Context: an optimization exercise on an open-source flow, tuned for small area and a short achievable clock period. The choices shown serve that exercise and are no tape-out recipe. Where RTL was checked, it was by simulation tests only, not by an equivalence proof against the original. Some runs may be left out. An edit can pass the tests and still lose a function that they never use. For runs 3 to 7, only the layout was checked, not whether the RTL still works.

**Run 1: met3 routing**

Bar = 200 um.
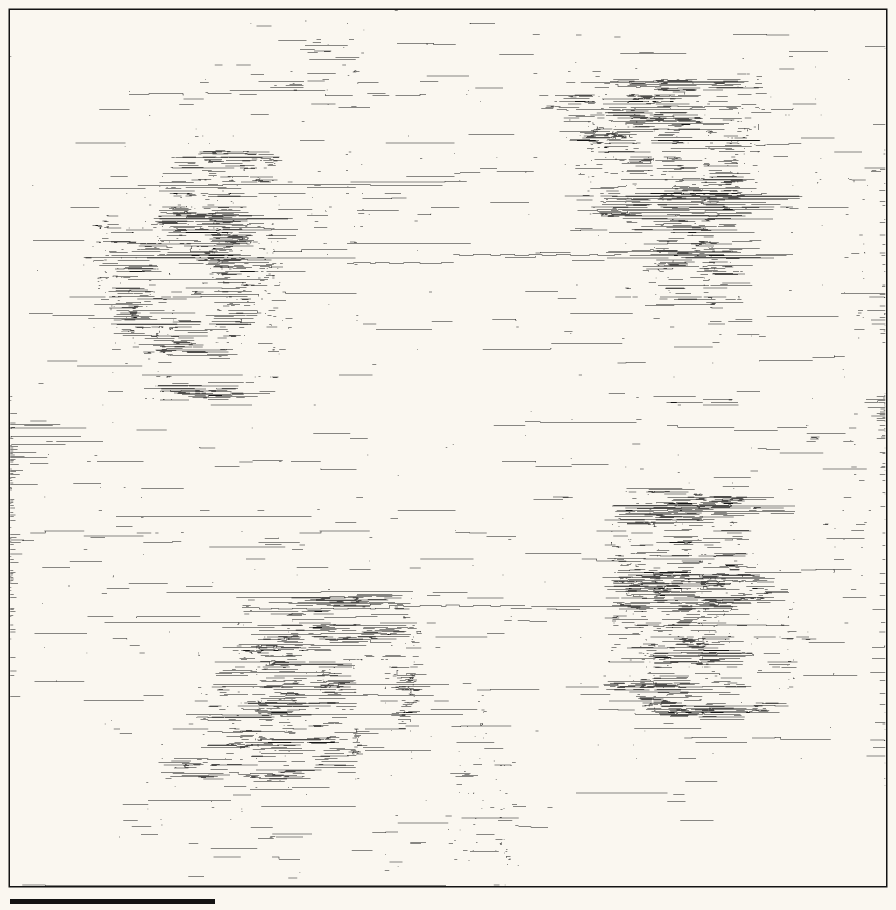
**Run 1: placement density heat map**

The die is cut into 21 by 21 equal tiles; black is low, pale yellow is high, 0 to 100% covered.
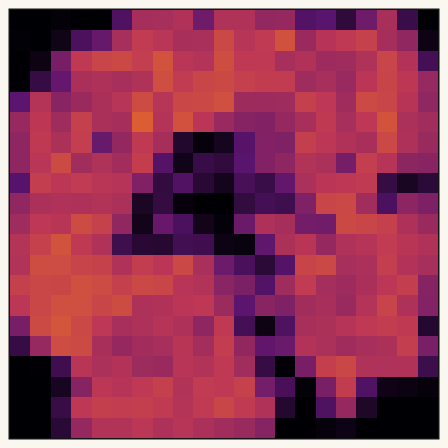
**Run 1: power grid**

Bar = 200 um. Pins as bars on the die edge. Tap cells in grey.
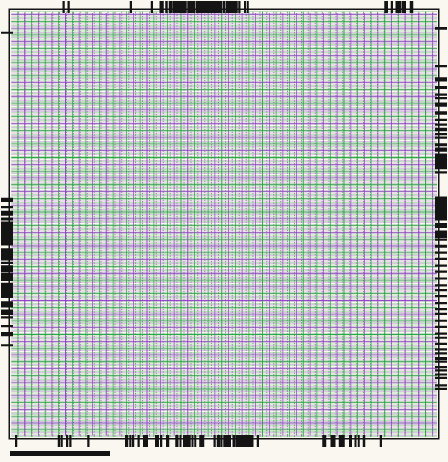
--- flow/design.v: outline only ---
// module systolic_2x2: 73 lines
// module pe: 33 lines
// module mul32_pipe: 1624 lines
// module pfx_add64pg: 454 lines
// module pfx_add65: 457 lines
// module pfx_add32x: 198 lines
module systolic_2x2 #(parameter DATA_TYPE = 3'b011) (
    input clk,
    input rst,
    input load_in,
    input [31:0] row_in_row0, row_in_row1,
    input [31:0] col_in_col0, col_in_col1,
    output [63:0] result_row00, result_row01, result_row10, result_row11,
    output carry_00, carry_01, carry_10, carry_11,
    output reg done,
    output reg valid_op
);
  // ...
==> flow/flow/run.sh <==
#!/bin/bash
# Own layout flow: the standard flow, except that synthesis keeps the prefix
# adder modules (pfx_add*) apart until the end and maps them with a
# delay-oriented ABC script. Everything else, including every register, is the
# standard synthesis; the design is flattened before it is written out.
set -euo pipefail
W=$(pwd)
F=$W/flow
KEEP="pfx_add32x pfx_add64pg pfx_add65"
# same make call as standard.sh, with our synthesis script in place of synth_recipe.tcl
sed -e "s#SYNTH_SCRIPT=[^ ]*synth_recipe.tcl#SYNTH_SCRIPT=$W/my_synth.tcl#" \
    -e "s#CLKGATE_MAP_FILE= #CLKGATE_MAP_FILE= 'SYNTH_KEEP_MODULES=$KEEP' #" standard.sh > my_standard.sh
grep -q "SYNTH_SCRIPT=$W/my_synth.tcl" my_standard.sh
grep -q "SYNTH_KEEP_MODULES=" my_standard.sh
sed "s#@FLOW_SYNTH@#$W/synth_recipe.tcl#" $F/my_synth.tcl.in > $W/my_synth.tcl
export MY_ABC_SCRIPT=$F/adder.abc
export MY_ABC_MODS="pfx_add*"
bash my_standard.sh synth > $W/synth.log 2>&1
bash standard.sh finish > $W/layout.log 2>&1
test -f out/final.def
==> flow/flow/adder.abc <==
strash
dch
map -D 1600
buffer -c
topo
upsize -c
dnsize -c
==> flow/flow/my_synth.tcl.in <==
# synth_recipe.tcl, with ABC run first on the adder modules with another script
proc abc {args} {
  set i [lsearch -exact $args -script]
  set fast $args
  lset fast [expr {$i + 1}] $::env(MY_ABC_SCRIPT)
  puts "own flow: abc with $::env(MY_ABC_SCRIPT) on $::env(MY_ABC_MODS)"
  yosys abc {*}$fast {*}$::env(MY_ABC_MODS)
  yosys abc {*}$args
}
source @FLOW_SYNTH@
==> flow/standard.sh <==
#!/bin/bash
# synth_recipe.tcl (not shown) runs the flow's synth.tcl, then flattens the netlist and writes it again
# the make line also repeats each setting of config.mk as NAME=value (left out here)
make -C /OpenROAD-flow-scripts/flow DESIGN_CONFIG=/design/flow/config.mk WORK_HOME=/design/flow/orfs CLKGATE_MAP_FILE= SYNTH_SCRIPT=/design/flow/synth_recipe.tcl "${@:-finish}"
==> flow/config.mk <==
export PLATFORM = sky130hd
export DESIGN_NAME = systolic_2x2
export DESIGN_NICKNAME = systolic_2x2
export VERILOG_FILES = /design/flow/design.v
export SDC_FILE = /design/flow/constraint.sdc
export NUM_CORES = 8
export LEC_CHECK = 0
export CAP_MARGIN = 20
export CELL_PAD_IN_SITES_DETAIL_PLACEMENT = 1
export CORE_MARGIN = 2
export CORE_UTILIZATION = 35
export CTS_CLUSTER_DIAMETER = 70
export CTS_CLUSTER_SIZE = 24
export PLACE_DENSITY = 0.5
export SETUP_SLACK_MARGIN = 2.2
export SLEW_MARGIN = 60
export TNS_END_PERCENT = 20
==> flow/constraint.sdc <==
create_clock -name core_clock -period 5.0 [get_ports {clk}]
set_input_delay 1.0000 -clock core_clock [delete_from_list [all_inputs] [get_ports {clk}]]
set_output_delay 1.0000 -clock core_clock [all_outputs]
set_load 0.01 [all_outputs]
==> reports/results.tsv, run 1 <==
stage	metric	value	unit
timing	finalCritPeriodShare	57.44	%
detailed_routing	drtAntennaViolNets	0	
cts	clockBufferDepth	4	
cts	worstSkewPairLatency	1.08	ns
detailed_routing	wirelength	735500	um
placement	pre_cts_slack	1.721	ns
global_routing	grt_overflow	0	
synthesis	avgSynthCellArea	11.47	sq um
floorplanning	io_pins	393	
timing	max_freq	0.3482	GHz
detailed_routing	drt_iter0_drc	13140	
layout	area_growth	12.62	%
critical_path	cp_max_fo	15	
layout	drive_gt1_share	12.95	%
timing	slew_headroom	56.07	%
global_routing	grt_pass1_wl	1086000	um
timing	hold_viol_final	0	
critical_path	required	5.97	ns
synthesis	yosysWarnings	6	
timing	tightest_slew	0.6589	ns
detailed_routing	first_pass_iters	9	
cts	ctsHoldBuffers	0	
detailed_routing	drc	0	
critical_path	r2r_cells	7	
floorplanning	die_x	855.0	um
global_routing	grt_usage	19.37	%
global_routing	antenna_found_initial	39	
floorplanning	die_y	855.0	um
synthesis	syn-cell-area	253500	sq um
detailed_routing	avgRoutedWirePerCell	23.09	um
critical_path	worstSetupStartpointType	flip-flop	
placement	portBuffers	392	
timing	fin_ws	2.128	ns
synthesis	netlist_instances	22100	
cts	cts.sinks	6822	
critical_path	reg2reg_setup_slack	2.13	ns
timing	finalClockSkew	0.1078	ns
cts	clock-root-buffer	clkbuf_16	
timing	drv_slew	0	
floorplanning	dieArea	731000	sq um
critical_path	path_class	flip-flop to flip-flop	
critical_path	endpoint_kind	flip-flop	
run_status	status	no timing/DRC/antenna violations	
timing	period_needed	2.872	ns
floorplanning	core-area	721800	sq um
cts	h-tree-depth	5	
job	cap_violations	0	
global_routing	grt_pass1_vias	167800	
timing	rsz0062_at_grt	yes	
layout	nets	23740	
detailed_routing	vias	162300	
worst_hold_path	hold_class	flip-flop to flip-flop	
cts	tritoncts	yes	
cts	cts_buffers	447	
layout	fin_area	285500	sq um
floorplanning	rows	312	
worst_hold_path	min_path_cells	0	
global_routing	grt_max_degree	101	
placement	place_area	266700	sq um
placement	gp_congestion	0.8615	
detailed_routing	via_per_inst	5.094	
timing	finalSetupViolCount	0	
placement	dp_hpwl	492500	um
timing	finalSetupTns	0	ns
cts	clk_pin_slew_worst_paths	0.09	ns
critical_path	arrival	3.84	ns
Notes on 'met3 routing' above:
The layer holds 7.6% of the routed length. The layer carries 55.9 mm of wire. 1283 nets have wire on it. The wires run mostly horizontal.

Notes on 'placement density heat map' above:
8.4% of the tiles are nearly empty. The fullest tile reaches 62%. The mean over all tiles is 37%.
Starting Density: 35.12%
end-of-flow core utilization: 39.55%

Notes on 'power grid' above:
VSS: shown in green. VDD: shown in purple.
393 signal pins sit on the boundary. 313 met1 rails follow the rows. 9577 tap cells. The core has 312 rows.

## run 1: final cells by class
class / count / area, sq um
clock inverter: 270 / 4055
tap: 9577 / 11980
sequential: 6822 / 139400
antenna: 6 / 15.01
clock buffer: 514 / 11680
timing repair buffer: 871 / 8850
multi-input combinational: 11360 / 100300
inverter: 2427 / 9150
fill: 76580 / 436300
## run 1: critical path, cell delays in order (launching register included)
cell	delay, ns
dfxtp_1	0.30
buf_4	0.24
inv_1	0.43
buf_4	0.41
xnor2_1	0.19
fa_1	0.64
inv_1	0.08
fa_1	0.43
## run 1: through the flow
step,hold WS [ns],instances
final,0.2520,31850
after global routing,0.1895,31840
after CTS,0.1199,31710
after detailed placement,0.3132,30890
after global placement,0.3095,30830
after floorplan,0.3096,22180
## run 1: cells in the final DEF, fill, tap and decap left out, types with 81 or more instances in the layout
cell type and count:
nor2_1 778, a22oi_1 144, inv_2 99, nor3_1 81
a222oi_1 88, xor2_1 744, inv_1 2301, o21ai_0 265
dfxtp_1 6053, buf_4 349, o21ai_1 105, ha_1 558
clkbuf_16 459, a21oi_1 775, xnor2_1 1532, a221oi_1 853
fa_1 1124, a221oi_2 438, nand3_1 125, edfxtp_1 128
dfxtp_2 341, dfxtp_4 300, clkdlybuf4s50_1 128, nand2_1 1484
dlygate4sd2_1 111, a22o_1 1272
## run 1: metal layers
metal  GRT usage [%]  share of wire [%]
met1           25.64                 43
met2           31.02                 45
met3           4.091                7.6
met4           7.499                4.5
met5               0             0.0088
## run 1: timing repair
| action | CTS | global route |
|---|---|---|
| buffers inserted | 37 | 92 |
| resized for setup | 1037 | 194 |
| cloned | 0 | 9 |
| endpoints found under the setup margin | 592 | 620 |
| pin swaps | 4 | 78 |
**Run 1: routed metal, one colour a layer**

Bar = 200 um. Only two layers are drawn.
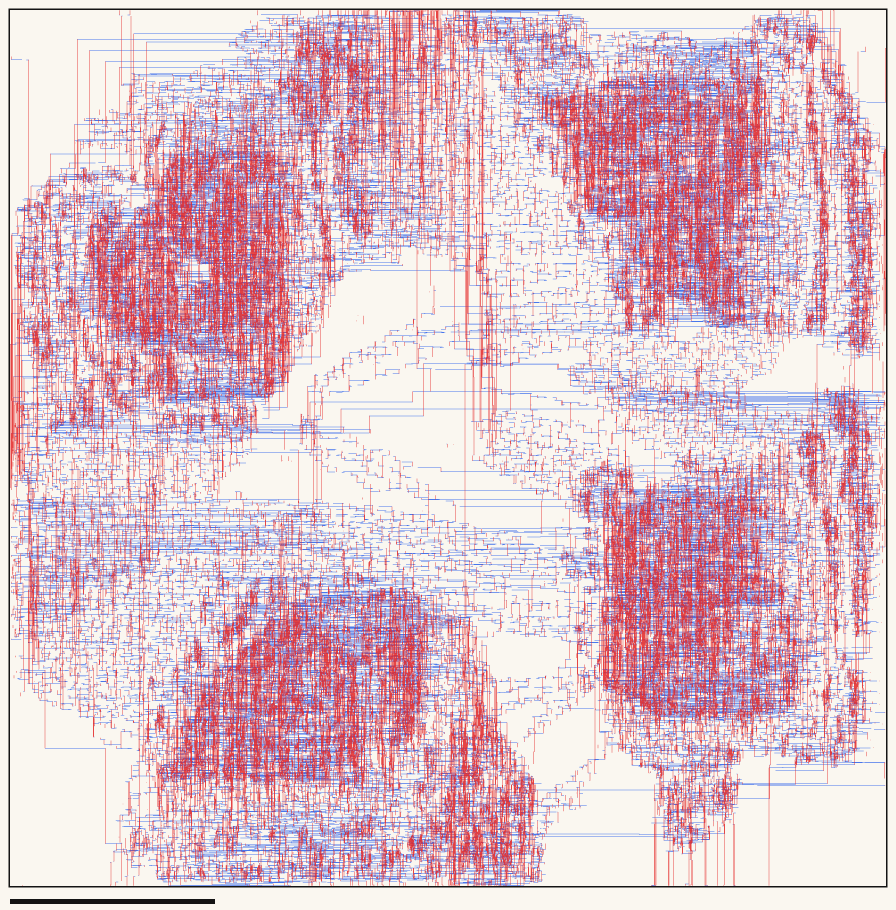

## Run 2: what changed since run 1
--- a/flow/config.mk
+++ b/flow/config.mk
@@ -14,4 +14,3 @@
 export PLACE_DENSITY = 0.5
 export SETUP_SLACK_MARGIN = 2.2
 export SLEW_MARGIN = 60
-export TNS_END_PERCENT = 20
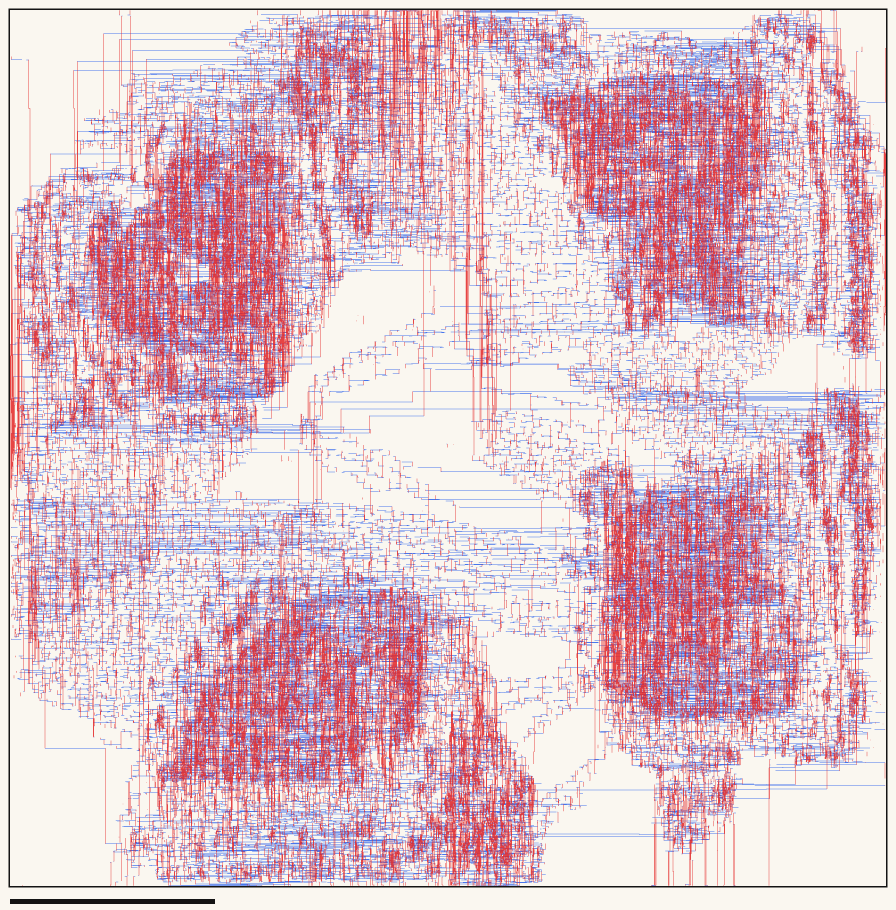
**Above:** run 2 (routed metal, one colour a layer).
Bar = 200 um. Only two layers are drawn.
M1: shown in blue, wire length 317 mm. M2: shown in red, wire length 331 mm.
wire per inst: 23.10 um
Vias: 162.7k
drt total wl: 737500 um

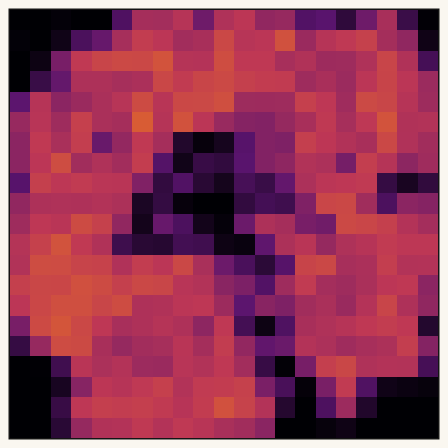
**Above:** run 2 (placement density heat map).
The die is cut into 21 by 21 equal tiles; black is low, pale yellow is high, 0 to 100% covered.
The mean over all tiles is 38%. 8.4% of the tiles are nearly empty. The emptiest ninth of the die: centre. The fullest tile reaches 61%.

==> run 2 against run 1 <==
Net effect: critical endpoint is now pe00.pe_result[44]; clock skew increased by 0.0014 ns; setup slack improved by 0.13 ns; final cell count grew 0.24%; sequential share of layout area shrank 0.14 points; non-clock buffer count rose by 74; critical path type unchanged.
==> reports/results.tsv, run 2 <==
stage	metric	value	unit	change
critical_path	worstSetupStartpointType	flip-flop		unchanged
timing	max_freq	0.3642	GHz	was 0.3482 GHz
placement	portBuffers	392		unchanged
timing	finalSetupViolCount	0		unchanged
synthesis	netlist_instances	22100		unchanged
layout	layout_commonest_cell	dfxtp_1		unchanged
critical_path	r2r_cells	16		was 7
global_routing	grt_overflow	0		unchanged
detailed_routing	drc	0		unchanged
critical_path	reg2reg_setup_slack	2.25	ns	was 2.13 ns
floorplanning	io_pins	393		unchanged
global_routing	grt_max_degree	101		unchanged
cts	cts.sinks	6822		unchanged
layout	nFillCells	76510		was 76.58k
worst_hold_path	min_path_cells	0		unchanged
floorplanning	die_y	855.0	um	unchanged
timing	hold_viol_final	0		unchanged
cts	clockBufferDepth	4		unchanged
floorplanning	start_util	35.12	%	unchanged
floorplanning	die_x	855.0	um	unchanged
worst_hold_path	hold_class	flip-flop to flip-flop		unchanged
cts	worstSkewPairLatency	1.08	ns	about the same
global_routing	grt_pass1_vias	168300		was 167.8k
layout	nets	23820		was 23.74k
timing	finalCritPeriodShare	54.92	%	was 57.44%
timing	drv_slew	0		unchanged
placement	gp_congestion	0.8615		unchanged
job	cap_violations	0		unchanged
cts	clock-root-buffer	clkbuf_16		unchanged
timing	whs	0.2504	ns	was 0.2520 ns
critical_path	path_class	flip-flop to flip-flop		unchanged
timing	finalClockSkew	0.1092	ns	was 0.1078 ns
critical_path	endpoint_kind	flip-flop		unchanged
global_routing	grt_usage	19.42	%	was 19.37%
global_routing	grt_pass1_wl	1089000	um	was 1086000 um
synthesis	avgSynthCellArea	11.47	sq um	unchanged
critical_path	crit_chain	buf_6 -> inv_4 -> nor2_2 -> maj3_2 -> a211oi_4 -> nor2_1 -> a211oi_2 -> o21ai_2 -> a21oi_4 -> buf_8 -> buf_8 -> nor2_1 -> nor2_1 -> xor2_1 -> nand2_1 -> a21oi_1		was buf_4 -> inv_1 -> buf_4 -> xnor2_1 -> fa_1 -> inv_1 -> fa_1
detailed_routing	first_pass_iters	7		was 9
cts	ctsHoldBuffers	0		unchanged
layout	mostFrequentLayoutCells	dfxtp_1, inv_1, xnor2_1		unchanged
floorplanning	dieArea	731000	sq um	unchanged
timing	finalSetupTns	0	ns	unchanged
cts	tritoncts	yes		unchanged
detailed_routing	drt_iter0_drc	13070		was 13.14k
critical_path	required	5.98	ns	was 5.97 ns
cts	clk_pin_slew_worst_paths	0.09	ns	about the same
timing	tightest_slew	0.6465	ns	was 0.6589 ns
layout	drive_gt1_share	14.07	%	was 12.95%
placement	dp_cells	30890		unchanged
cts	cts_buffers	447		unchanged
timing	slew_headroom	56.90	%	was 56.07%
timing	period_needed	2.746	ns	was 2.872 ns
timing	rsz0062_at_grt	yes		unchanged
layout	area_growth	13.14	%	was 12.62%
critical_path	arrival	3.73	ns	was 3.84 ns
run_status	status	no timing/DRC/antenna violations		unchanged
synthesis	yosysWarnings	6		unchanged
detailed_routing	via_per_inst	5.096		was 5.094
critical_path	cp_common_cell	nor2_1		
cts	h-tree-depth	5		unchanged
global_routing	antenna_found_initial	39		unchanged
critical_path	cpMaxStageDelayCell	dfxtp_2		was fa_1
critical_path	cp_max_fo	10		was 15
detailed_routing	drtAntennaViolNets	0		unchanged
synthesis	syn-cell-area	253500	sq um	unchanged
floorplanning	rows	312		unchanged
placement	dp_hpwl	492500	um	unchanged
critical_path	slowest_delay	0.33	ns	was 0.64 ns
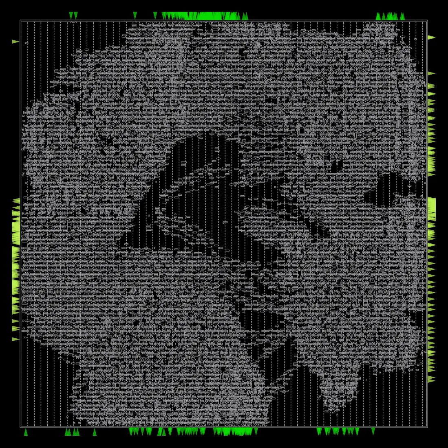
**Above:** run 2 (cell placement).
# Taps: 9577
fin cells: 31.93k
Core Region: 721800 sq um
end-of-flow core utilization: 39.73%

[run 2: metrics by stage]
| step | utilization, % | worst slack, ns | instance area (sq um) |
|---|---|---|---|
| after global placement | 36.68 | 1.616 | 264800 |
| after detailed placement | 36.94 | 1.721 | 266700 |
| after global routing | 39.73 | 2.081 | 286800 |
| after CTS | 39.34 | 2.122 | 283900 |
| after floorplan | - | 2.597 | 253800 |
| final | 39.73 | 2.254 | 286800 |
[run 2: layout make-up]
cell class | count | area [sq um] | share of cell area [%]
repair buffers | 945 | 9639 | 3.361
clock buffers | 514 | 11680 | 4.074
well taps | 9577 | 11980 | 4.179
diodes | 8 | 20.02 | 0.006981
inverters | 2427 | 9154 | 3.192
clock inverters | 270 | 4055 | 1.414
flip-flops and latches | 6822 | 139600 | 48.69
multi-input cells | 11360 | 100600 | 35.08
[run 2: worst max-delay path: cells and delay by family (launching register included)]
kind                     cells  cell delay [ns]
buffers and inverters        4             0.48
AO/OA/AOI/OAI                5             1.01
flip-flops                   1             0.33
XOR/XNOR                     1             0.16
adder cells (fa/ha/maj)      1             0.32
AND/OR/NAND/NOR              5             0.35
[run 2: routing by layer]
metal	part of all wire, %	vias up	track usage [%]
met5	0.012	-	0
met4	4.5	12	7.558
met3	7.6	1830	4.115
met2	45	6205	31.11
met1	43	81340	25.69
li1	-	73310	-
[run 2: repair_timing]
action,CTS,global route
pin swaps,14,100
setup buffers,101,101
resized for setup,1445,218
cloned,2,7
setup endpoints to repair,592,369
**Run 2: met3 routing**

Bar = 200 um.
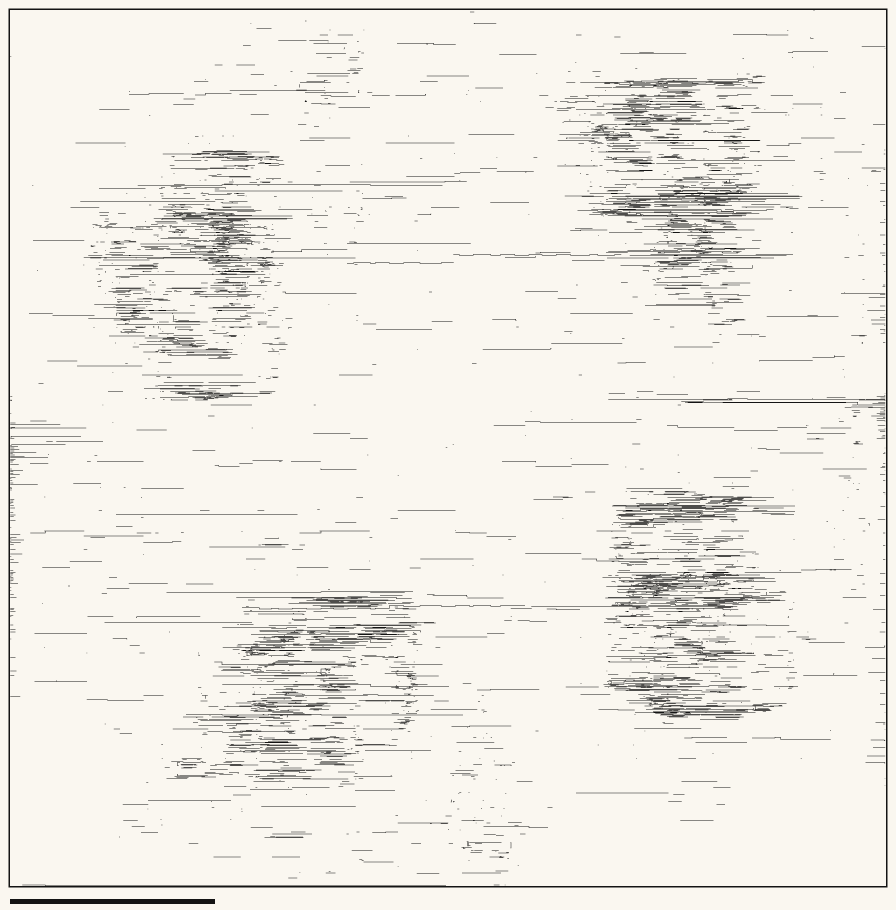

## Run 3: large edit since run 2, in outline
flow/design.v: 2841 -> 3046 lines; modules unchanged: 3
  mul32_pipe: edited, 1624 -> 1624 lines
  pfx_add64pg: edited, 454 -> 453 lines
  pfx_add65: edited, 457 -> 663 lines
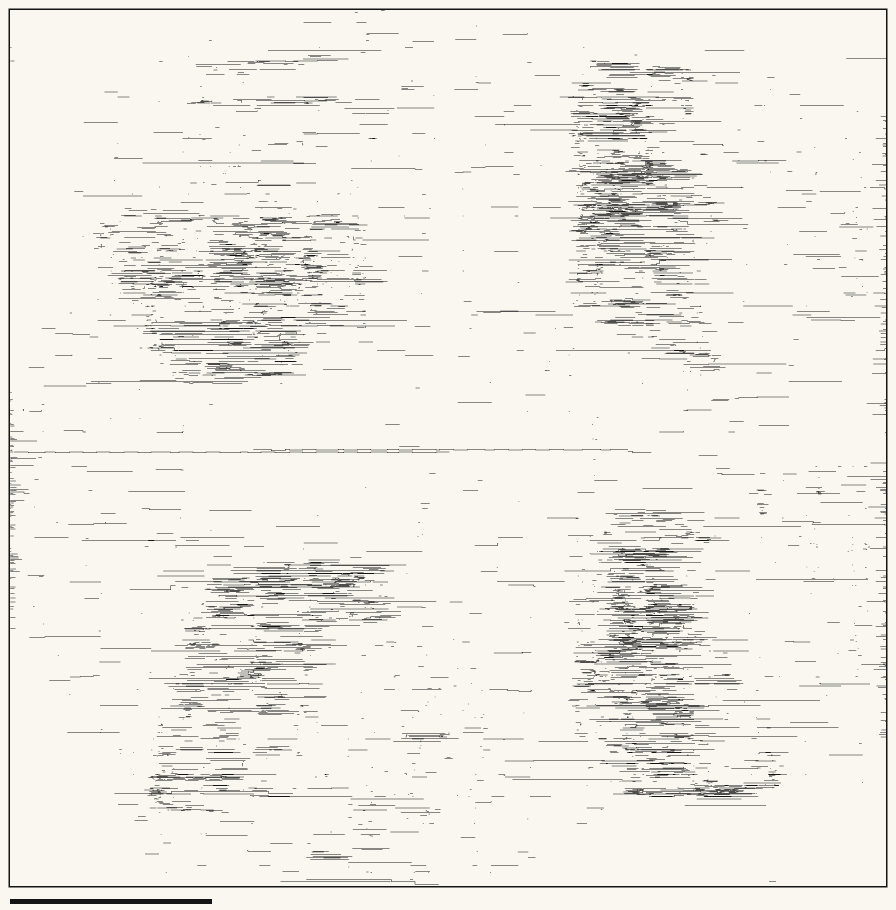
**Above:** run 3 (met3 routing).
Bar = 200 um.
The layer holds 7.2% of the routed length. The wires run mostly horizontal. The layer carries 58.3 mm of wire. 1439 nets have wire on it. The longest straight run is 159 um.
GR Util met3: 4.038%
Vias: 172.2k
drt total wl: 804900 um

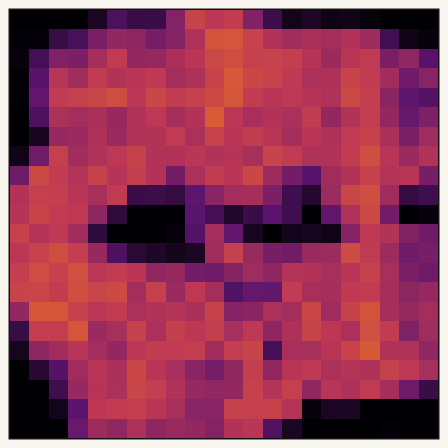
**Above:** run 3 (placement density heat map).
The die is cut into 22 by 22 equal tiles; black is low, pale yellow is high, 0 to 100% covered.
9.1% of the tiles are nearly empty. The densest ninth of the die: top centre. The mean over all tiles is 38%. The fullest tile reaches 61%.
Core Region: 740200 sq um
Starting Density: 35.09%

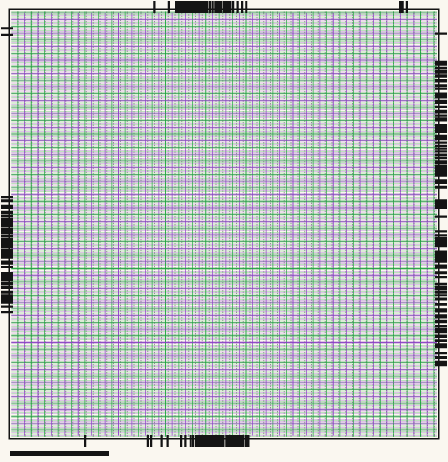
**Above:** run 3 (power grid).
Bar = 200 um. Pins as bars on the die edge. Tap cells in grey.
VSS: shown in green. VDD: shown in purple.
317 met1 rails follow the rows. 63 straps on met4.
chip height: 865.5 um
Die W: 865.5 um

==> run 3 against run 2 <==
Net effect: still clean on timing, DRC and antenna; setup slack worse by 0.049 ns; clock skew is 0.0032 ns higher; utilization barely moved; sequential share of layout area shrank 1.1 points; first-iteration DRC count up 9.1%; die area rose by 2.5%; critical path type unchanged; critical endpoint is now pe01.pe_result[58]; largest cell class unchanged.
==> reports/results.tsv, run 3 <==
stage	metric	value	unit	change
timing	period_needed	2.795	ns	was 2.746 ns
timing	fin_ws	2.205	ns	was 2.254 ns
timing	rsz0062_at_grt	yes		unchanged
critical_path	arrival	3.78	ns	was 3.73 ns
synthesis	avgSynthCellArea	11.07	sq um	was 11.47 sq um
layout	layout_commonest_cell	dfxtp_1		unchanged
global_routing	grt_max_degree	86		was 101
run_status	status	no timing/DRC/antenna violations		unchanged
worst_hold_path	hold_class	primary input to flip-flop		was flip-flop to flip-flop
critical_path	reg2reg_setup_slack	2.20	ns	was 2.25 ns
layout	nets	25190		was 23.82k
placement	portBuffers	392		unchanged
timing	finalClockSkew	0.1123	ns	was 0.1092 ns
synthesis	syn-cell-area	259700	sq um	was 253500 sq um
detailed_routing	wl_met1	344300	um	was 316500 um
cts	clockBufferDepth	4		unchanged
critical_path	path_class	flip-flop to flip-flop		unchanged
cts	cts_buffers	464		was 447
timing	finalSetupViolCount	0		unchanged
detailed_routing	avgRoutedWirePerCell	23.97	um	was 23.10 um
detailed_routing	via_per_inst	5.127		was 5.096
critical_path	r2r_cells	12		was 16
placement	gp_congestion	0.8902		was 0.8615
floorplanning	rows	316		was 312
timing	tightest_slew	0.6900	ns	was 0.6465 ns
global_routing	grt_pass1_wl	1190000	um	was 1089000 um
cts	clock-root-buffer	clkbuf_16		unchanged
critical_path	required	5.98	ns	about the same
cts	worstSkewPairLatency	1.10	ns	was 1.08 ns
cts	h-tree-depth	5		unchanged
cts	cts.sinks	6822		unchanged
detailed_routing	drc	0		unchanged
timing	drv_slew	0		unchanged
detailed_routing	top_layer_used	met5		unchanged
critical_path	cp_max_fo	4		was 10
worst_hold_path	min_path_cells	2		was 0
global_routing	antenna_found_initial	24		was 39
detailed_routing	drtAntennaViolNets	0		unchanged
critical_path	worstSetupStartpointType	flip-flop		unchanged
global_routing	grt_pass1_vias	180400		was 168.3k
detailed_routing	met2_length	364400	um	was 331200 um
global_routing	grt_usage	20.79	%	was 19.42%
cts	clk_pin_slew_worst_paths	0.09	ns	about the same
timing	hold_viol_final	0		unchanged
layout	drive_gt1_share	13.83	%	was 14.07%
floorplanning	dieArea	749000	sq um	was 731000 sq um
placement	pre_cts_slack	1.821	ns	was 1.721 ns
floorplanning	io_pins	393		unchanged
detailed_routing	route.met3.wl	58330	um	was 56230 um
synthesis	yosysWarnings	6		unchanged
placement	dp_hpwl	556100	um	was 492500 um
layout	area_growth	13.09	%	was 13.14%
global_routing	grt_overflow	0		unchanged
timing	finalCritPeriodShare	55.91	%	was 54.92%
timing	max_freq	0.3577	GHz	was 0.3642 GHz
detailed_routing	drt_iter0_drc	14260		was 13.07k
cts	ctsHoldBuffers	0		unchanged
synthesis	netlist_instances	23450		was 22.10k
timing	finalSetupTns	0	ns	unchanged
timing	slew_headroom	53.64	%	was 56.90%
cts	tritoncts	yes		unchanged
critical_path	endpoint_kind	flip-flop		unchanged
job	cap_violations	0		unchanged
run 3: cell count changes in the layout (fill, tap and decap cells not counted), moves of 34 or more:
cell / delta
a21oi_1: +59
a221oi_1: +41
buf_2: +68
clkdlybuf4s15_2: -69
inv_1: +282
inv_2: -34
nand2_1: +239
nor2_1: +387
o21ai_0: +320
run 3: critical path, stage by stage, from the launching register on:
cell and delay (ns):
dfxtp_2 0.35, inv_1 0.07, nor2_1 0.05, o21ai_0 0.25, o21ai_0 0.26, a21oi_1 0.46, o21ai_0 0.35, a21oi_1 0.24
o31ai_1 0.11, a21oi_2 0.21, xor2_1 0.18, nand2_1 0.07, a21oi_1 0.14
run 3: stage by stage:
stage / utilization, % / cell area, sq um / std cells / hold slack (ns)
CTS: 39.34 / 291200 / 33470 / 0.07020
floorplan: - / 260000 / 23530 / 0.3096
finish: 39.69 / 293700 / 33590 / 0.2271
global route: 39.68 / 293700 / 33580 / 0.1204
global placement: 36.68 / 271500 / 32470 / 0.3095
detailed placement: 36.96 / 273600 / 32530 / 0.3132
run 3: what timing repair did:
| item | CTS | global route |
|---|---|---|
| gates resized for setup | 1533 | 186 |
| setup endpoints to repair | 366 | 222 |
| hold endpoints to repair | 0 | 0 |
| setup buffers | 138 | 50 |
| cloned | 0 | 1 |
| pin swaps | 6 | 40 |
run 3: metal layers:
metal / vias up / global-route usage [%]
met3: 1963 / 4.038
met2: 6652 / 33.79
met5: - / 0
li1: 77710 / -
met1: 85860 / 27.27
met4: 8 / 8.350
run 3: cell type report:
| cell class | count | area, sq um |
|---|---|---|
| inverter | 2659 | 10010 |
| sequential | 6822 | 139700 |
| clock inverter | 279 | 4213 |
| clock buffer | 522 | 12060 |
| tap | 9858 | 12330 |
| timing repair buffer | 939 | 9188 |
| multi-input combinational | 12500 | 106200 |
| fill | 79400 | 446400 |
| antenna | 12 | 30.03 |
**Run 3: cell placement**

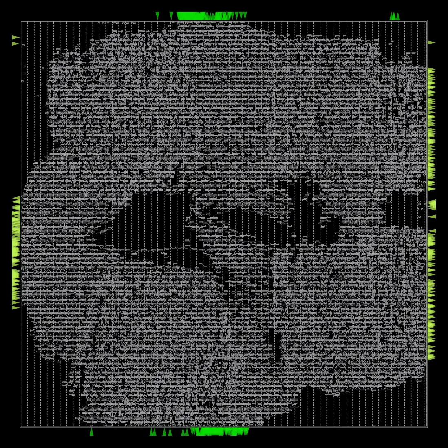

==> run 4: too many edits to list; what changed since run 3 <==
flow/design.v: 3046 -> 2848 lines; modules unchanged: 4
  mul32_pipe: edited, 1624 -> 1624 lines
  pfx_add65: edited, 663 -> 457 lines
  fa3: new, 4 lines
  ha2: new, 4 lines
==> module ha2 as of run 4 <==
module ha2 (input a, input b, output s, output co);
  assign s = a ^ b;
  assign co = a & b;
endmodule
==> module fa3 as of run 4 <==
module fa3 (input a, input b, input c, output s, output co);
  assign s = a ^ b ^ c;
  assign co = (a & b) | (a & c) | (b & c);
endmodule
--- a/flow/flow/run.sh
+++ b/flow/flow/run.sh
@@ -1,11 +1,12 @@
 #!/bin/bash
 # Own layout flow: the standard flow, except that synthesis keeps the prefix
-# adder modules (pfx_add*) apart until the end and maps them with a
-# delay-oriented ABC script. Everything else, including every register, is the
-# standard synthesis; the design is flattened before it is written out.
+# adder modules (pfx_add*) and the tree's full/half adder modules (fa3, ha2)
+# apart until the end, and maps the prefix adders with a delay-oriented ABC
+# script. Everything else, including every register, is the standard
+# synthesis; the design is flattened before it is written out.
 set -euo pipefail
 W=$(pwd)
 F=$W/flow
-KEEP="pfx_add32x pfx_add64pg pfx_add65"
+KEEP="pfx_add32x pfx_add64pg pfx_add65 fa3 ha2"
 # same make call as standard.sh, with our synthesis script in place of synth_recipe.tcl
 sed -e "s#SYNTH_SCRIPT=[^ ]*synth_recipe.tcl#SYNTH_SCRIPT=$W/my_synth.tcl#" \
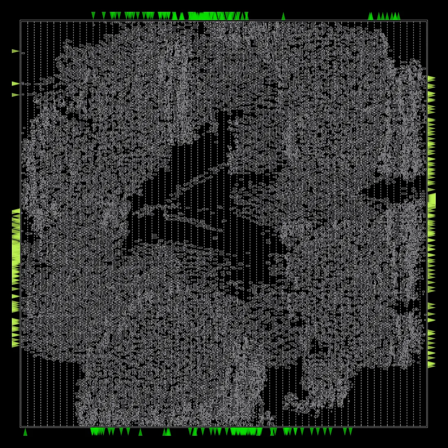
**Above:** run 4 (cell placement).
end-of-flow core utilization: 39.46%
seq_cells: 6822

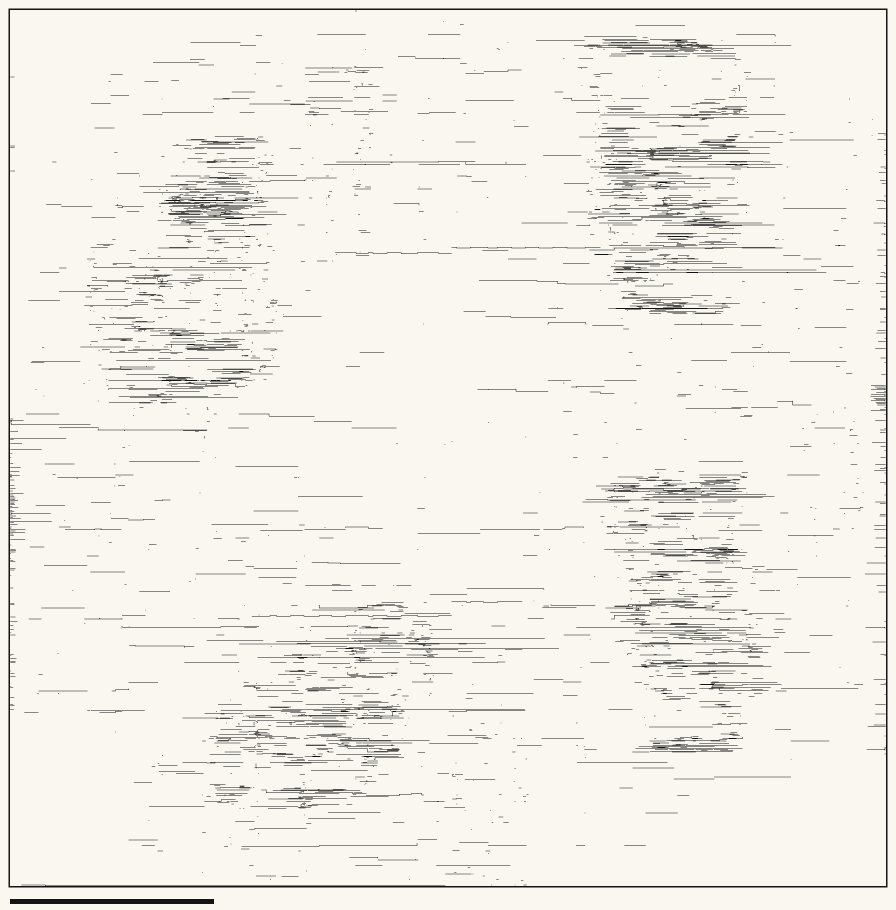
**Above:** run 4 (met3 routing).
Bar = 200 um.
The wires run mostly horizontal. 1138 nets have wire on it.

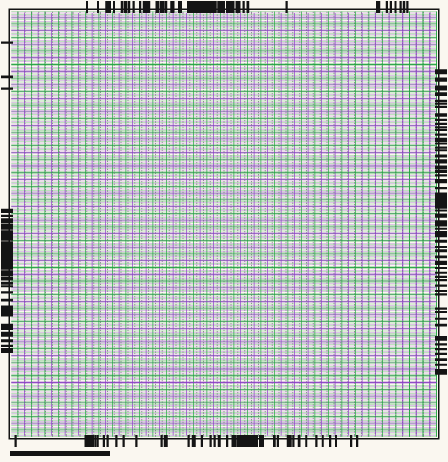
**Above:** run 4 (power grid).
Bar = 200 um. Pins as bars on the die edge. Tap cells in grey.
VDD: shown in purple. VSS: shown in green.
393 signal pins sit on the boundary. 315 met1 rails follow the rows. 62 straps on met5. 9638 tap cells. 63 straps on met4.

==> run 4 against run 3 <==
Net effect: via count shrank 9.1%; synthesized area shrank 1.2%; critical path depth grew 4; sequential share of layout area grew 0.79 points; hold slack gained 0.059 ns; critical path type unchanged.
==> reports/results.tsv, run 4 <==
stage	metric	value	unit	change
global_routing	grt_max_degree	80		was 86
critical_path	cp_top_family	compound AO/OA/AOI/OAI gates		unchanged
layout	area_growth	12.37	%	was 13.09%
global_routing	grt_usage	18.70	%	was 20.79%
floorplanning	die_y	860.3	um	was 865.5 um
cts	tritoncts	yes		unchanged
timing	finalClockSkew	0.07219	ns	was 0.1123 ns
cts	worstSkewPairLatency	1.07	ns	was 1.10 ns
detailed_routing	via_per_inst	5.033		was 5.127
critical_path	worstSetupStartpointType	flip-flop		unchanged
critical_path	cp.buffers_inverters	5		was 1
critical_path	cp_common_cell	buf_12		
placement	portBuffers	392		unchanged
detailed_routing	drtAntennaViolNets	0		unchanged
detailed_routing	wirelength	717300	um	was 804900 um
timing	slew_headroom	55.43	%	was 53.64%
critical_path	cpMaxStageDelayCell	dfxtp_4		was a21oi_1
detailed_routing	drt_iter0_drc	11120		was 14.26k
timing	finalSetupTns	0	ns	unchanged
floorplanning	dieArea	740000	sq um	was 749000 sq um
detailed_routing	drc	0		unchanged
timing	finalCritPeriodShare	57.06	%	was 55.91%
synthesis	yosysWarnings	6		unchanged
job	cap_violations	0		unchanged
critical_path	path_class	flip-flop to flip-flop		unchanged
run_status	status	no timing/DRC/antenna violations		unchanged
synthesis	syn-cell-area	256600	sq um	was 259700 sq um
critical_path	arrival	3.83	ns	was 3.78 ns
layout	finalNonFillerCells	31110		was 33.59k
cts	cts_buffers	449		was 464
timing	finalSetupViolCount	0		unchanged
synthesis	avgSynthCellArea	12.13	sq um	was 11.07 sq um
global_routing	grt_pass1_wl	1070000	um	was 1190000 um
layout	mostFrequentLayoutCells	dfxtp_1, xnor2_1, nand2_1		was dfxtp_1, inv_1, nand2_1
floorplanning	io_pins	393		unchanged
critical_path	endpoint_kind	flip-flop		unchanged
cts	h-tree-depth	5		unchanged
critical_path	worst-path-stages	16		was 12
placement	dp_hpwl	490900	um	was 556100 um
floorplanning	rows	314		was 316
timing	drv_slew	0		unchanged
detailed_routing	avgRoutedWirePerCell	23.06	um	was 23.97 um
global_routing	antenna_found_initial	37		was 24
timing	hold_viol_final	0		unchanged
global_routing	grt_overflow	0		unchanged
placement	dp_cells	30100		was 32.53k
critical_path	slowest_delay	0.37	ns	was 0.46 ns
timing	period_needed	2.853	ns	was 2.795 ns
worst_hold_path	min_path_cells	2		unchanged
floorplanning	die_x	860.3	um	was 865.5 um
floorplanning	core-area	730800	sq um	was 740200 sq um
detailed_routing	first_pass_iters	6		was 7
timing	rsz0062_at_grt	yes		unchanged
cts	clk_pin_slew_worst_paths	0.09	ns	about the same
critical_path	reg2reg_setup_slack	2.15	ns	was 2.20 ns
cts	cts.sinks	6822		unchanged
layout	layout_commonest_cell	dfxtp_1		unchanged
cts	clock-root-buffer	clkbuf_16		unchanged
layout	nets	22960		was 25.19k
critical_path	required	5.98	ns	about the same
detailed_routing	vias	156600		was 172.2k
worst_hold_path	hold_class	primary input to flip-flop		unchanged
floorplanning	start_util	35.12	%	was 35.09%
critical_path	cp_max_fo	8		was 4
cts	clockBufferDepth	4		unchanged
timing	tightest_slew	0.6686	ns	was 0.6900 ns
synthesis	netlist_instances	21160		was 23.45k
critical_path	crit_chain	inv_4 -> nor2_4 -> maj3_2 -> a211oi_4 -> nor2_2 -> a211oi_2 -> o21ai_2 -> a21oi_4 -> buf_12 -> buf_12 -> buf_12 -> buf_4 -> o311ai_2 -> xnor2_1 -> nand2_1 -> a21oi_1		was inv_1 -> nor2_1 -> o21ai_0 -> o21ai_0 -> a21oi_1 -> o21ai_0 -> a21oi_1 -> o31ai_1 -> a21oi_2 -> xor2_1 -> nand2_1 -> a21oi_1
layout	drive_gt1_share	18.30	%	was 13.83%
placement	gp_congestion	0.8476		was 0.8902
global_routing	grt_pass1_vias	164200		was 180.4k
timing	max_freq	0.3505	GHz	was 0.3577 GHz
critical_path	r2r_cells	16		was 12
[run 4: final cells by class]
| class | count | area [sq um] |
|---|---|---|
| fill | 76710 | 442400 |
| sequential | 6822 | 139400 |
| multi-input combinational | 11360 | 105500 |
| tap | 9638 | 12060 |
| clock buffer | 515 | 11820 |
| timing repair buffer | 1028 | 9886 |
| inverter | 1467 | 5528 |
| clock inverter | 267 | 4105 |
| antenna | 13 | 32.53 |
[run 4: through the flow]
step,area [sq um],util [%],hold WS (ns),setup WS [ns]
final,288400,39.46,0.2862,2.147
after global routing,288300,39.46,0.2022,2.045
after CTS,286000,39.13,0.1535,1.977
after detailed placement,268900,36.80,0.3132,1.662
after global placement,267100,36.55,0.3096,1.578
after floorplan,256900,-,0.3096,2.791
[run 4: layer usage]
layer  vias to the layer above  track usage, %  share of wire, %
met5                         -         0.03841             0.012
met4                        14           5.881               3.4
met3                      1383           3.446               6.3
met2                      4712           30.31                45
met1                     78780           25.33                45
li1                      71680               -                 -
[run 4: timing repair]
action | in CTS | in global routing
endpoints found under the hold margin | 0 | 0
gates cloned | 1 | 7
endpoints found under the setup margin | 555 | 251
setup buffers | 95 | 92
hold buffers | 0 | 0
gates resized for setup | 1495 | 208
pin swaps | 15 | 87
**Run 4: routed metal, one colour a layer**

Bar = 200 um. Only two layers are drawn.
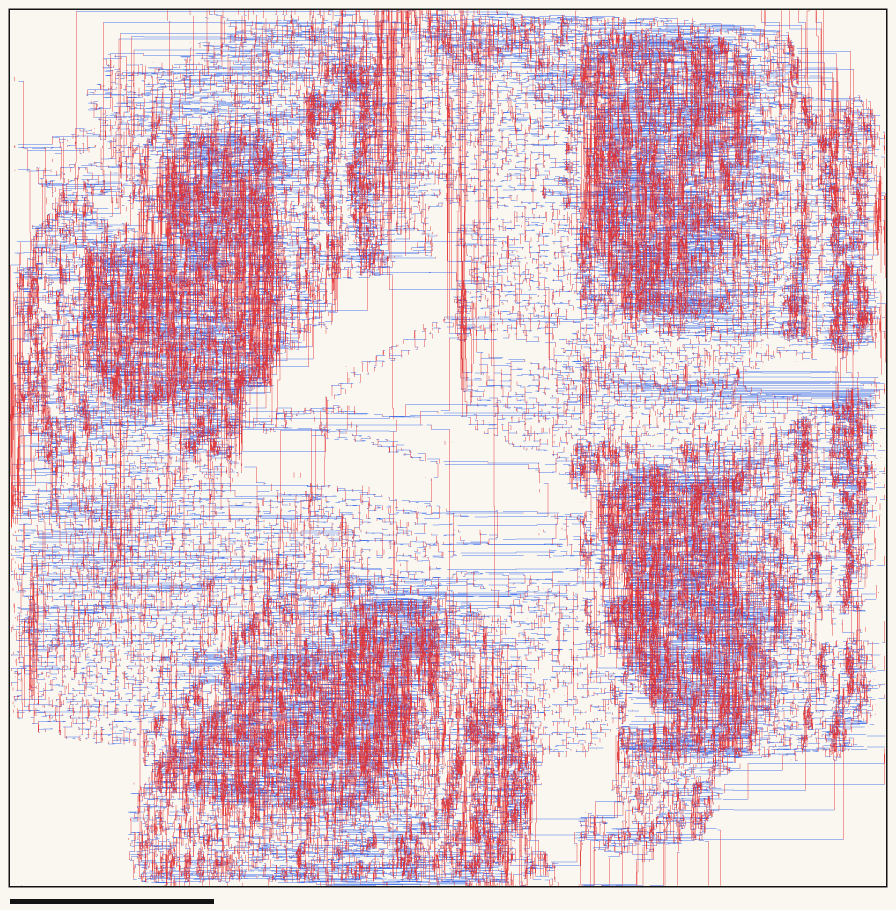

## Run 5: what changed since run 4
==> flow/flow/run.sh (replaced) <==
#!/bin/bash
# Own layout flow: the standard flow, except in synthesis:
#  - the prefix adder modules (pfx_add*) and the tree's full/half adder modules
#    (fa3, ha2) are kept apart until the design is flattened at the end;
#  - ABC maps the accumulator adder, the other prefix adders and the rest of the
#    design with the scripts named in MY_ABC_PLAN / MY_ABC_MAIN below.
# Every register, and everything after synthesis, is the standard flow's.
set -euo pipefail
W=$(pwd)
F=$W/flow
KEEP="pfx_add32x pfx_add64pg pfx_add65 fa3 ha2"
# same make call as standard.sh, with our synthesis script in place of synth_recipe.tcl
sed -e "s#SYNTH_SCRIPT=[^ ]*synth_recipe.tcl#SYNTH_SCRIPT=$W/my_synth.tcl#" \
    -e "s#CLKGATE_MAP_FILE= #CLKGATE_MAP_FILE= 'SYNTH_KEEP_MODULES=$KEEP' #" standard.sh > my_standard.sh
grep -q "SYNTH_SCRIPT=$W/my_synth.tcl" my_standard.sh
grep -q "SYNTH_KEEP_MODULES=" my_standard.sh
sed "s#@FLOW_SYNTH@#$W/synth_recipe.tcl#" $F/my_synth.tcl.in > $W/my_synth.tcl
export MY_FLOW=$F
export MY_ABC_PLAN="adder_fast.abc pfx_add65 adder.abc pfx_add*"
export MY_ABC_MAIN=main.abc
bash my_standard.sh synth > $W/synth.log 2>&1
bash standard.sh finish > $W/layout.log 2>&1
test -f out/final.def
==> flow/flow/adder_fast.abc (new file) <==
strash
dch
map
buffer -c
topo
upsize -c
dnsize -c
==> flow/flow/main.abc (new file) <==
strash
dch
map -D 2000
buffer -c
topo
upsize -c
dnsize -c
==> flow/flow/my_synth.tcl.in (replaced) <==
# synth_recipe.tcl, with other ABC scripts: the prefix adders first (the
# accumulator's with its own script), then the rest of the design
proc abc {args} {
  set i [lsearch -exact $args -script]
  foreach {script mods} $::env(MY_ABC_PLAN) {
    set a $args
    lset a [expr {$i + 1}] $::env(MY_FLOW)/$script
    puts "own flow: abc with $script on $mods"
    yosys abc {*}$a {*}$mods
  }
  set a $args
  lset a [expr {$i + 1}] $::env(MY_FLOW)/$::env(MY_ABC_MAIN)
  puts "own flow: abc with $::env(MY_ABC_MAIN) on the rest"
  yosys abc {*}$a
}
source @FLOW_SYNTH@
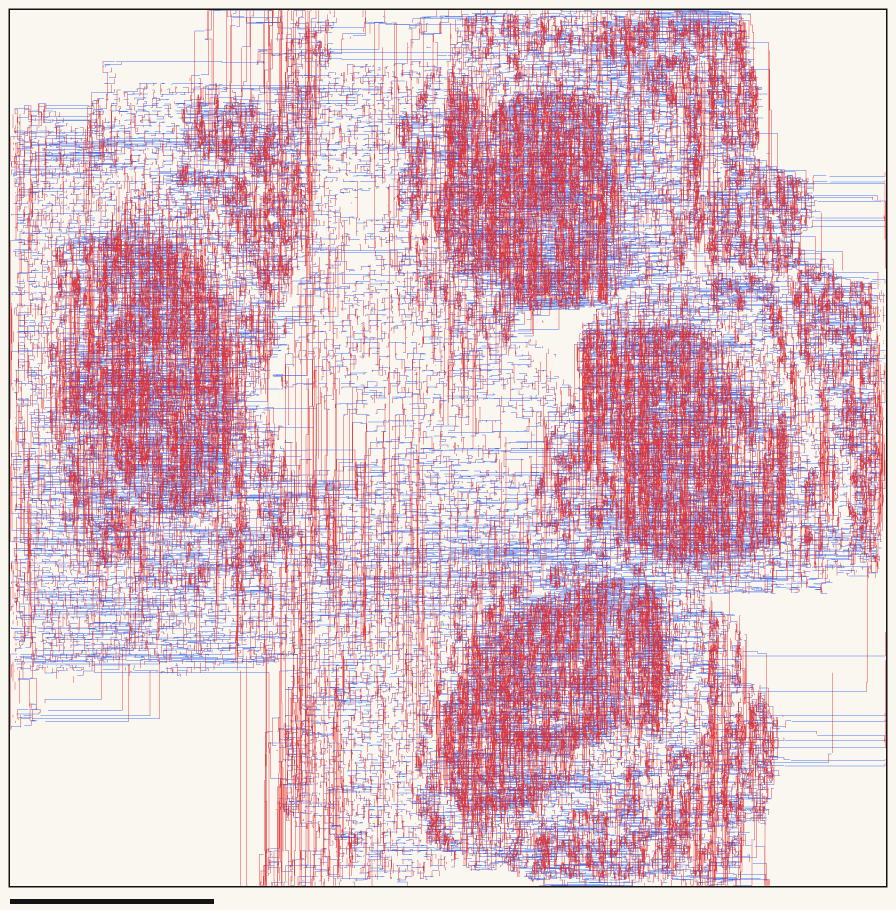
**Above:** run 5 (routed metal, one colour a layer).
Bar = 200 um. Only two layers are drawn.
M1: shown in blue, wire length 333 mm. M2: shown in red, wire length 363 mm.

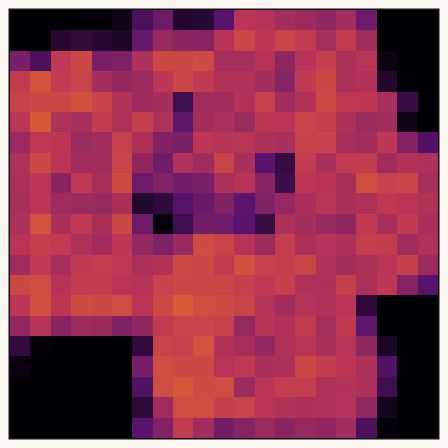
**Above:** run 5 (placement density heat map).
The die is cut into 21 by 21 equal tiles; black is low, pale yellow is high, 0 to 100% covered.
14% of the tiles are nearly empty. The emptiest ninth of the die: lower left. The fullest tile reaches 61%. The mean over all tiles is 37%.
end-of-flow core utilization: 39.24%
Starting Density: 35.07%
Core Region: 725700 sq um

==> run 5 against run 4 <==
Net effect: critical path depth decreased by 11; die area decreased by 0.81%; still clean on timing, DRC and antenna; critical endpoint is now pe11.mul.r2_fs259; design area decreased by 1.2%; via count increased by 11%; utilization decreased by 0.22 points; critical path type unchanged; synthesized area decreased by 0.81%; synthesized cell count increased by 12%.
==> reports/results.tsv, run 5 <==
stage	metric	value	unit	change
global_routing	antenna_found_initial	66		was 37
placement	gp_congestion	0.9028		was 0.8476
global_routing	grt_pass1_vias	182200		was 164.2k
timing	finalSetupViolCount	0		unchanged
detailed_routing	drt_iter0_drc	16130		was 11.12k
layout	nFillCells	78530		was 76.71k
layout	fin_area	284800	sq um	was 288400 sq um
floorplanning	rows	313		was 314
layout	area_growth	11.88	%	was 12.37%
cts	tritoncts	yes		unchanged
cts	cts.sinks	6822		unchanged
worst_hold_path	min_path_cells	0		was 2
critical_path	cp_max_fo	10		was 8
global_routing	grt_max_degree	80		unchanged
detailed_routing	avgRoutedWirePerCell	24.14	um	was 23.06 um
synthesis	netlist_instances	23750		was 21.16k
cts	clk_pin_slew_worst_paths	0.09	ns	about the same
timing	rsz0062_at_grt	yes		unchanged
detailed_routing	via_per_inst	5.177		was 5.033
timing	period_needed	2.885	ns	was 2.853 ns
global_routing	grt_usage	21.28	%	was 18.70%
floorplanning	die_x	856.8	um	was 860.3 um
cts	h-tree-depth	5		unchanged
critical_path	worstSetupStartpointType	flip-flop		unchanged
detailed_routing	vias	173800		was 156.6k
layout	drive_gt1_share	10.58	%	was 18.30%
cts	worstSkewPairLatency	1.07	ns	about the same
critical_path	reg2reg_setup_slack	2.11	ns	was 2.15 ns
detailed_routing	first_pass_iters	8		was 6
synthesis	yosysWarnings	6		unchanged
floorplanning	dieArea	734100	sq um	was 740000 sq um
timing	finalSetupTns	0	ns	unchanged
worst_hold_path	hold_class	flip-flop to flip-flop		was primary input to flip-flop
global_routing	grt_pass1_wl	1195000	um	was 1070000 um
cts	clock-root-buffer	clkbuf_16		unchanged
job	cap_violations	0		unchanged
timing	drv_slew	0		unchanged
critical_path	endpoint_kind	flip-flop		unchanged
layout	nets	25480		was 22.96k
timing	max_freq	0.3466	GHz	was 0.3505 GHz
cts	clockBufferDepth	4		unchanged
timing	finalClockSkew	0.06323	ns	was 0.07219 ns
floorplanning	io_pins	393		unchanged
timing	tightest_slew	0.6729	ns	was 0.6686 ns
critical_path	r2r_cells	5		was 16
synthesis	avgSynthCellArea	10.72	sq um	was 12.13 sq um
detailed_routing	drc	0		unchanged
placement	place_area	267400	sq um	was 268900 sq um
critical_path	path_class	flip-flop to flip-flop		unchanged
critical_path	arrival	3.82	ns	was 3.83 ns
timing	slew_headroom	55.14	%	was 55.43%
cts	cts_buffers	433		was 449
critical_path	required	5.93	ns	was 5.98 ns
layout	mostFrequentLayoutCells	dfxtp_1, a22oi_1, nand2_1		was dfxtp_1, xnor2_1, nand2_1
synthesis	syn-cell-area	254500	sq um	was 256600 sq um
timing	finalCritPeriodShare	57.70	%	was 57.06%
floorplanning	die_y	856.8	um	was 860.3 um
detailed_routing	wirelength	810500	um	was 717300 um
layout	layout_commonest_cell	dfxtp_1		unchanged
placement	portBuffers	392		unchanged
detailed_routing	drtAntennaViolNets	0		unchanged
run_status	status	no timing/DRC/antenna violations		unchanged
placement	dp_hpwl	566200	um	was 490900 um
timing	hold_viol_final	0		unchanged
global_routing	grt_overflow	0		unchanged
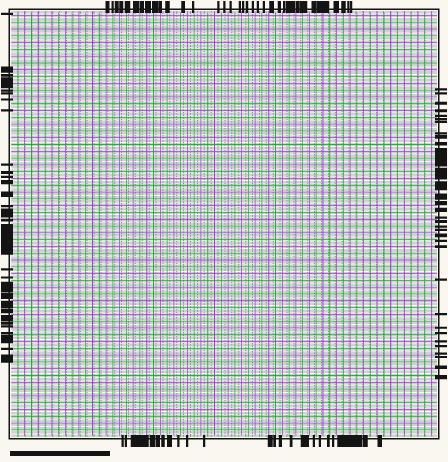
**Above:** run 5 (power grid).
Bar = 200 um. Pins as bars on the die edge. Tap cells in grey.
VDD: shown in purple. VSS: shown in green.
9607 tap cells. 314 met1 rails follow the rows.

## run 5: cell types whose count changed in the layout (fill, tap and decap cells not counted), moves of 124 or more
| cell | previous run | this run |
|---|---|---|
| a21oi_1 | 742 | 452 |
| a221oi_2 | 1210 | 14 |
| a22o_1 | 1244 | 1 |
| a22oi_1 | 200 | 2464 |
| inv_1 | 1357 | 1941 |
| nand2_1 | 1503 | 2216 |
| nand3_1 | 130 | 344 |
| nor2_1 | 778 | 1993 |
| o21ai_0 | 288 | 727 |
| o2bb2ai_1 | 0 | 124 |
| xnor2_1 | 1657 | 156 |
| xor2_1 | 615 | 1734 |
## run 5: per-stage QoR
step | setup slack, ns | hold WS, ns | std cells
floorplan | 2.862 | 0.3096 | 23830
global placement | 1.143 | 0.3095 | 32660
detailed placement | 1.836 | 0.3132 | 32710
CTS | 1.968 | 0.2154 | 33490
global route | 2.126 | 0.2718 | 33550
finish | 2.115 | 0.2874 | 33570
## run 5: repair_timing
item / in CTS / in global routing
pin swaps: 9 / 43
endpoints found under the setup margin: 462 / 318
hold buffers: 0 / 0
cloned: 0 / 3
buffers inserted: 48 / 37
resized for setup: 1362 / 127
## run 5: final cells by class
cell class	count	area (sq um)	area share [%]
Clock buffer	495	11360	3.988
Inverter	2032	7720	2.711
Multi-Input combinational cell	13550	102900	36.12
Timing Repair Buffer	806	7553	2.653
Tap cell	9607	12020	4.221
Sequential cell	6822	139500	48.99
Antenna cell	20	50.05	0.01758
Clock inverter	238	3700	1.299
## run 5: critical path, cell delays in order (launching register included)
cell	delay, ns
dfxtp_1	0.38
clkinv_1	0.51
o221ai_1	0.58
xor2_1	0.15
fa_1	0.68
fa_1	0.46
## run 5: layer usage
layer  vias to the layer above  global-route usage, %  part of all wire (%)
met5                         -                      0                 0.024
met4                        30                  9.056                   5.0
met3                      2235                  5.772                   9.1
met2                      7535                  34.09                    45
met1                     85830                  27.08                    41
li1                      78160                      -                     -
**Run 5: met3 routing**

Bar = 200 um.
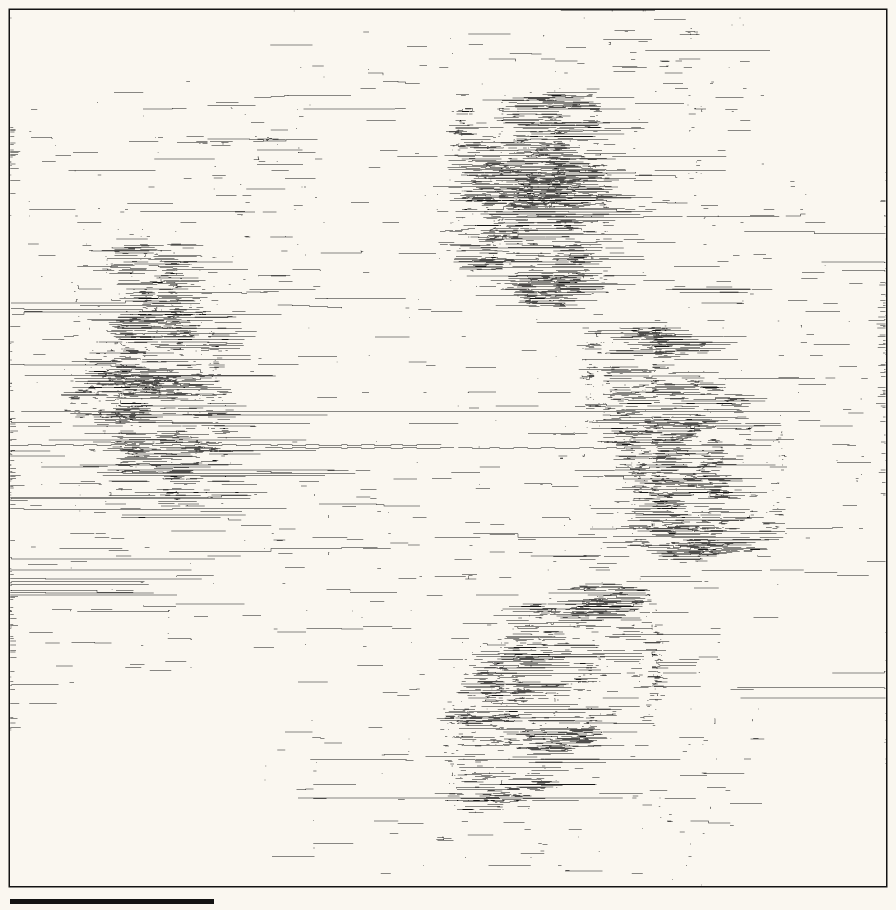

## Run 6: what changed since run 5
==> flow/flow/main.abc (replaced) <==
strash
dch
map -D 2400
topo
dnsize -c
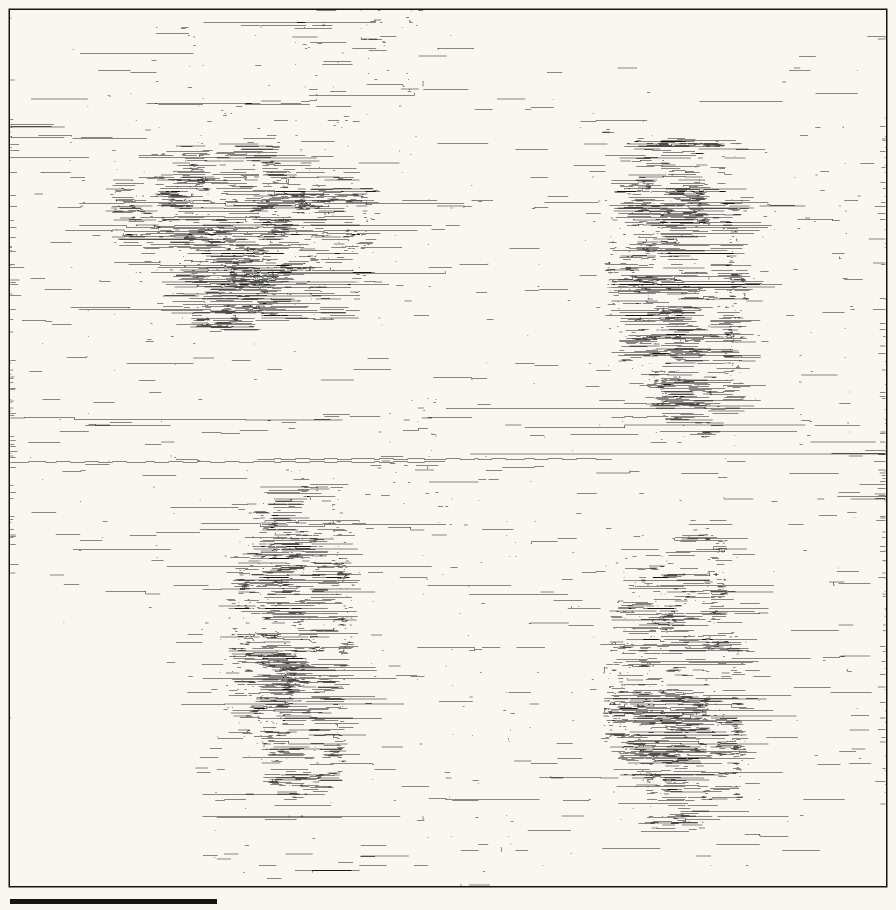
**Above:** run 6 (met3 routing).
Bar = 200 um.
The wires run mostly horizontal. The layer holds 8.5% of the routed length. The layer carries 66.9 mm of wire. 1528 nets have wire on it. The longest straight run is 401 um.

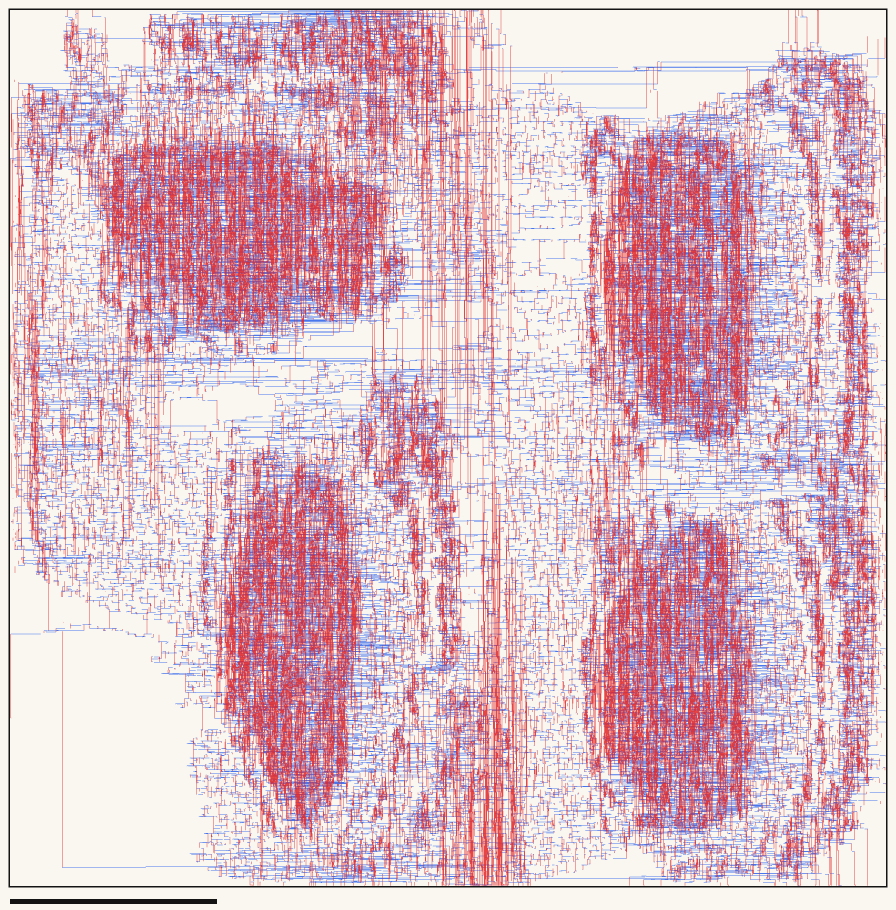
**Above:** run 6 (routed metal, one colour a layer).
Bar = 200 um. Only two layers are drawn.
M1: shown in blue, wire length 325 mm. M2: shown in red, wire length 356 mm.

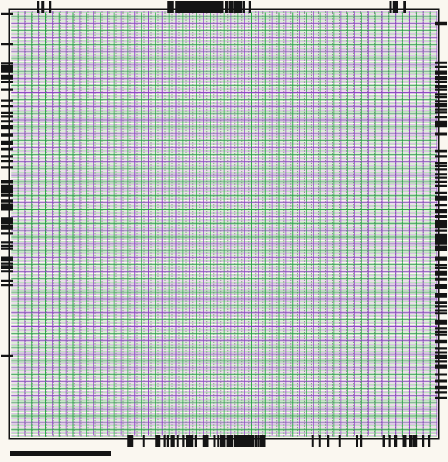
**Above:** run 6 (power grid).
Bar = 200 um. Pins as bars on the die edge. Tap cells in grey.
VDD: shown in purple. VSS: shown in green.
9330 tap cells. 62 straps on met4.

==> run 6 against run 5 <==
Net effect: first-iteration DRC count shrank 5.1%; hold slack worse by 0.069 ns; critical path depth up 1; sequential cell count unchanged; setup slack better by 0.0097 ns; synthesized area down 2.6%; largest cell class unchanged.
==> reports/results.tsv, run 6 <==
stage	metric	value	unit	change
run_status	status	no timing/DRC/antenna violations		unchanged
cts	clk_pin_slew_worst_paths	0.08	ns	was 0.09 ns
layout	mostFrequentLayoutCells	dfxtp_1, a22oi_1, nand2_1		unchanged
timing	finalSetupTns	0	ns	unchanged
placement	portBuffers	392		unchanged
critical_path	cp_max_fo	12		was 10
layout	area_growth	15.23	%	was 11.88%
global_routing	grt_overflow	0		unchanged
detailed_routing	wirelength	791000	um	was 810500 um
timing	finalCritPeriodShare	57.51	%	was 57.70%
synthesis	avgSynthCellArea	11.07	sq um	was 10.72 sq um
timing	tightest_slew	0.7320	ns	was 0.6729 ns
timing	finalClockSkew	0.1030	ns	was 0.06323 ns
layout	post-route-util	40.41	%	was 39.24%
synthesis	netlist_instances	22390		was 23.75k
detailed_routing	drt_iter0_drc	15310		was 16.13k
floorplanning	core-area	707100	sq um	was 725700 sq um
global_routing	grt_pass1_wl	1176000	um	was 1195000 um
global_routing	grt_max_degree	95		was 80
worst_hold_path	min_path_cells	3		was 0
floorplanning	start_util	35.07	%	about the same
placement	dp_hpwl	536200	um	was 566200 um
floorplanning	io_pins	393		unchanged
critical_path	reg2reg_setup_slack	2.12	ns	was 2.11 ns
cts	cts.sinks	6822		unchanged
cts	clock-root-buffer	clkbuf_16		unchanged
detailed_routing	vias	173600		was 173.8k
floorplanning	die_y	845.7	um	was 856.8 um
cts	h-tree-depth	5		unchanged
critical_path	required	5.97	ns	was 5.93 ns
critical_path	path_class	flip-flop to flip-flop		unchanged
synthesis	yosysWarnings	6		unchanged
placement	gp_congestion	0.9582		was 0.9028
critical_path	r2r_cells	6		was 5
detailed_routing	avgRoutedWirePerCell	23.68	um	was 24.14 um
global_routing	grt_usage	21.44	%	was 21.28%
job	cap_violations	0		unchanged
layout	nets	25550		was 25.48k
critical_path	cp_common_cell	fa_1		unchanged
placement	place_area	267100	sq um	was 267400 sq um
global_routing	antenna_found_initial	71		was 66
timing	finalSetupViolCount	0		unchanged
cts	tritoncts	yes		unchanged
layout	fin_area	285800	sq um	was 284800 sq um
cts	ctsHoldBuffers	0		unchanged
critical_path	cpMaxStageDelayCell	fa_1		unchanged
detailed_routing	drc	0		unchanged
worst_hold_path	hold_class	primary input to flip-flop		was flip-flop to flip-flop
critical_path	crit_chain	clkinv_1 -> buf_4 -> o221ai_1 -> xor2_1 -> fa_1 -> fa_1		was clkinv_1 -> o221ai_1 -> xor2_1 -> fa_1 -> fa_1
synthesis	syn-cell-area	248000	sq um	was 254500 sq um
timing	whs	0.2187	ns	was 0.2874 ns
timing	drv_slew	0		unchanged
floorplanning	die_x	845.7	um	was 856.8 um
cts	worstSkewPairLatency	1.12	ns	was 1.07 ns
cts	clockBufferDepth	4		unchanged
critical_path	slowest_delay	0.60	ns	was 0.68 ns
detailed_routing	drtAntennaViolNets	0		unchanged
detailed_routing	first_pass_iters	24		was 8
timing	hold_viol_final	0		unchanged
layout	drive_gt1_share	11.02	%	was 10.58%
timing	period_needed	2.876	ns	was 2.885 ns
floorplanning	rows	309		was 313
cts	cts_buffers	450		was 433
floorplanning	dieArea	715300	sq um	was 734100 sq um
layout	layout_commonest_cell	dfxtp_1		unchanged
critical_path	endpoint_kind	flip-flop		unchanged
timing	max_freq	0.3478	GHz	was 0.3466 GHz
detailed_routing	via_per_inst	5.195		was 5.177
critical_path	arrival	3.85	ns	was 3.82 ns
timing	rsz0062_at_grt	yes		unchanged
timing	slew_headroom	51.13	%	was 55.14%
global_routing	grt_pass1_vias	182300		was 182.2k
critical_path	worstSetupStartpointType	flip-flop		unchanged
-- run 6: routing by layer --
metal | global-route usage [%] | share of wire [%]
met2 | 34.64 | 45
met4 | 9.933 | 5.3
met5 | 0.1521 | 0.045
met3 | 5.086 | 8.5
met1 | 27.17 | 41
-- run 6: critical path: cells and delay by family, from the launching register on --
kind / cells / cell delay [ns]
AOI/OAI and AO/OA: 1 / 0.54
adders and majority gates: 2 / 1.01
xor gates and xnor gates: 1 / 0.21
DFF: 1 / 0.46
buffers and inverters: 2 / 0.53
-- run 6: final cells by class --
cell class	instances	area, sq um
well taps	9330	11670
inverters	2032	7739
multi-input cells	13550	102700
clock inverters	263	4041
clock buffers	515	11740
flip-flops and latches	6822	139600
repair buffers	866	8193
diodes	28	70.07
fillers	76320	421400
-- run 6: what timing repair did --
item	4_1_cts	5_1_grt
cloned	0	2
buffers inserted	104	36
endpoints found under the setup margin	494	259
resized for setup	1421	127
pin swaps	10	38
-- run 6: per-stage QoR --
| step | instances | setup WS [ns] |
|---|---|---|
| global route | 33380 | 2.169 |
| finish | 33400 | 2.124 |
| detailed placement | 32440 | 1.658 |
| global placement | 32400 | 1.586 |
| CTS | 33320 | 1.926 |
| floorplan | 22470 | 1.888 |
**Run 6: placement density heat map**

The die is cut into 21 by 21 equal tiles; black is low, pale yellow is high, 0 to 100% covered.
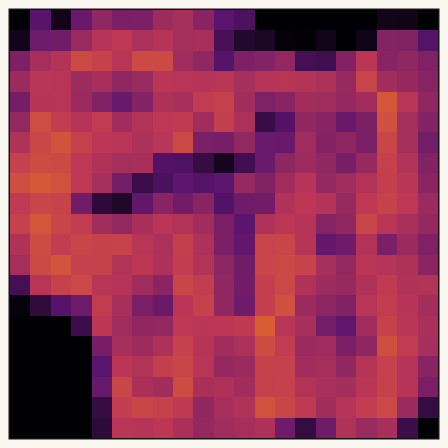

## Run 7: what changed since run 6
--- a/flow/flow/run.sh
+++ b/flow/flow/run.sh
@@ -16,7 +16,7 @@
 grep -q "SYNTH_KEEP_MODULES=" my_standard.sh
 sed "s#@FLOW_SYNTH@#$W/synth_recipe.tcl#" $F/my_synth.tcl.in > $W/my_synth.tcl
 export MY_FLOW=$F
-export MY_ABC_PLAN="adder_fast.abc pfx_add65 adder.abc pfx_add*"
+export MY_ABC_PLAN="adder_fast.abc pfx_add65 adder_fast.abc pfx_add32x adder.abc pfx_add*"
 export MY_ABC_MAIN=main.abc
 bash my_standard.sh synth > $W/synth.log 2>&1
 bash standard.sh finish > $W/layout.log 2>&1
==> flow/flow/main.abc (replaced) <==
strash
dch
map -D 2000
buffer -c
topo
upsize -c
dnsize -c
--- a/flow/config.mk
+++ b/flow/config.mk
@@ -12,5 +12,5 @@
 export CTS_CLUSTER_DIAMETER = 70
 export CTS_CLUSTER_SIZE = 24
 export PLACE_DENSITY = 0.5
-export SETUP_SLACK_MARGIN = 2.2
+export SETUP_SLACK_MARGIN = 2.3
 export SLEW_MARGIN = 60
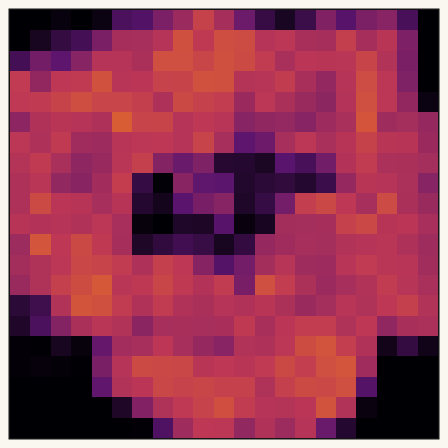
**Above:** run 7 (placement density heat map).
The die is cut into 21 by 21 equal tiles; black is low, pale yellow is high, 0 to 100% covered.
The mean over all tiles is 38%. 10% of the tiles are nearly empty. The emptiest ninth of the die: lower left. The fullest tile reaches 61%.
end-of-flow core utilization: 39.67%
Starting Density: 35.10%
Core Region: 730400 sq um

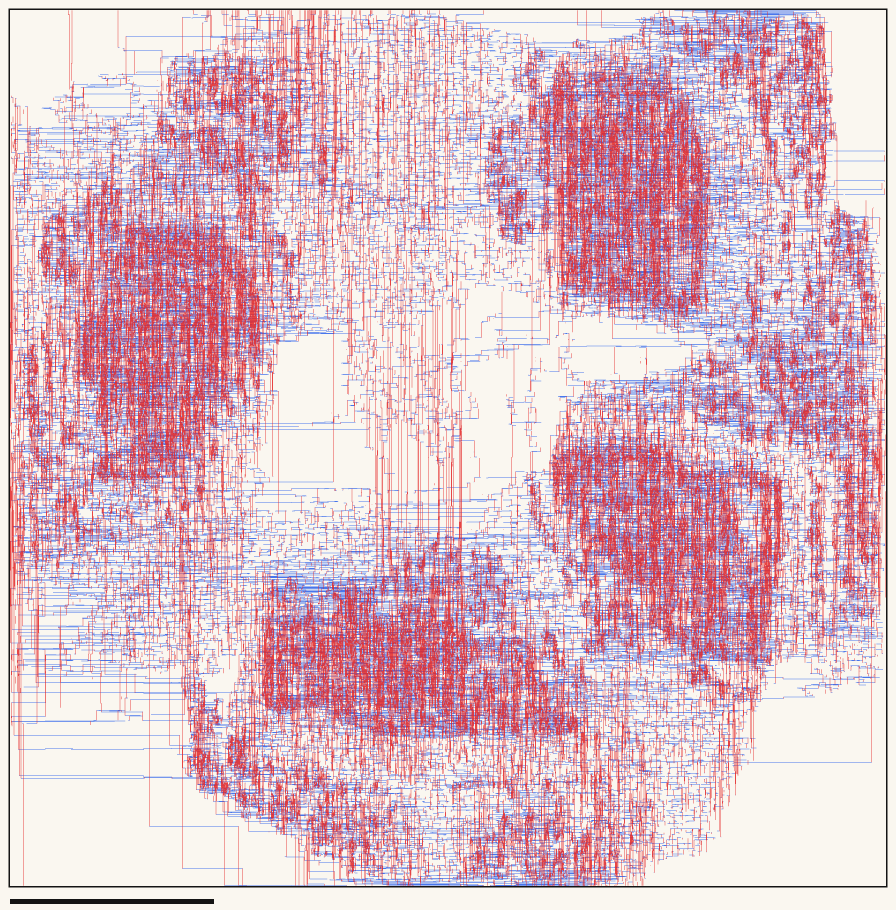
**Above:** run 7 (routed metal, one colour a layer).
Bar = 200 um. Only two layers are drawn.
M2: shown in red, wire length 363 mm. M1: shown in blue, wire length 342 mm.
drt total wl: 812700 um
Vias: 176.7k
GRT Util Overall: 21.18%
wire per inst: 23.78 um

==> run 7 against run 6 <==
Net effect: maximum frequency grew 6.4%; critical path type unchanged; via count grew 1.8%; routed wire length grew 2.8%; critical endpoint is now pe10.mul.r2_fs311; still clean; largest cell class unchanged; clock skew shrank 0.010 ns; clock-buffer cell count shrank 12; sequential share of layout area shrank 0.60 points; final cell count grew 2.3%.
==> reports/results.tsv, run 7 <==
stage	metric	value	unit	change
layout	mostFrequentLayoutCells	dfxtp_1, a22oi_1, nand2_1		unchanged
cts	worstSkewPairLatency	1.09	ns	was 1.12 ns
cts	ctsHoldBuffers	0		unchanged
job	cap_violations	0		unchanged
critical_path	endpoint_kind	flip-flop		unchanged
detailed_routing	via_per_inst	5.170		was 5.195
timing	hold_viol_final	0		unchanged
cts	clk_pin_slew_worst_paths	0.09	ns	was 0.08 ns
placement	gp_congestion	0.9151		was 0.9582
cts	tritoncts	yes		unchanged
layout	area_growth	13.03	%	was 15.23%
cts	cts.sinks	6822		unchanged
worst_hold_path	min_path_cells	0		was 3
placement	pre_cts_slack	1.824	ns	was 1.658 ns
synthesis	yosysWarnings	6		unchanged
floorplanning	io_pins	393		unchanged
placement	portBuffers	392		unchanged
timing	drv_slew	0		unchanged
floorplanning	die_y	859.8	um	was 845.7 um
timing	max_freq	0.3701	GHz	was 0.3478 GHz
critical_path	path_class	flip-flop to flip-flop		unchanged
layout	regArea	139800	sq um	was 139600 sq um
timing	finalCritPeriodShare	54.04	%	was 57.51%
detailed_routing	wl_met1	342400	um	was 325400 um
detailed_routing	first_pass_iters	7		was 24
layout	drive_gt1_share	12.04	%	was 11.02%
detailed_routing	drt_iter0_drc	16370		was 15.31k
worst_hold_path	hold_class	flip-flop to flip-flop		was primary input to flip-flop
global_routing	grt_pass1_vias	183900		was 182.3k
cts	clock-root-buffer	clkbuf_16		unchanged
synthesis	avgSynthCellArea	10.64	sq um	was 11.07 sq um
cts	h-tree-depth	5		unchanged
global_routing	grt_overflow	0		unchanged
timing	fin_ws	2.298	ns	was 2.124 ns
timing	slew_headroom	55.54	%	was 51.13%
critical_path	required	5.94	ns	was 5.97 ns
timing	tightest_slew	0.6669	ns	was 0.7320 ns
critical_path	r2r_cells	6		unchanged
floorplanning	dieArea	739200	sq um	was 715300 sq um
critical_path	cp_max_fo	21		was 12
layout	nets	26040		was 25.55k
run_status	status	no timing/DRC/antenna violations		unchanged
detailed_routing	route.met3.wl	66800	um	was 66860 um
critical_path	reg2reg_setup_slack	2.30	ns	was 2.12 ns
detailed_routing	drtAntennaViolNets	0		unchanged
detailed_routing	top_layer_used	met5		unchanged
synthesis	syn-cell-area	256300	sq um	was 248000 sq um
timing	finalClockSkew	0.09258	ns	was 0.1030 ns
timing	rsz0062_at_grt	yes		unchanged
global_routing	grt_max_degree	75		was 95
timing	finalSetupTns	0	ns	unchanged
cts	cts_buffers	454		was 450
layout	layout_commonest_cell	dfxtp_1		unchanged
layout	multi_input_area	105000	sq um	was 102700 sq um
global_routing	grt_pass1_wl	1201000	um	was 1176000 um
detailed_routing	met2_length	363400	um	was 356100 um
cts	clockBufferDepth	4		unchanged
detailed_routing	drc	0		unchanged
placement	dp_hpwl	563300	um	was 536200 um
floorplanning	die_x	859.8	um	was 845.7 um
timing	period_needed	2.702	ns	was 2.876 ns
timing	finalSetupViolCount	0		unchanged
synthesis	netlist_instances	24090		was 22.39k
critical_path	worstSetupStartpointType	flip-flop		unchanged
global_routing	antenna_found_initial	58		was 71
critical_path	arrival	3.64	ns	was 3.85 ns
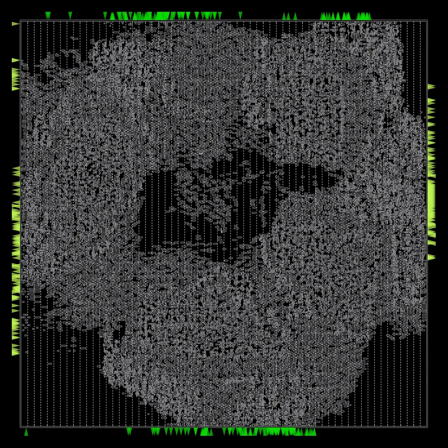
**Above:** run 7 (cell placement).
fin cells: 34.18k
FP Rows: 314
fillers: 79.14k

==> run 7: area by class of cell <==
type	count	area share, %
Sequential cell	6822	48.25
Multi-Input combinational cell	13860	36.23
Tap cell	9638	4.162
Clock buffer	503	4.084
Timing Repair Buffer	1005	3.214
Inverter	2060	2.700
Clock inverter	267	1.347
Antenna cell	25	0.02159
==> run 7: per-layer routing <==
metal | vias to the layer above | global-route usage (%)
li1 | 79910 | -
met1 | 87320 | 27.82
met2 | 7341 | 33.67
met3 | 2119 | 4.707
met4 | 22 | 8.949
met5 | - | 0
==> run 7: what timing repair did <==
action                      CTS  global route
gates resized for setup    1875           246
pin swaps                    24            73
buffers inserted            233            74
gates cloned                  2             2
hold endpoints to repair      0             0
setup endpoints to repair   601           462
==> run 7: critical path, cell delays in order (launching register included) <==
cell and delay [ns]:
dfxtp_2 0.50, buf_4 0.35, a22oi_1 0.15, nand2_1 0.10, xor2_1 0.43, fa_1 0.55, fa_1 0.50
==> run 7: per-stage QoR <==
step / cell area [sq um] / hold slack (ns) / instances
after floorplan: 256600 / 0.3096 / 24170
after global placement: 267700 / 0.3098 / 33030
after detailed placement: 269000 / 0.3132 / 33070
after CTS: 287600 / 0.1969 / 34070
after global routing: 289700 / 0.2342 / 34160
final: 289700 / 0.2625 / 34180
**Run 7: met3 routing**

Bar = 200 um.
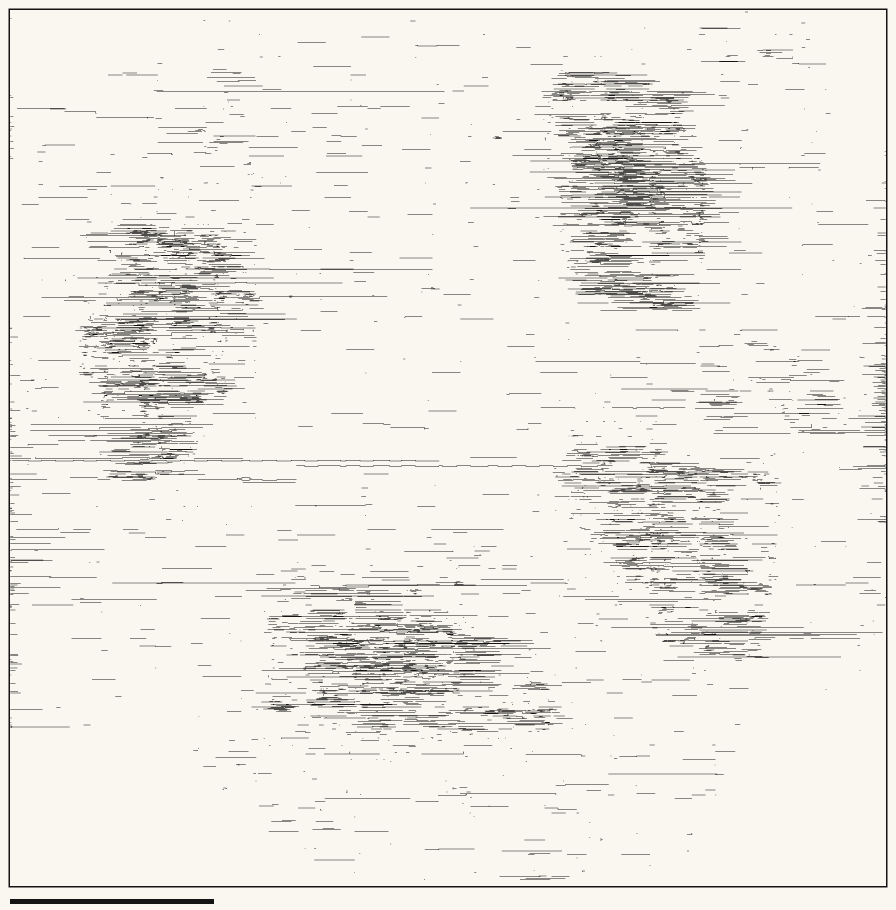

## Run 8: what changed since run 7
--- a/flow/design.v
+++ b/flow/design.v
@@ -84,10 +84,11 @@
     output reg [64:0] pe_result
 );
     reg  [31:0] a_in_reg, b_in_reg;
-    wire [63:0] product, product_n;
-    wire [65:0] sum;
-    mul32_pipe mul (.clk(clk), .a(a_in_reg), .b(b_in_reg), .p(product), .pn(product_n));
-    pfx_add65 acc_add (.x(pe_result), .y({1'b0, product}), .y2({1'b1, product_n}), .s(sum));
+    wire [63:0] product;
+    wire [64:0] t = pe_result ^ {1'b0, product};
+    wire [64:0] sum;
+    mul32_pipe mul (.clk(clk), .a(a_in_reg), .b(b_in_reg), .p(product));
+    pfx_sum65 acc_add (.x(pe_result), .y(product), .t(t), .s(sum));
     wire acc_en = mul_done & ~load_in;
     always @(posedge clk) begin
         if (!HOLD_A || load_in) a_in_reg <= row_in;
@@ -106,7 +107,7 @@
     end
 endmodule
 `timescale 1ns / 1ps
-module mul32_pipe (input clk, input [31:0] a, input [31:0] b, output reg [63:0] p, output reg [63:0] pn);
+module mul32_pipe (input clk, input [31:0] a, input [31:0] b, output reg [63:0] p);
   reg [31:0] da0, db0;
   always @(posedge clk) begin da0 <= a; db0 <= b; end
   reg [31:0] da1, db1;
@@ -207,7 +208,9 @@
   wire e_s410 = (g10 == 4'd7) | (g10 == 4'd8);
   wire e_neg10 = 1'b0 & ~(bb[31] & bb[30] & bb[29]);
   wire [32:0] t3s;
-  pfx_add32x t3add (.x({1'b0, da14[31:1]}), .y(da14), .s(t3s));
+  wire [32:1] t3c;
+  pfx_car33 t3add (.x({1'b0, da14}), .y({1'b0, da14[31:1]}), .c(t3c));
+  assign t3s = {t3c[32], da14 ^ {1'b0, da14[31:1]} ^ {t3c[31:1], 1'b0}};
   reg [33:1] t3r;
   wire [33:0] t3 = {t3r, ta[0]};
   always @(posedge clk) begin ta <= da14; t3r <= t3s;
@@ -1728,7 +1731,7 @@
   always @(posedge clk) begin qp <= rx ^ ry; qg <= rx & ry; end
   wire [63:0] cs;
   pfx_add64pg cpa (.x(qp), .y(qg), .s(cs));
-  always @(posedge clk) begin p <= cs[63:0]; pn <= ~cs[63:0]; end
+  always @(posedge clk) begin p <= cs[63:0]; end
 endmodule
 module pfx_add64pg (input [63:0] x, input [63:0] y, output [63:0] s);
   wire [63:0] p0 = x;
@@ -2183,10 +2186,9 @@
   assign s[62] = t0[62] ^ gg190;
   assign s[63] = t0[63] ^ gg191;
 endmodule
-module pfx_add65 (input [64:0] x, input [64:0] y, input [64:0] y2, output [65:0] s);
-  wire [64:0] p0 = x | ~y2;
-  wire [64:0] g0 = x & ~y2;
-  wire [64:0] t0 = x ^ y;
+module pfx_sum65 (input [64:0] x, input [63:0] y, input [64:0] t, output [64:0] s);
+  wire [63:0] p0 = x[63:0] | y;
+  wire [63:0] g0 = x[63:0] & y;
   wire gg1 = g0[1] | (p0[1] & g0[0]);
   wire pp1 = p0[1] & p0[0];
   wire gg2 = g0[3] | (p0[3] & g0[2]);
@@ -2571,79 +2573,75 @@
   wire pp191 = pp159 & pp144;
   wire gg192 = gg160 | (pp160 & gg144);
   wire pp192 = pp160 & pp144;
-  wire gg193 = g0[64] | (p0[64] & gg192);
-  wire pp193 = p0[64] & pp192;
-  assign s[0] = t0[0];
-  assign s[1] = t0[1] ^ g0[0];
-  assign s[2] = t0[2] ^ gg1;
-  assign s[3] = t0[3] ^ gg33;
-  assign s[4] = t0[4] ^ gg34;
-  assign s[5] = t0[5] ^ gg65;
-  assign s[6] = t0[6] ^ gg66;
-  assign s[7] = t0[7] ^ gg67;
-  assign s[8] = t0[8] ^ gg68;
-  assign s[9] = t0[9] ^ gg97;
-  assign s[10] = t0[10] ^ gg98;
-  assign s[11] = t0[11] ^ gg99;
-  assign s[12] = t0[12] ^ gg100;
-  assign s[13] = t0[13] ^ gg101;
-  assign s[14] = t0[14] ^ gg102;
-  assign s[15] = t0[15] ^ gg103;
-  assign s[16] = t0[16] ^ gg104;
-  assign s[17] = t0[17] ^ gg129;
-  assign s[18] = t0[18] ^ gg130;
-  assign s[19] = t0[19] ^ gg131;
-  assign s[20] = t0[20] ^ gg132;
-  assign s[21] = t0[21] ^ gg133;
-  assign s[22] = t0[22] ^ gg134;
-  assign s[23] = t0[23] ^ gg135;
-  assign s[24] = t0[24] ^ gg136;
-  assign s[25] = t0[25] ^ gg137;
-  assign s[26] = t0[26] ^ gg138;
-  assign s[27] = t0[27] ^ gg139;
-  assign s[28] = t0[28] ^ gg140;
-  assign s[29] = t0[29] ^ gg141;
-  assign s[30] = t0[30] ^ gg142;
-  assign s[31] = t0[31] ^ gg143;
-  assign s[32] = t0[32] ^ gg144;
-  assign s[33] = t0[33] ^ gg161;
-  assign s[34] = t0[34] ^ gg162;
-  assign s[35] = t0[35] ^ gg163;
-  assign s[36] = t0[36] ^ gg164;
-  assign s[37] = t0[37] ^ gg165;
-  assign s[38] = t0[38] ^ gg166;
-  assign s[39] = t0[39] ^ gg167;
-  assign s[40] = t0[40] ^ gg168;
-  assign s[41] = t0[41] ^ gg169;
-  assign s[42] = t0[42] ^ gg170;
-  assign s[43] = t0[43] ^ gg171;
-  assign s[44] = t0[44] ^ gg172;
-  assign s[45] = t0[45] ^ gg173;
-  assign s[46] = t0[46] ^ gg174;
-  assign s[47] = t0[47] ^ gg175;
-  assign s[48] = t0[48] ^ gg176;
-  assign s[49] = t0[49] ^ gg177;
-  assign s[50] = t0[50] ^ gg178;
-  assign s[51] = t0[51] ^ gg179;
-  assign s[52] = t0[52] ^ gg180;
-  assign s[53] = t0[53] ^ gg181;
-  assign s[54] = t0[54] ^ gg182;
-  assign s[55] = t0[55] ^ gg183;
-  assign s[56] = t0[56] ^ gg184;
-  assign s[57] = t0[57] ^ gg185;
-  assign s[58] = t0[58] ^ gg186;
-  assign s[59] = t0[59] ^ gg187;
-  assign s[60] = t0[60] ^ gg188;
-  assign s[61] = t0[61] ^ gg189;
-  assign s[62] = t0[62] ^ gg190;
-  assign s[63] = t0[63] ^ gg191;
-  assign s[64] = t0[64] ^ gg192;
-  assign s[65] = gg193;
+  assign s[0] = t[0];
+  assign s[1] = t[1] ^ g0[0];
+  assign s[2] = t[2] ^ gg1;
+  assign s[3] = t[3] ^ gg33;
+  assign s[4] = t[4] ^ gg34;
+  assign s[5] = t[5] ^ gg65;
+  assign s[6] = t[6] ^ gg66;
+  assign s[7] = t[7] ^ gg67;
+  assign s[8] = t[8] ^ gg68;
+  assign s[9] = t[9] ^ gg97;
+  assign s[10] = t[10] ^ gg98;
+  assign s[11] = t[11] ^ gg99;
+  assign s[12] = t[12] ^ gg100;
+  assign s[13] = t[13] ^ gg101;
+  assign s[14] = t[14] ^ gg102;
+  assign s[15] = t[15] ^ gg103;
+  assign s[16] = t[16] ^ gg104;
+  assign s[17] = t[17] ^ gg129;
+  assign s[18] = t[18] ^ gg130;
+  assign s[19] = t[19] ^ gg131;
+  assign s[20] = t[20] ^ gg132;
+  assign s[21] = t[21] ^ gg133;
+  assign s[22] = t[22] ^ gg134;
+  assign s[23] = t[23] ^ gg135;
+  assign s[24] = t[24] ^ gg136;
+  assign s[25] = t[25] ^ gg137;
+  assign s[26] = t[26] ^ gg138;
+  assign s[27] = t[27] ^ gg139;
+  assign s[28] = t[28] ^ gg140;
+  assign s[29] = t[29] ^ gg141;
+  assign s[30] = t[30] ^ gg142;
+  assign s[31] = t[31] ^ gg143;
+  assign s[32] = t[32] ^ gg144;
+  assign s[33] = t[33] ^ gg161;
+  assign s[34] = t[34] ^ gg162;
+  assign s[35] = t[35] ^ gg163;
+  assign s[36] = t[36] ^ gg164;
+  assign s[37] = t[37] ^ gg165;
+  assign s[38] = t[38] ^ gg166;
+  assign s[39] = t[39] ^ gg167;
+  assign s[40] = t[40] ^ gg168;
+  assign s[41] = t[41] ^ gg169;
+  assign s[42] = t[42] ^ gg170;
+  assign s[43] = t[43] ^ gg171;
+  assign s[44] = t[44] ^ gg172;
+  assign s[45] = t[45] ^ gg173;
+  assign s[46] = t[46] ^ gg174;
+  assign s[47] = t[47] ^ gg175;
+  assign s[48] = t[48] ^ gg176;
+  assign s[49] = t[49] ^ gg177;
+  assign s[50] = t[50] ^ gg178;
+  assign s[51] = t[51] ^ gg179;
+  assign s[52] = t[52] ^ gg180;
+  assign s[53] = t[53] ^ gg181;
+  assign s[54] = t[54] ^ gg182;
+  assign s[55] = t[55] ^ gg183;
+  assign s[56] = t[56] ^ gg184;
+  assign s[57] = t[57] ^ gg185;
+  assign s[58] = t[58] ^ gg186;
+  assign s[59] = t[59] ^ gg187;
+  assign s[60] = t[60] ^ gg188;
+  assign s[61] = t[61] ^ gg189;
+  assign s[62] = t[62] ^ gg190;
+  assign s[63] = t[63] ^ gg191;
+  assign s[64] = t[64] ^ gg192;
 endmodule
-module pfx_add32x (input [31:0] x, input [31:0] y, output [32:0] s);
-  wire [31:0] p0 = x ^ y;
-  wire [31:0] g0 = x & y;
-  wire [31:0] t0 = p0;
+module pfx_car33 (input [32:0] x, input [31:0] y, output [32:1] c);
+  wire [31:0] p0 = x[31:0] | y;
+  wire [31:0] g0 = x[31:0] & y;
   wire gg1 = g0[1] | (p0[1] & g0[0]);
   wire pp1 = p0[1] & p0[0];
   wire gg2 = g0[3] | (p0[3] & g0[2]);
@@ -2804,39 +2802,38 @@
   wire pp79 = pp63 & pp56;
   wire gg80 = gg64 | (pp64 & gg56);
   wire pp80 = pp64 & pp56;
-  assign s[0] = t0[0];
-  assign s[1] = t0[1] ^ g0[0];
-  assign s[2] = t0[2] ^ gg1;
-  assign s[3] = t0[3] ^ gg17;
-  assign s[4] = t0[4] ^ gg18;
-  assign s[5] = t0[5] ^ gg33;
-  assign s[6] = t0[6] ^ gg34;
-  assign s[7] = t0[7] ^ gg35;
-  assign s[8] = t0[8] ^ gg36;
-  assign s[9] = t0[9] ^ gg49;
-  assign s[10] = t0[10] ^ gg50;
-  assign s[11] = t0[11] ^ gg51;
-  assign s[12] = t0[12] ^ gg52;
-  assign s[13] = t0[13] ^ gg53;
-  assign s[14] = t0[14] ^ gg54;
-  assign s[15] = t0[15] ^ gg55;
-  assign s[16] = t0[16] ^ gg56;
-  assign s[17] = t0[17] ^ gg65;
-  assign s[18] = t0[18] ^ gg66;
-  assign s[19] = t0[19] ^ gg67;
-  assign s[20] = t0[20] ^ gg68;
-  assign s[21] = t0[21] ^ gg69;
-  assign s[22] = t0[22] ^ gg70;
-  assign s[23] = t0[23] ^ gg71;
-  assign s[24] = t0[24] ^ gg72;
-  assign s[25] = t0[25] ^ gg73;
-  assign s[26] = t0[26] ^ gg74;
-  assign s[27] = t0[27] ^ gg75;
-  assign s[28] = t0[28] ^ gg76;
-  assign s[29] = t0[29] ^ gg77;
-  assign s[30] = t0[30] ^ gg78;
-  assign s[31] = t0[31] ^ gg79;
-  assign s[32] = gg80;
+  assign c[1] = g0[0];
+  assign c[2] = gg1;
+  assign c[3] = gg17;
+  assign c[4] = gg18;
+  assign c[5] = gg33;
+  assign c[6] = gg34;
+  assign c[7] = gg35;
+  assign c[8] = gg36;
+  assign c[9] = gg49;
+  assign c[10] = gg50;
+  assign c[11] = gg51;
+  assign c[12] = gg52;
+  assign c[13] = gg53;
+  assign c[14] = gg54;
+  assign c[15] = gg55;
+  assign c[16] = gg56;
+  assign c[17] = gg65;
+  assign c[18] = gg66;
+  assign c[19] = gg67;
+  assign c[20] = gg68;
+  assign c[21] = gg69;
+  assign c[22] = gg70;
+  assign c[23] = gg71;
+  assign c[24] = gg72;
+  assign c[25] = gg73;
+  assign c[26] = gg74;
+  assign c[27] = gg75;
+  assign c[28] = gg76;
+  assign c[29] = gg77;
+  assign c[30] = gg78;
+  assign c[31] = gg79;
+  assign c[32] = gg80;
 endmodule
 module fa3 (input a, input b, input c, output s, output co);
   assign s = a ^ b ^ c;
==> flow/flow/run.sh (replaced) <==
#!/bin/bash
# Own layout flow: the standard flow, except in synthesis:
#  - the prefix adder modules (pfx_*) and the tree's full/half adder modules
#    (fa3, ha2) are kept apart until the design is flattened at the end;
#  - ABC maps the accumulator adder, the other prefix adders and the rest of the
#    design with the scripts named in MY_ABC_PLAN / MY_ABC_MAIN below.
# Every register, and everything after synthesis, is the standard flow's.
set -euo pipefail
W=$(pwd)
F=$W/flow
KEEP="pfx_car33 pfx_add64pg pfx_sum65 fa3 ha2"
# same make call as standard.sh, with our synthesis script in place of synth_recipe.tcl
sed -e "s#SYNTH_SCRIPT=[^ ]*synth_recipe.tcl#SYNTH_SCRIPT=$W/my_synth.tcl#" \
    -e "s#CLKGATE_MAP_FILE= #CLKGATE_MAP_FILE= 'SYNTH_KEEP_MODULES=$KEEP' #" standard.sh > my_standard.sh
grep -q "SYNTH_SCRIPT=$W/my_synth.tcl" my_standard.sh
grep -q "SYNTH_KEEP_MODULES=" my_standard.sh
sed "s#@FLOW_SYNTH@#$W/synth_recipe.tcl#" $F/my_synth.tcl.in > $W/my_synth.tcl
export MY_FLOW=$F
export MY_ABC_PLAN="adder_fast.abc pfx_sum65 adder_fast.abc pfx_car33 adder.abc pfx_add64pg"
export MY_ABC_MAIN=main.abc
bash my_standard.sh synth > $W/synth.log 2>&1
bash standard.sh finish > $W/layout.log 2>&1
test -f out/final.def
--- a/flow/config.mk
+++ b/flow/config.mk
@@ -12,5 +12,5 @@
 export CTS_CLUSTER_DIAMETER = 70
 export CTS_CLUSTER_SIZE = 24
 export PLACE_DENSITY = 0.5
-export SETUP_SLACK_MARGIN = 2.3
+export SETUP_SLACK_MARGIN = 2.2
 export SLEW_MARGIN = 60
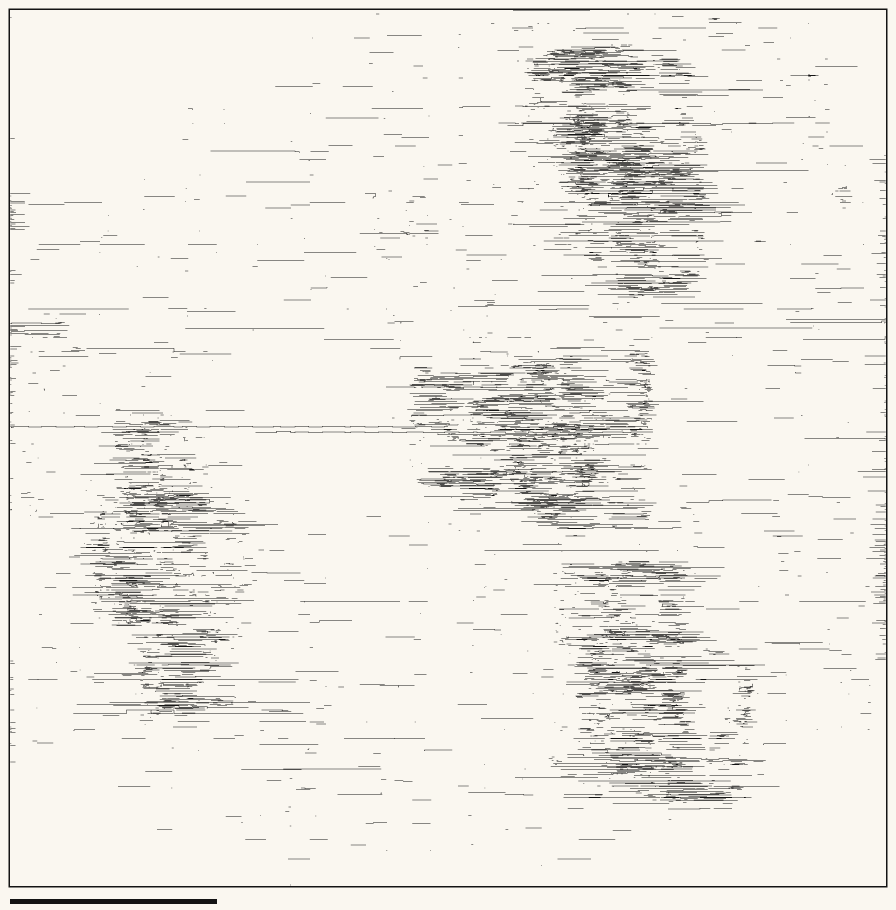
**Above:** run 8 (met3 routing).
Bar = 200 um.
1513 nets have wire on it. The longest straight run is 194 um. The layer carries 63.9 mm of wire. The wires run mostly horizontal. The layer holds 8.2% of the routed length.

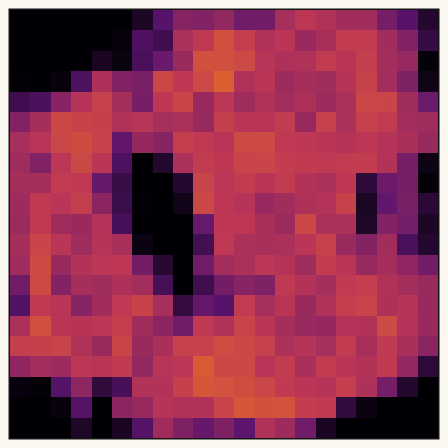
**Above:** run 8 (placement density heat map).
The die is cut into 21 by 21 equal tiles; black is low, pale yellow is high, 0 to 100% covered.
11% of the tiles are nearly empty. The emptiest ninth of the die: upper left. The fullest tile reaches 62%.
Core Region: 711400 sq um
end-of-flow core utilization: 39.13%
Starting Density: 35.06%

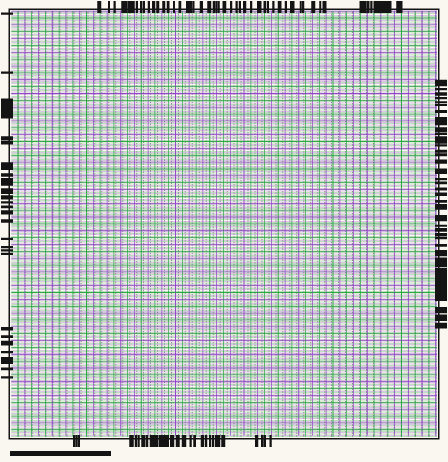
**Above:** run 8 (power grid).
Bar = 200 um. Pins as bars on the die edge. Tap cells in grey.
VDD: shown in purple. VSS: shown in green.
62 straps on met5. 9516 tap cells.

==> run 8 against run 7 <==
Net effect: design area fell by 3.9%; die area shrank 2.7%; hold slack gained 0.015 ns; synthesized cell count is 3.2% lower; first-iteration DRC count fell by 10%; sequential share of layout area up 0.065 points; via count fell by 3.4%; maximum frequency fell by 4.9%; critical path depth decreased by 1; critical path type unchanged.
==> reports/results.tsv, run 8 <==
stage	metric	value	unit	change
global_routing	grt_usage	20.91	%	was 21.18%
placement	place_area	260800	sq um	was 269000 sq um
critical_path	reg2reg_setup_slack	2.16	ns	was 2.30 ns
placement	portBuffers	392		unchanged
job	cap_violations	0		unchanged
floorplanning	rows	310		was 314
worst_hold_path	min_path_cells	0		unchanged
global_routing	antenna_found_initial	45		was 58
timing	finalSetupTns	0	ns	unchanged
floorplanning	io_pins	393		unchanged
timing	hold_viol_final	0		unchanged
cts	cts.sinks	6566		was 6822
layout	layout_commonest_cell	dfxtp_1		unchanged
worst_hold_path	hold_class	flip-flop to flip-flop		unchanged
floorplanning	die_x	848.2	um	was 859.8 um
synthesis	yosysWarnings	6		unchanged
timing	whs	0.2779	ns	was 0.2625 ns
run_status	status	no timing/DRC/antenna violations		unchanged
timing	finalClockSkew	0.1049	ns	was 0.09258 ns
detailed_routing	drt_iter0_drc	14690		was 16.37k
floorplanning	dieArea	719400	sq um	was 739200 sq um
cts	clockBufferDepth	4		unchanged
global_routing	grt_pass1_vias	178600		was 183.9k
detailed_routing	drtAntennaViolNets	0		unchanged
critical_path	cp_max_fo	10		was 21
layout	regArea	134500	sq um	was 139800 sq um
synthesis	syn-cell-area	249400	sq um	was 256300 sq um
timing	finalCritPeriodShare	56.81	%	was 54.04%
floorplanning	die_y	848.2	um	was 859.8 um
cts	clock-root-buffer	clkbuf_16		unchanged
timing	max_freq	0.3520	GHz	was 0.3701 GHz
detailed_routing	drc	0		unchanged
critical_path	endpoint_kind	flip-flop		unchanged
placement	gp_congestion	0.8962		was 0.9151
placement	dp_hpwl	529400	um	was 563300 um
critical_path	path_class	flip-flop to flip-flop		unchanged
cts	cts_buffers	440		was 454
cts	worstSkewPairLatency	1.11	ns	was 1.09 ns
detailed_routing	wirelength	777700	um	was 812700 um
critical_path	slowest_delay	0.61	ns	was 0.55 ns
layout	fin_area	278400	sq um	was 289700 sq um
detailed_routing	vias	170700		was 176.7k
layout	nFillCells	77360		was 79.14k
timing	tightest_slew	0.6550	ns	was 0.6669 ns
layout	multi_input_area	103500	sq um	was 105000 sq um
layout	area_growth	11.61	%	was 13.03%
layout	drive_gt1_share	10.95	%	was 12.04%
layout	nets	24740		was 26.04k
synthesis	avgSynthCellArea	10.69	sq um	was 10.64 sq um
cts	h-tree-depth	5		unchanged
critical_path	arrival	3.81	ns	was 3.64 ns
layout	mostFrequentLayoutCells	dfxtp_1, nand2_1, a22oi_1		was dfxtp_1, a22oi_1, nand2_1
detailed_routing	avgRoutedWirePerCell	23.64	um	was 23.78 um
critical_path	crit_chain	clkinv_2 -> o221ai_1 -> xor2_1 -> fa_1 -> fa_1		was buf_4 -> a22oi_1 -> nand2_1 -> xor2_1 -> fa_1 -> fa_1
timing	slew_headroom	56.34	%	was 55.54%
synthesis	synth.distinct_cells	76		
timing	period_needed	2.841	ns	was 2.702 ns
critical_path	cp_common_cell	fa_1		unchanged
detailed_routing	via_per_inst	5.191		was 5.170
synthesis	synth_edf_count	128		
cts	clk_pin_slew_worst_paths	0.09	ns	about the same
global_routing	grt_max_degree	97		was 75
synthesis	yosysSeqAreaShare	53.22	%	
critical_path	required	5.97	ns	was 5.94 ns
timing	drv_slew	0		unchanged
critical_path	cpMaxStageDelayCell	fa_1		unchanged
critical_path	r2r_cells	5		was 6
synthesis	netlist_instances	23330		was 24.09k
critical_path	worstSetupStartpointType	flip-flop		unchanged
synthesis	synthTopCellsByCount	dfxtp_1, nand2_1, a22oi_1		
detailed_routing	first_pass_iters	10		was 7
global_routing	grt_pass1_wl	1158000	um	was 1201000 um
timing	finalSetupViolCount	0		unchanged
synthesis	synth_ff_type	dfxtp_1		
synthesis	synth-seq-cells	6566		
cts	tritoncts	yes		unchanged
synthesis	async_reset_ff_share	0	%	
global_routing	grt_overflow	0		unchanged
timing	rsz0062_at_grt	yes		unchanged
-- run 8: kinds of logic after synthesis --
kind of cell / after synthesis / share of synthesized area (%)
buffers and inverters: 3049 / 5.586
AOI/OAI and AO/OA: 5217 / 14.68
other: 1 / 0.001504
adders and majority gates: 1558 / 11.20
xor gates and xnor gates: 2172 / 7.627
and+or+nand+nor: 4768 / 7.689
DFF: 6566 / 53.22
-- run 8: critical path, delay by kind of cell, from the launching register on --
kind / cells / cell delay [ns]
flip-flops: 1 / 0.54
adder cells (fa/ha/maj): 2 / 1.05
AO/OA/AOI/OAI: 1 / 0.57
buffers and inverters: 1 / 0.35
XOR/XNOR: 1 / 0.16
-- run 8: stage by stage --
step | setup WS [ns] | instances | utilization (%)
floorplan | 2.871 | 23410 | -
global placement | 1.419 | 31970 | 36.46
detailed placement | 1.587 | 32010 | 36.67
CTS | 1.935 | 32820 | 38.98
global route | 2.188 | 32880 | 39.13
finish | 2.159 | 32890 | 39.13
-- run 8: per-layer routing --
metal	global-route usage, %	up-vias	wire, um
li1	-	76960	-
met1	27.61	84250	328800
met2	33.25	7393	346600
met3	4.412	2119	63950
met4	8.805	14	38280
met5	0	-	96
-- run 8: what timing repair did --
action | in CTS | in global routing
gates cloned | 0 | 1
endpoints found under the hold margin | 0 | 0
endpoints found under the setup margin | 378 | 203
pin swaps | 5 | 21
resized for setup | 1420 | 87
hold buffers | 0 | 0
setup buffers | 60 | 42
-- run 8: area by class of cell --
cell class / instances / area share (%)
sequential: 6566 / 48.31
clock inverter: 260 / 1.470
timing repair buffer: 772 / 2.608
multi-input combinational: 13790 / 37.19
clock buffer: 489 / 4.107
antenna: 23 / 0.02068
inverter: 1476 / 2.017
tap: 9516 / 4.277
**Run 8: routed metal, one colour a layer**

Bar = 200 um. Only two layers are drawn.
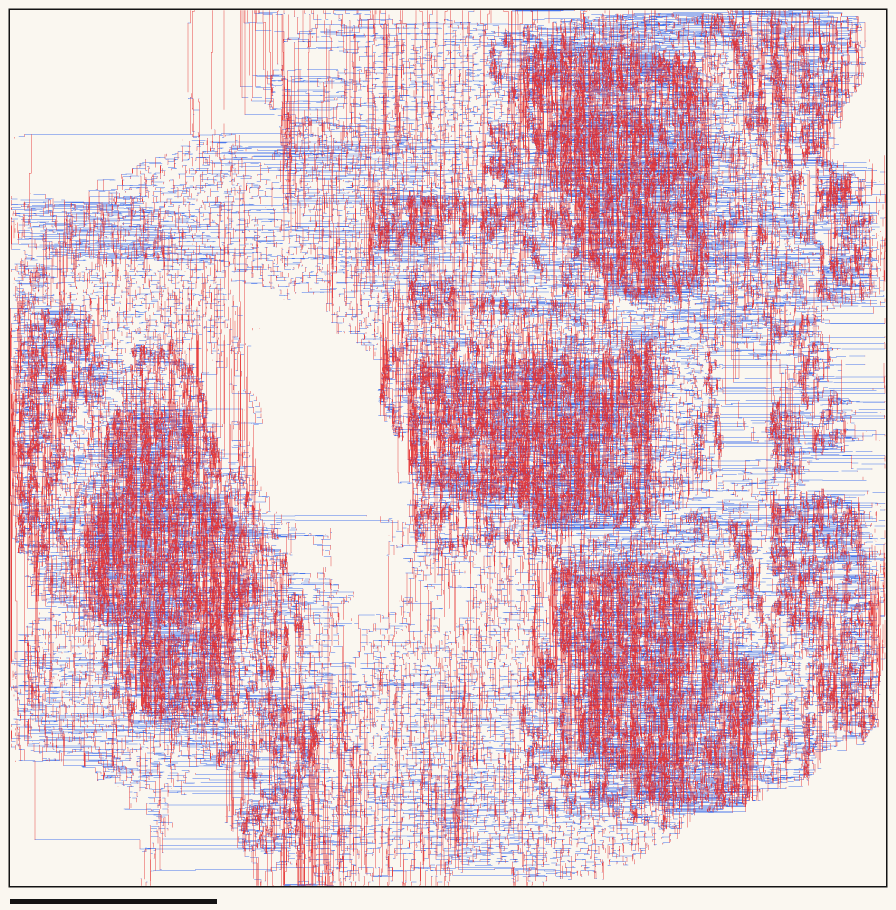

## Run 9: what changed since run 8
--- a/flow/config.mk
+++ b/flow/config.mk
@@ -12,5 +12,5 @@
 export CTS_CLUSTER_DIAMETER = 70
 export CTS_CLUSTER_SIZE = 24
 export PLACE_DENSITY = 0.5
-export SETUP_SLACK_MARGIN = 2.2
+export SETUP_SLACK_MARGIN = 2.3
 export SLEW_MARGIN = 60
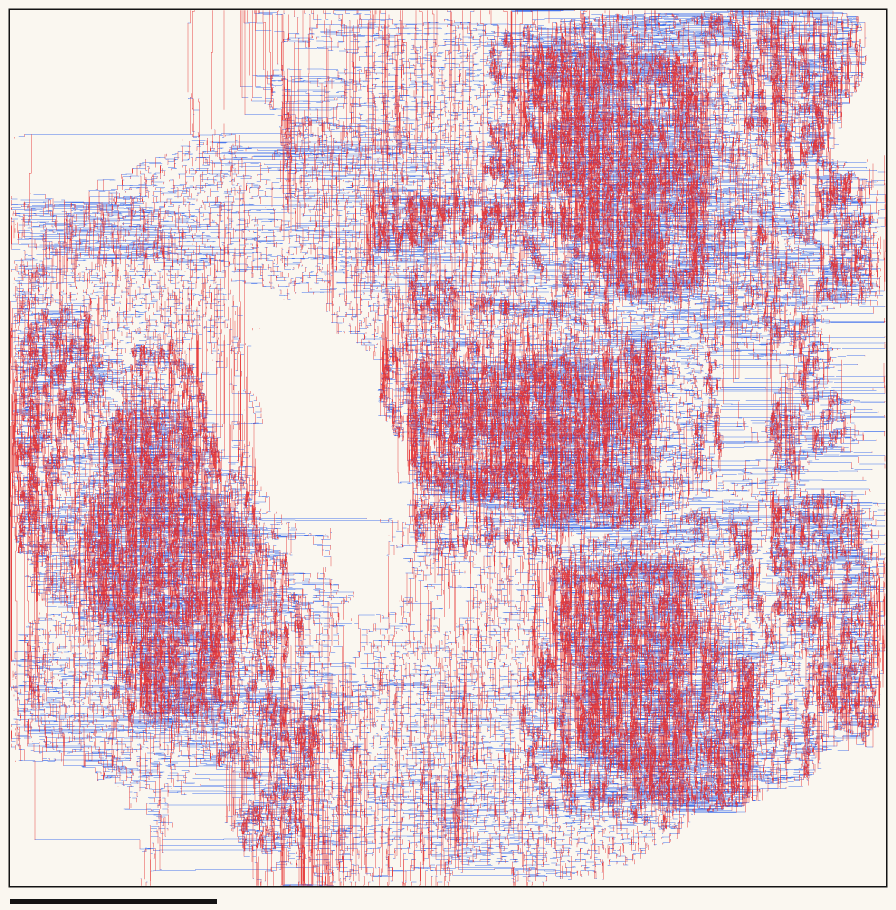
**Above:** run 9 (routed metal, one colour a layer).
Bar = 200 um. Only two layers are drawn.
M2: shown in red, wire length 351 mm. M1: shown in blue, wire length 332 mm.
wire per inst: 23.77 um
drt total wl: 787500 um
GRT Util Overall: 21.00%
Vias: 172.3k

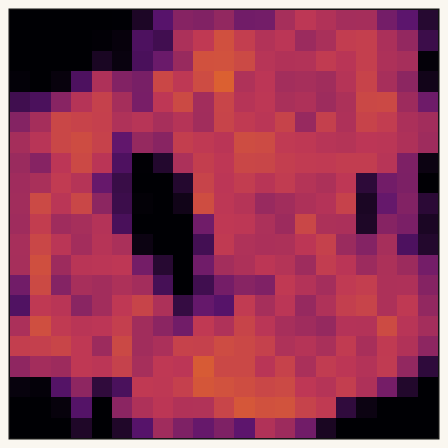
**Above:** run 9 (placement density heat map).
The die is cut into 21 by 21 equal tiles; black is low, pale yellow is high, 0 to 100% covered.
The fullest tile reaches 62%. 11% of the tiles are nearly empty. The mean over all tiles is 37%.
end-of-flow core utilization: 39.53%

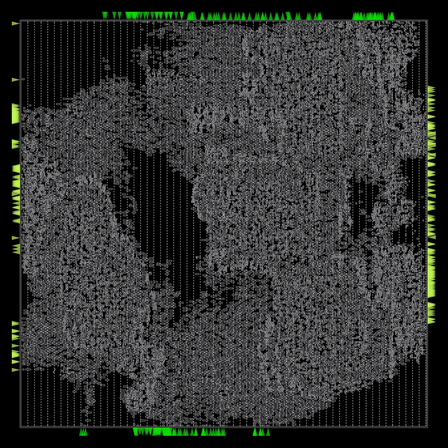
**Above:** run 9 (cell placement).
# Taps: 9516
fin cells: 33.12k
seq_cells: 6566
Seq/total area: 47.94%
fillers: 77.34k

==> run 9 against run 8 <==
Net effect: still clean on timing, DRC and antenna; via count up 0.93%; design area up 1.0%; die area unchanged; critical path depth unchanged; first-iteration DRC count up 2.1%; maximum frequency up 3.7%; clock-buffer cell count unchanged; critical path type unchanged; largest cell class unchanged; highest routed layer unchanged.
==> reports/results.tsv, run 9 <==
stage	metric	value	unit	change
floorplanning	dieArea	719400	sq um	unchanged
layout	mostFrequentLayoutCells	dfxtp_1, a22oi_1, nand2_1		was dfxtp_1, nand2_1, a22oi_1
cts	cts_buffers	440		unchanged
cts	post_cts_buffers	204		was 60
layout	nets	24960		was 24.74k
critical_path	slowest_delay	0.56	ns	was 0.61 ns
timing	finalSetupTns	0	ns	unchanged
critical_path	cp_max_fo	10		unchanged
cts	clock-root-buffer	clkbuf_16		unchanged
cts	worstSkewPairLatency	1.12	ns	was 1.11 ns
critical_path	endpoint_kind	flip-flop		unchanged
layout	area_growth	12.76	%	was 11.61%
critical_path	worstSetupStartpointType	flip-flop		unchanged
cts	clockBufferDepth	4		unchanged
critical_path	reg2reg_setup_slack	2.26	ns	was 2.16 ns
run_status	status	no timing/DRC/antenna violations		unchanged
cts	clk_pin_slew_worst_paths	0.09	ns	about the same
job	cap_violations	0		unchanged
timing	slew_headroom	55.64	%	was 56.34%
placement	gp_congestion	0.8962		unchanged
timing	drv_slew	0		unchanged
floorplanning	start_util	35.06	%	unchanged
run 9: cell types whose count changed in the layout (fill, tap and decap cells not counted), sizes merged, moves of 2 or more:
cell	before	now
buf	523	855
clkbuf	492	496
clkdlybuf4s15	111	5
clkinvlp	11	13
diode	23	27
dlygate4sd2	6	0
run 9: kinds of logic (layout without fill, tap and decap cells):
group,count (synthesis),after routing,synth area share [%]
and+or+nand+nor,4768,4769,7.689
AOI/OAI and AO/OA,5217,5218,14.68
adders and majority gates,1558,1558,11.20
other,1,103,0.001504
buffers and inverters,3049,3221,5.586
xor gates and xnor gates,2172,2172,7.627
DFF,6566,6566,53.22
run 9: area by class of cell:
cell class	count	area [sq um]	share of cell area, %
Sequential cell	6566	134800	47.94
Multi-Input combinational cell	13790	103800	36.91
Tap cell	9516	11910	4.234
Clock buffer	489	11430	4.065
Timing Repair Buffer	996	9474	3.369
Inverter	1476	5628	2.001
Clock inverter	260	4091	1.455
Antenna cell	27	67.56	0.02403
run 9: worst max-delay path, delay by kind of cell, from the launching register on:
kind,cells,cell delay [ns]
flip-flops,1,0.56
XOR/XNOR,1,0.33
AO/OA/AOI/OAI,1,0.31
adder cells (fa/ha/maj),2,1.03
buffers and inverters,1,0.39
run 9: stage by stage:
stage,cells,hold WS [ns],util (%),worst slack [ns]
after floorplan,23410,0.3096,-,2.871
after global placement,31970,0.3095,36.46,1.419
after detailed placement,32010,0.3132,36.67,1.587
after CTS,32960,0.2741,39.20,2.011
after global routing,33110,0.2802,39.53,2.220
final,33120,0.2793,39.53,2.260
run 9: routing by layer:
layer	part of all wire (%)	global-route usage (%)	up-vias
met5	0.019	0	-
met2	45	33.46	7432
met3	8.2	4.578	2153
li1	-	-	77440
met4	5.0	8.828	16
met1	42	27.59	85290

[afterwards: timing with drivers on the ports]
No port has a modelled driver above. Below, the same layouts with a new extraction and two added sets of constraints.
Step 1 sets driving cells, clkbuf_16 on the clock port and buf_2 on the other inputs (assumed; they add their load-dependent delay and slew).
Step 2 moves the port delays by t, midway between the first and last clock arrival at a register: inputs arrive t later, outputs are due t later. That takes back most of the time a late clock gives input paths.
Slacks: ideal ports / drivers / drivers and shift; pairs: ideal ports / drivers.
run	t (ns)	setup WS [ns]	clock arrival spread, ns	worst slew at a driven data input, ns
run 1	1.173	2.128 / 2.093 / 1.917	0.129 / 0.129	0.20
run 2	1.171	2.254 / 2.133 / 1.907	0.132 / 0.132	0.23
run 3	1.183	2.205 / 2.178 / 1.839	0.118 / 0.118	0.27
run 4	1.176	2.147 / 2.144 / 1.730	0.095 / 0.095	0.10
run 5	1.187	2.115 / 2.115 / 1.853	0.088 / 0.088	0.10
run 6	1.206	2.124 / 2.124 / 1.628	0.125 / 0.125	0.10
run 7	1.191	2.298 / 2.229 / 1.807	0.106 / 0.106	0.14
run 8	1.203	2.159 / 2.142 / 1.636	0.147 / 0.146	0.08
run 9	1.208	2.260 / 2.177 / 1.641	0.150 / 0.149	0.08
After both steps setup and hold are still met in every run listed. The setup slack of run 9, which loses most, moves by -0.083 ns with the drivers and by -0.619 ns with both steps.
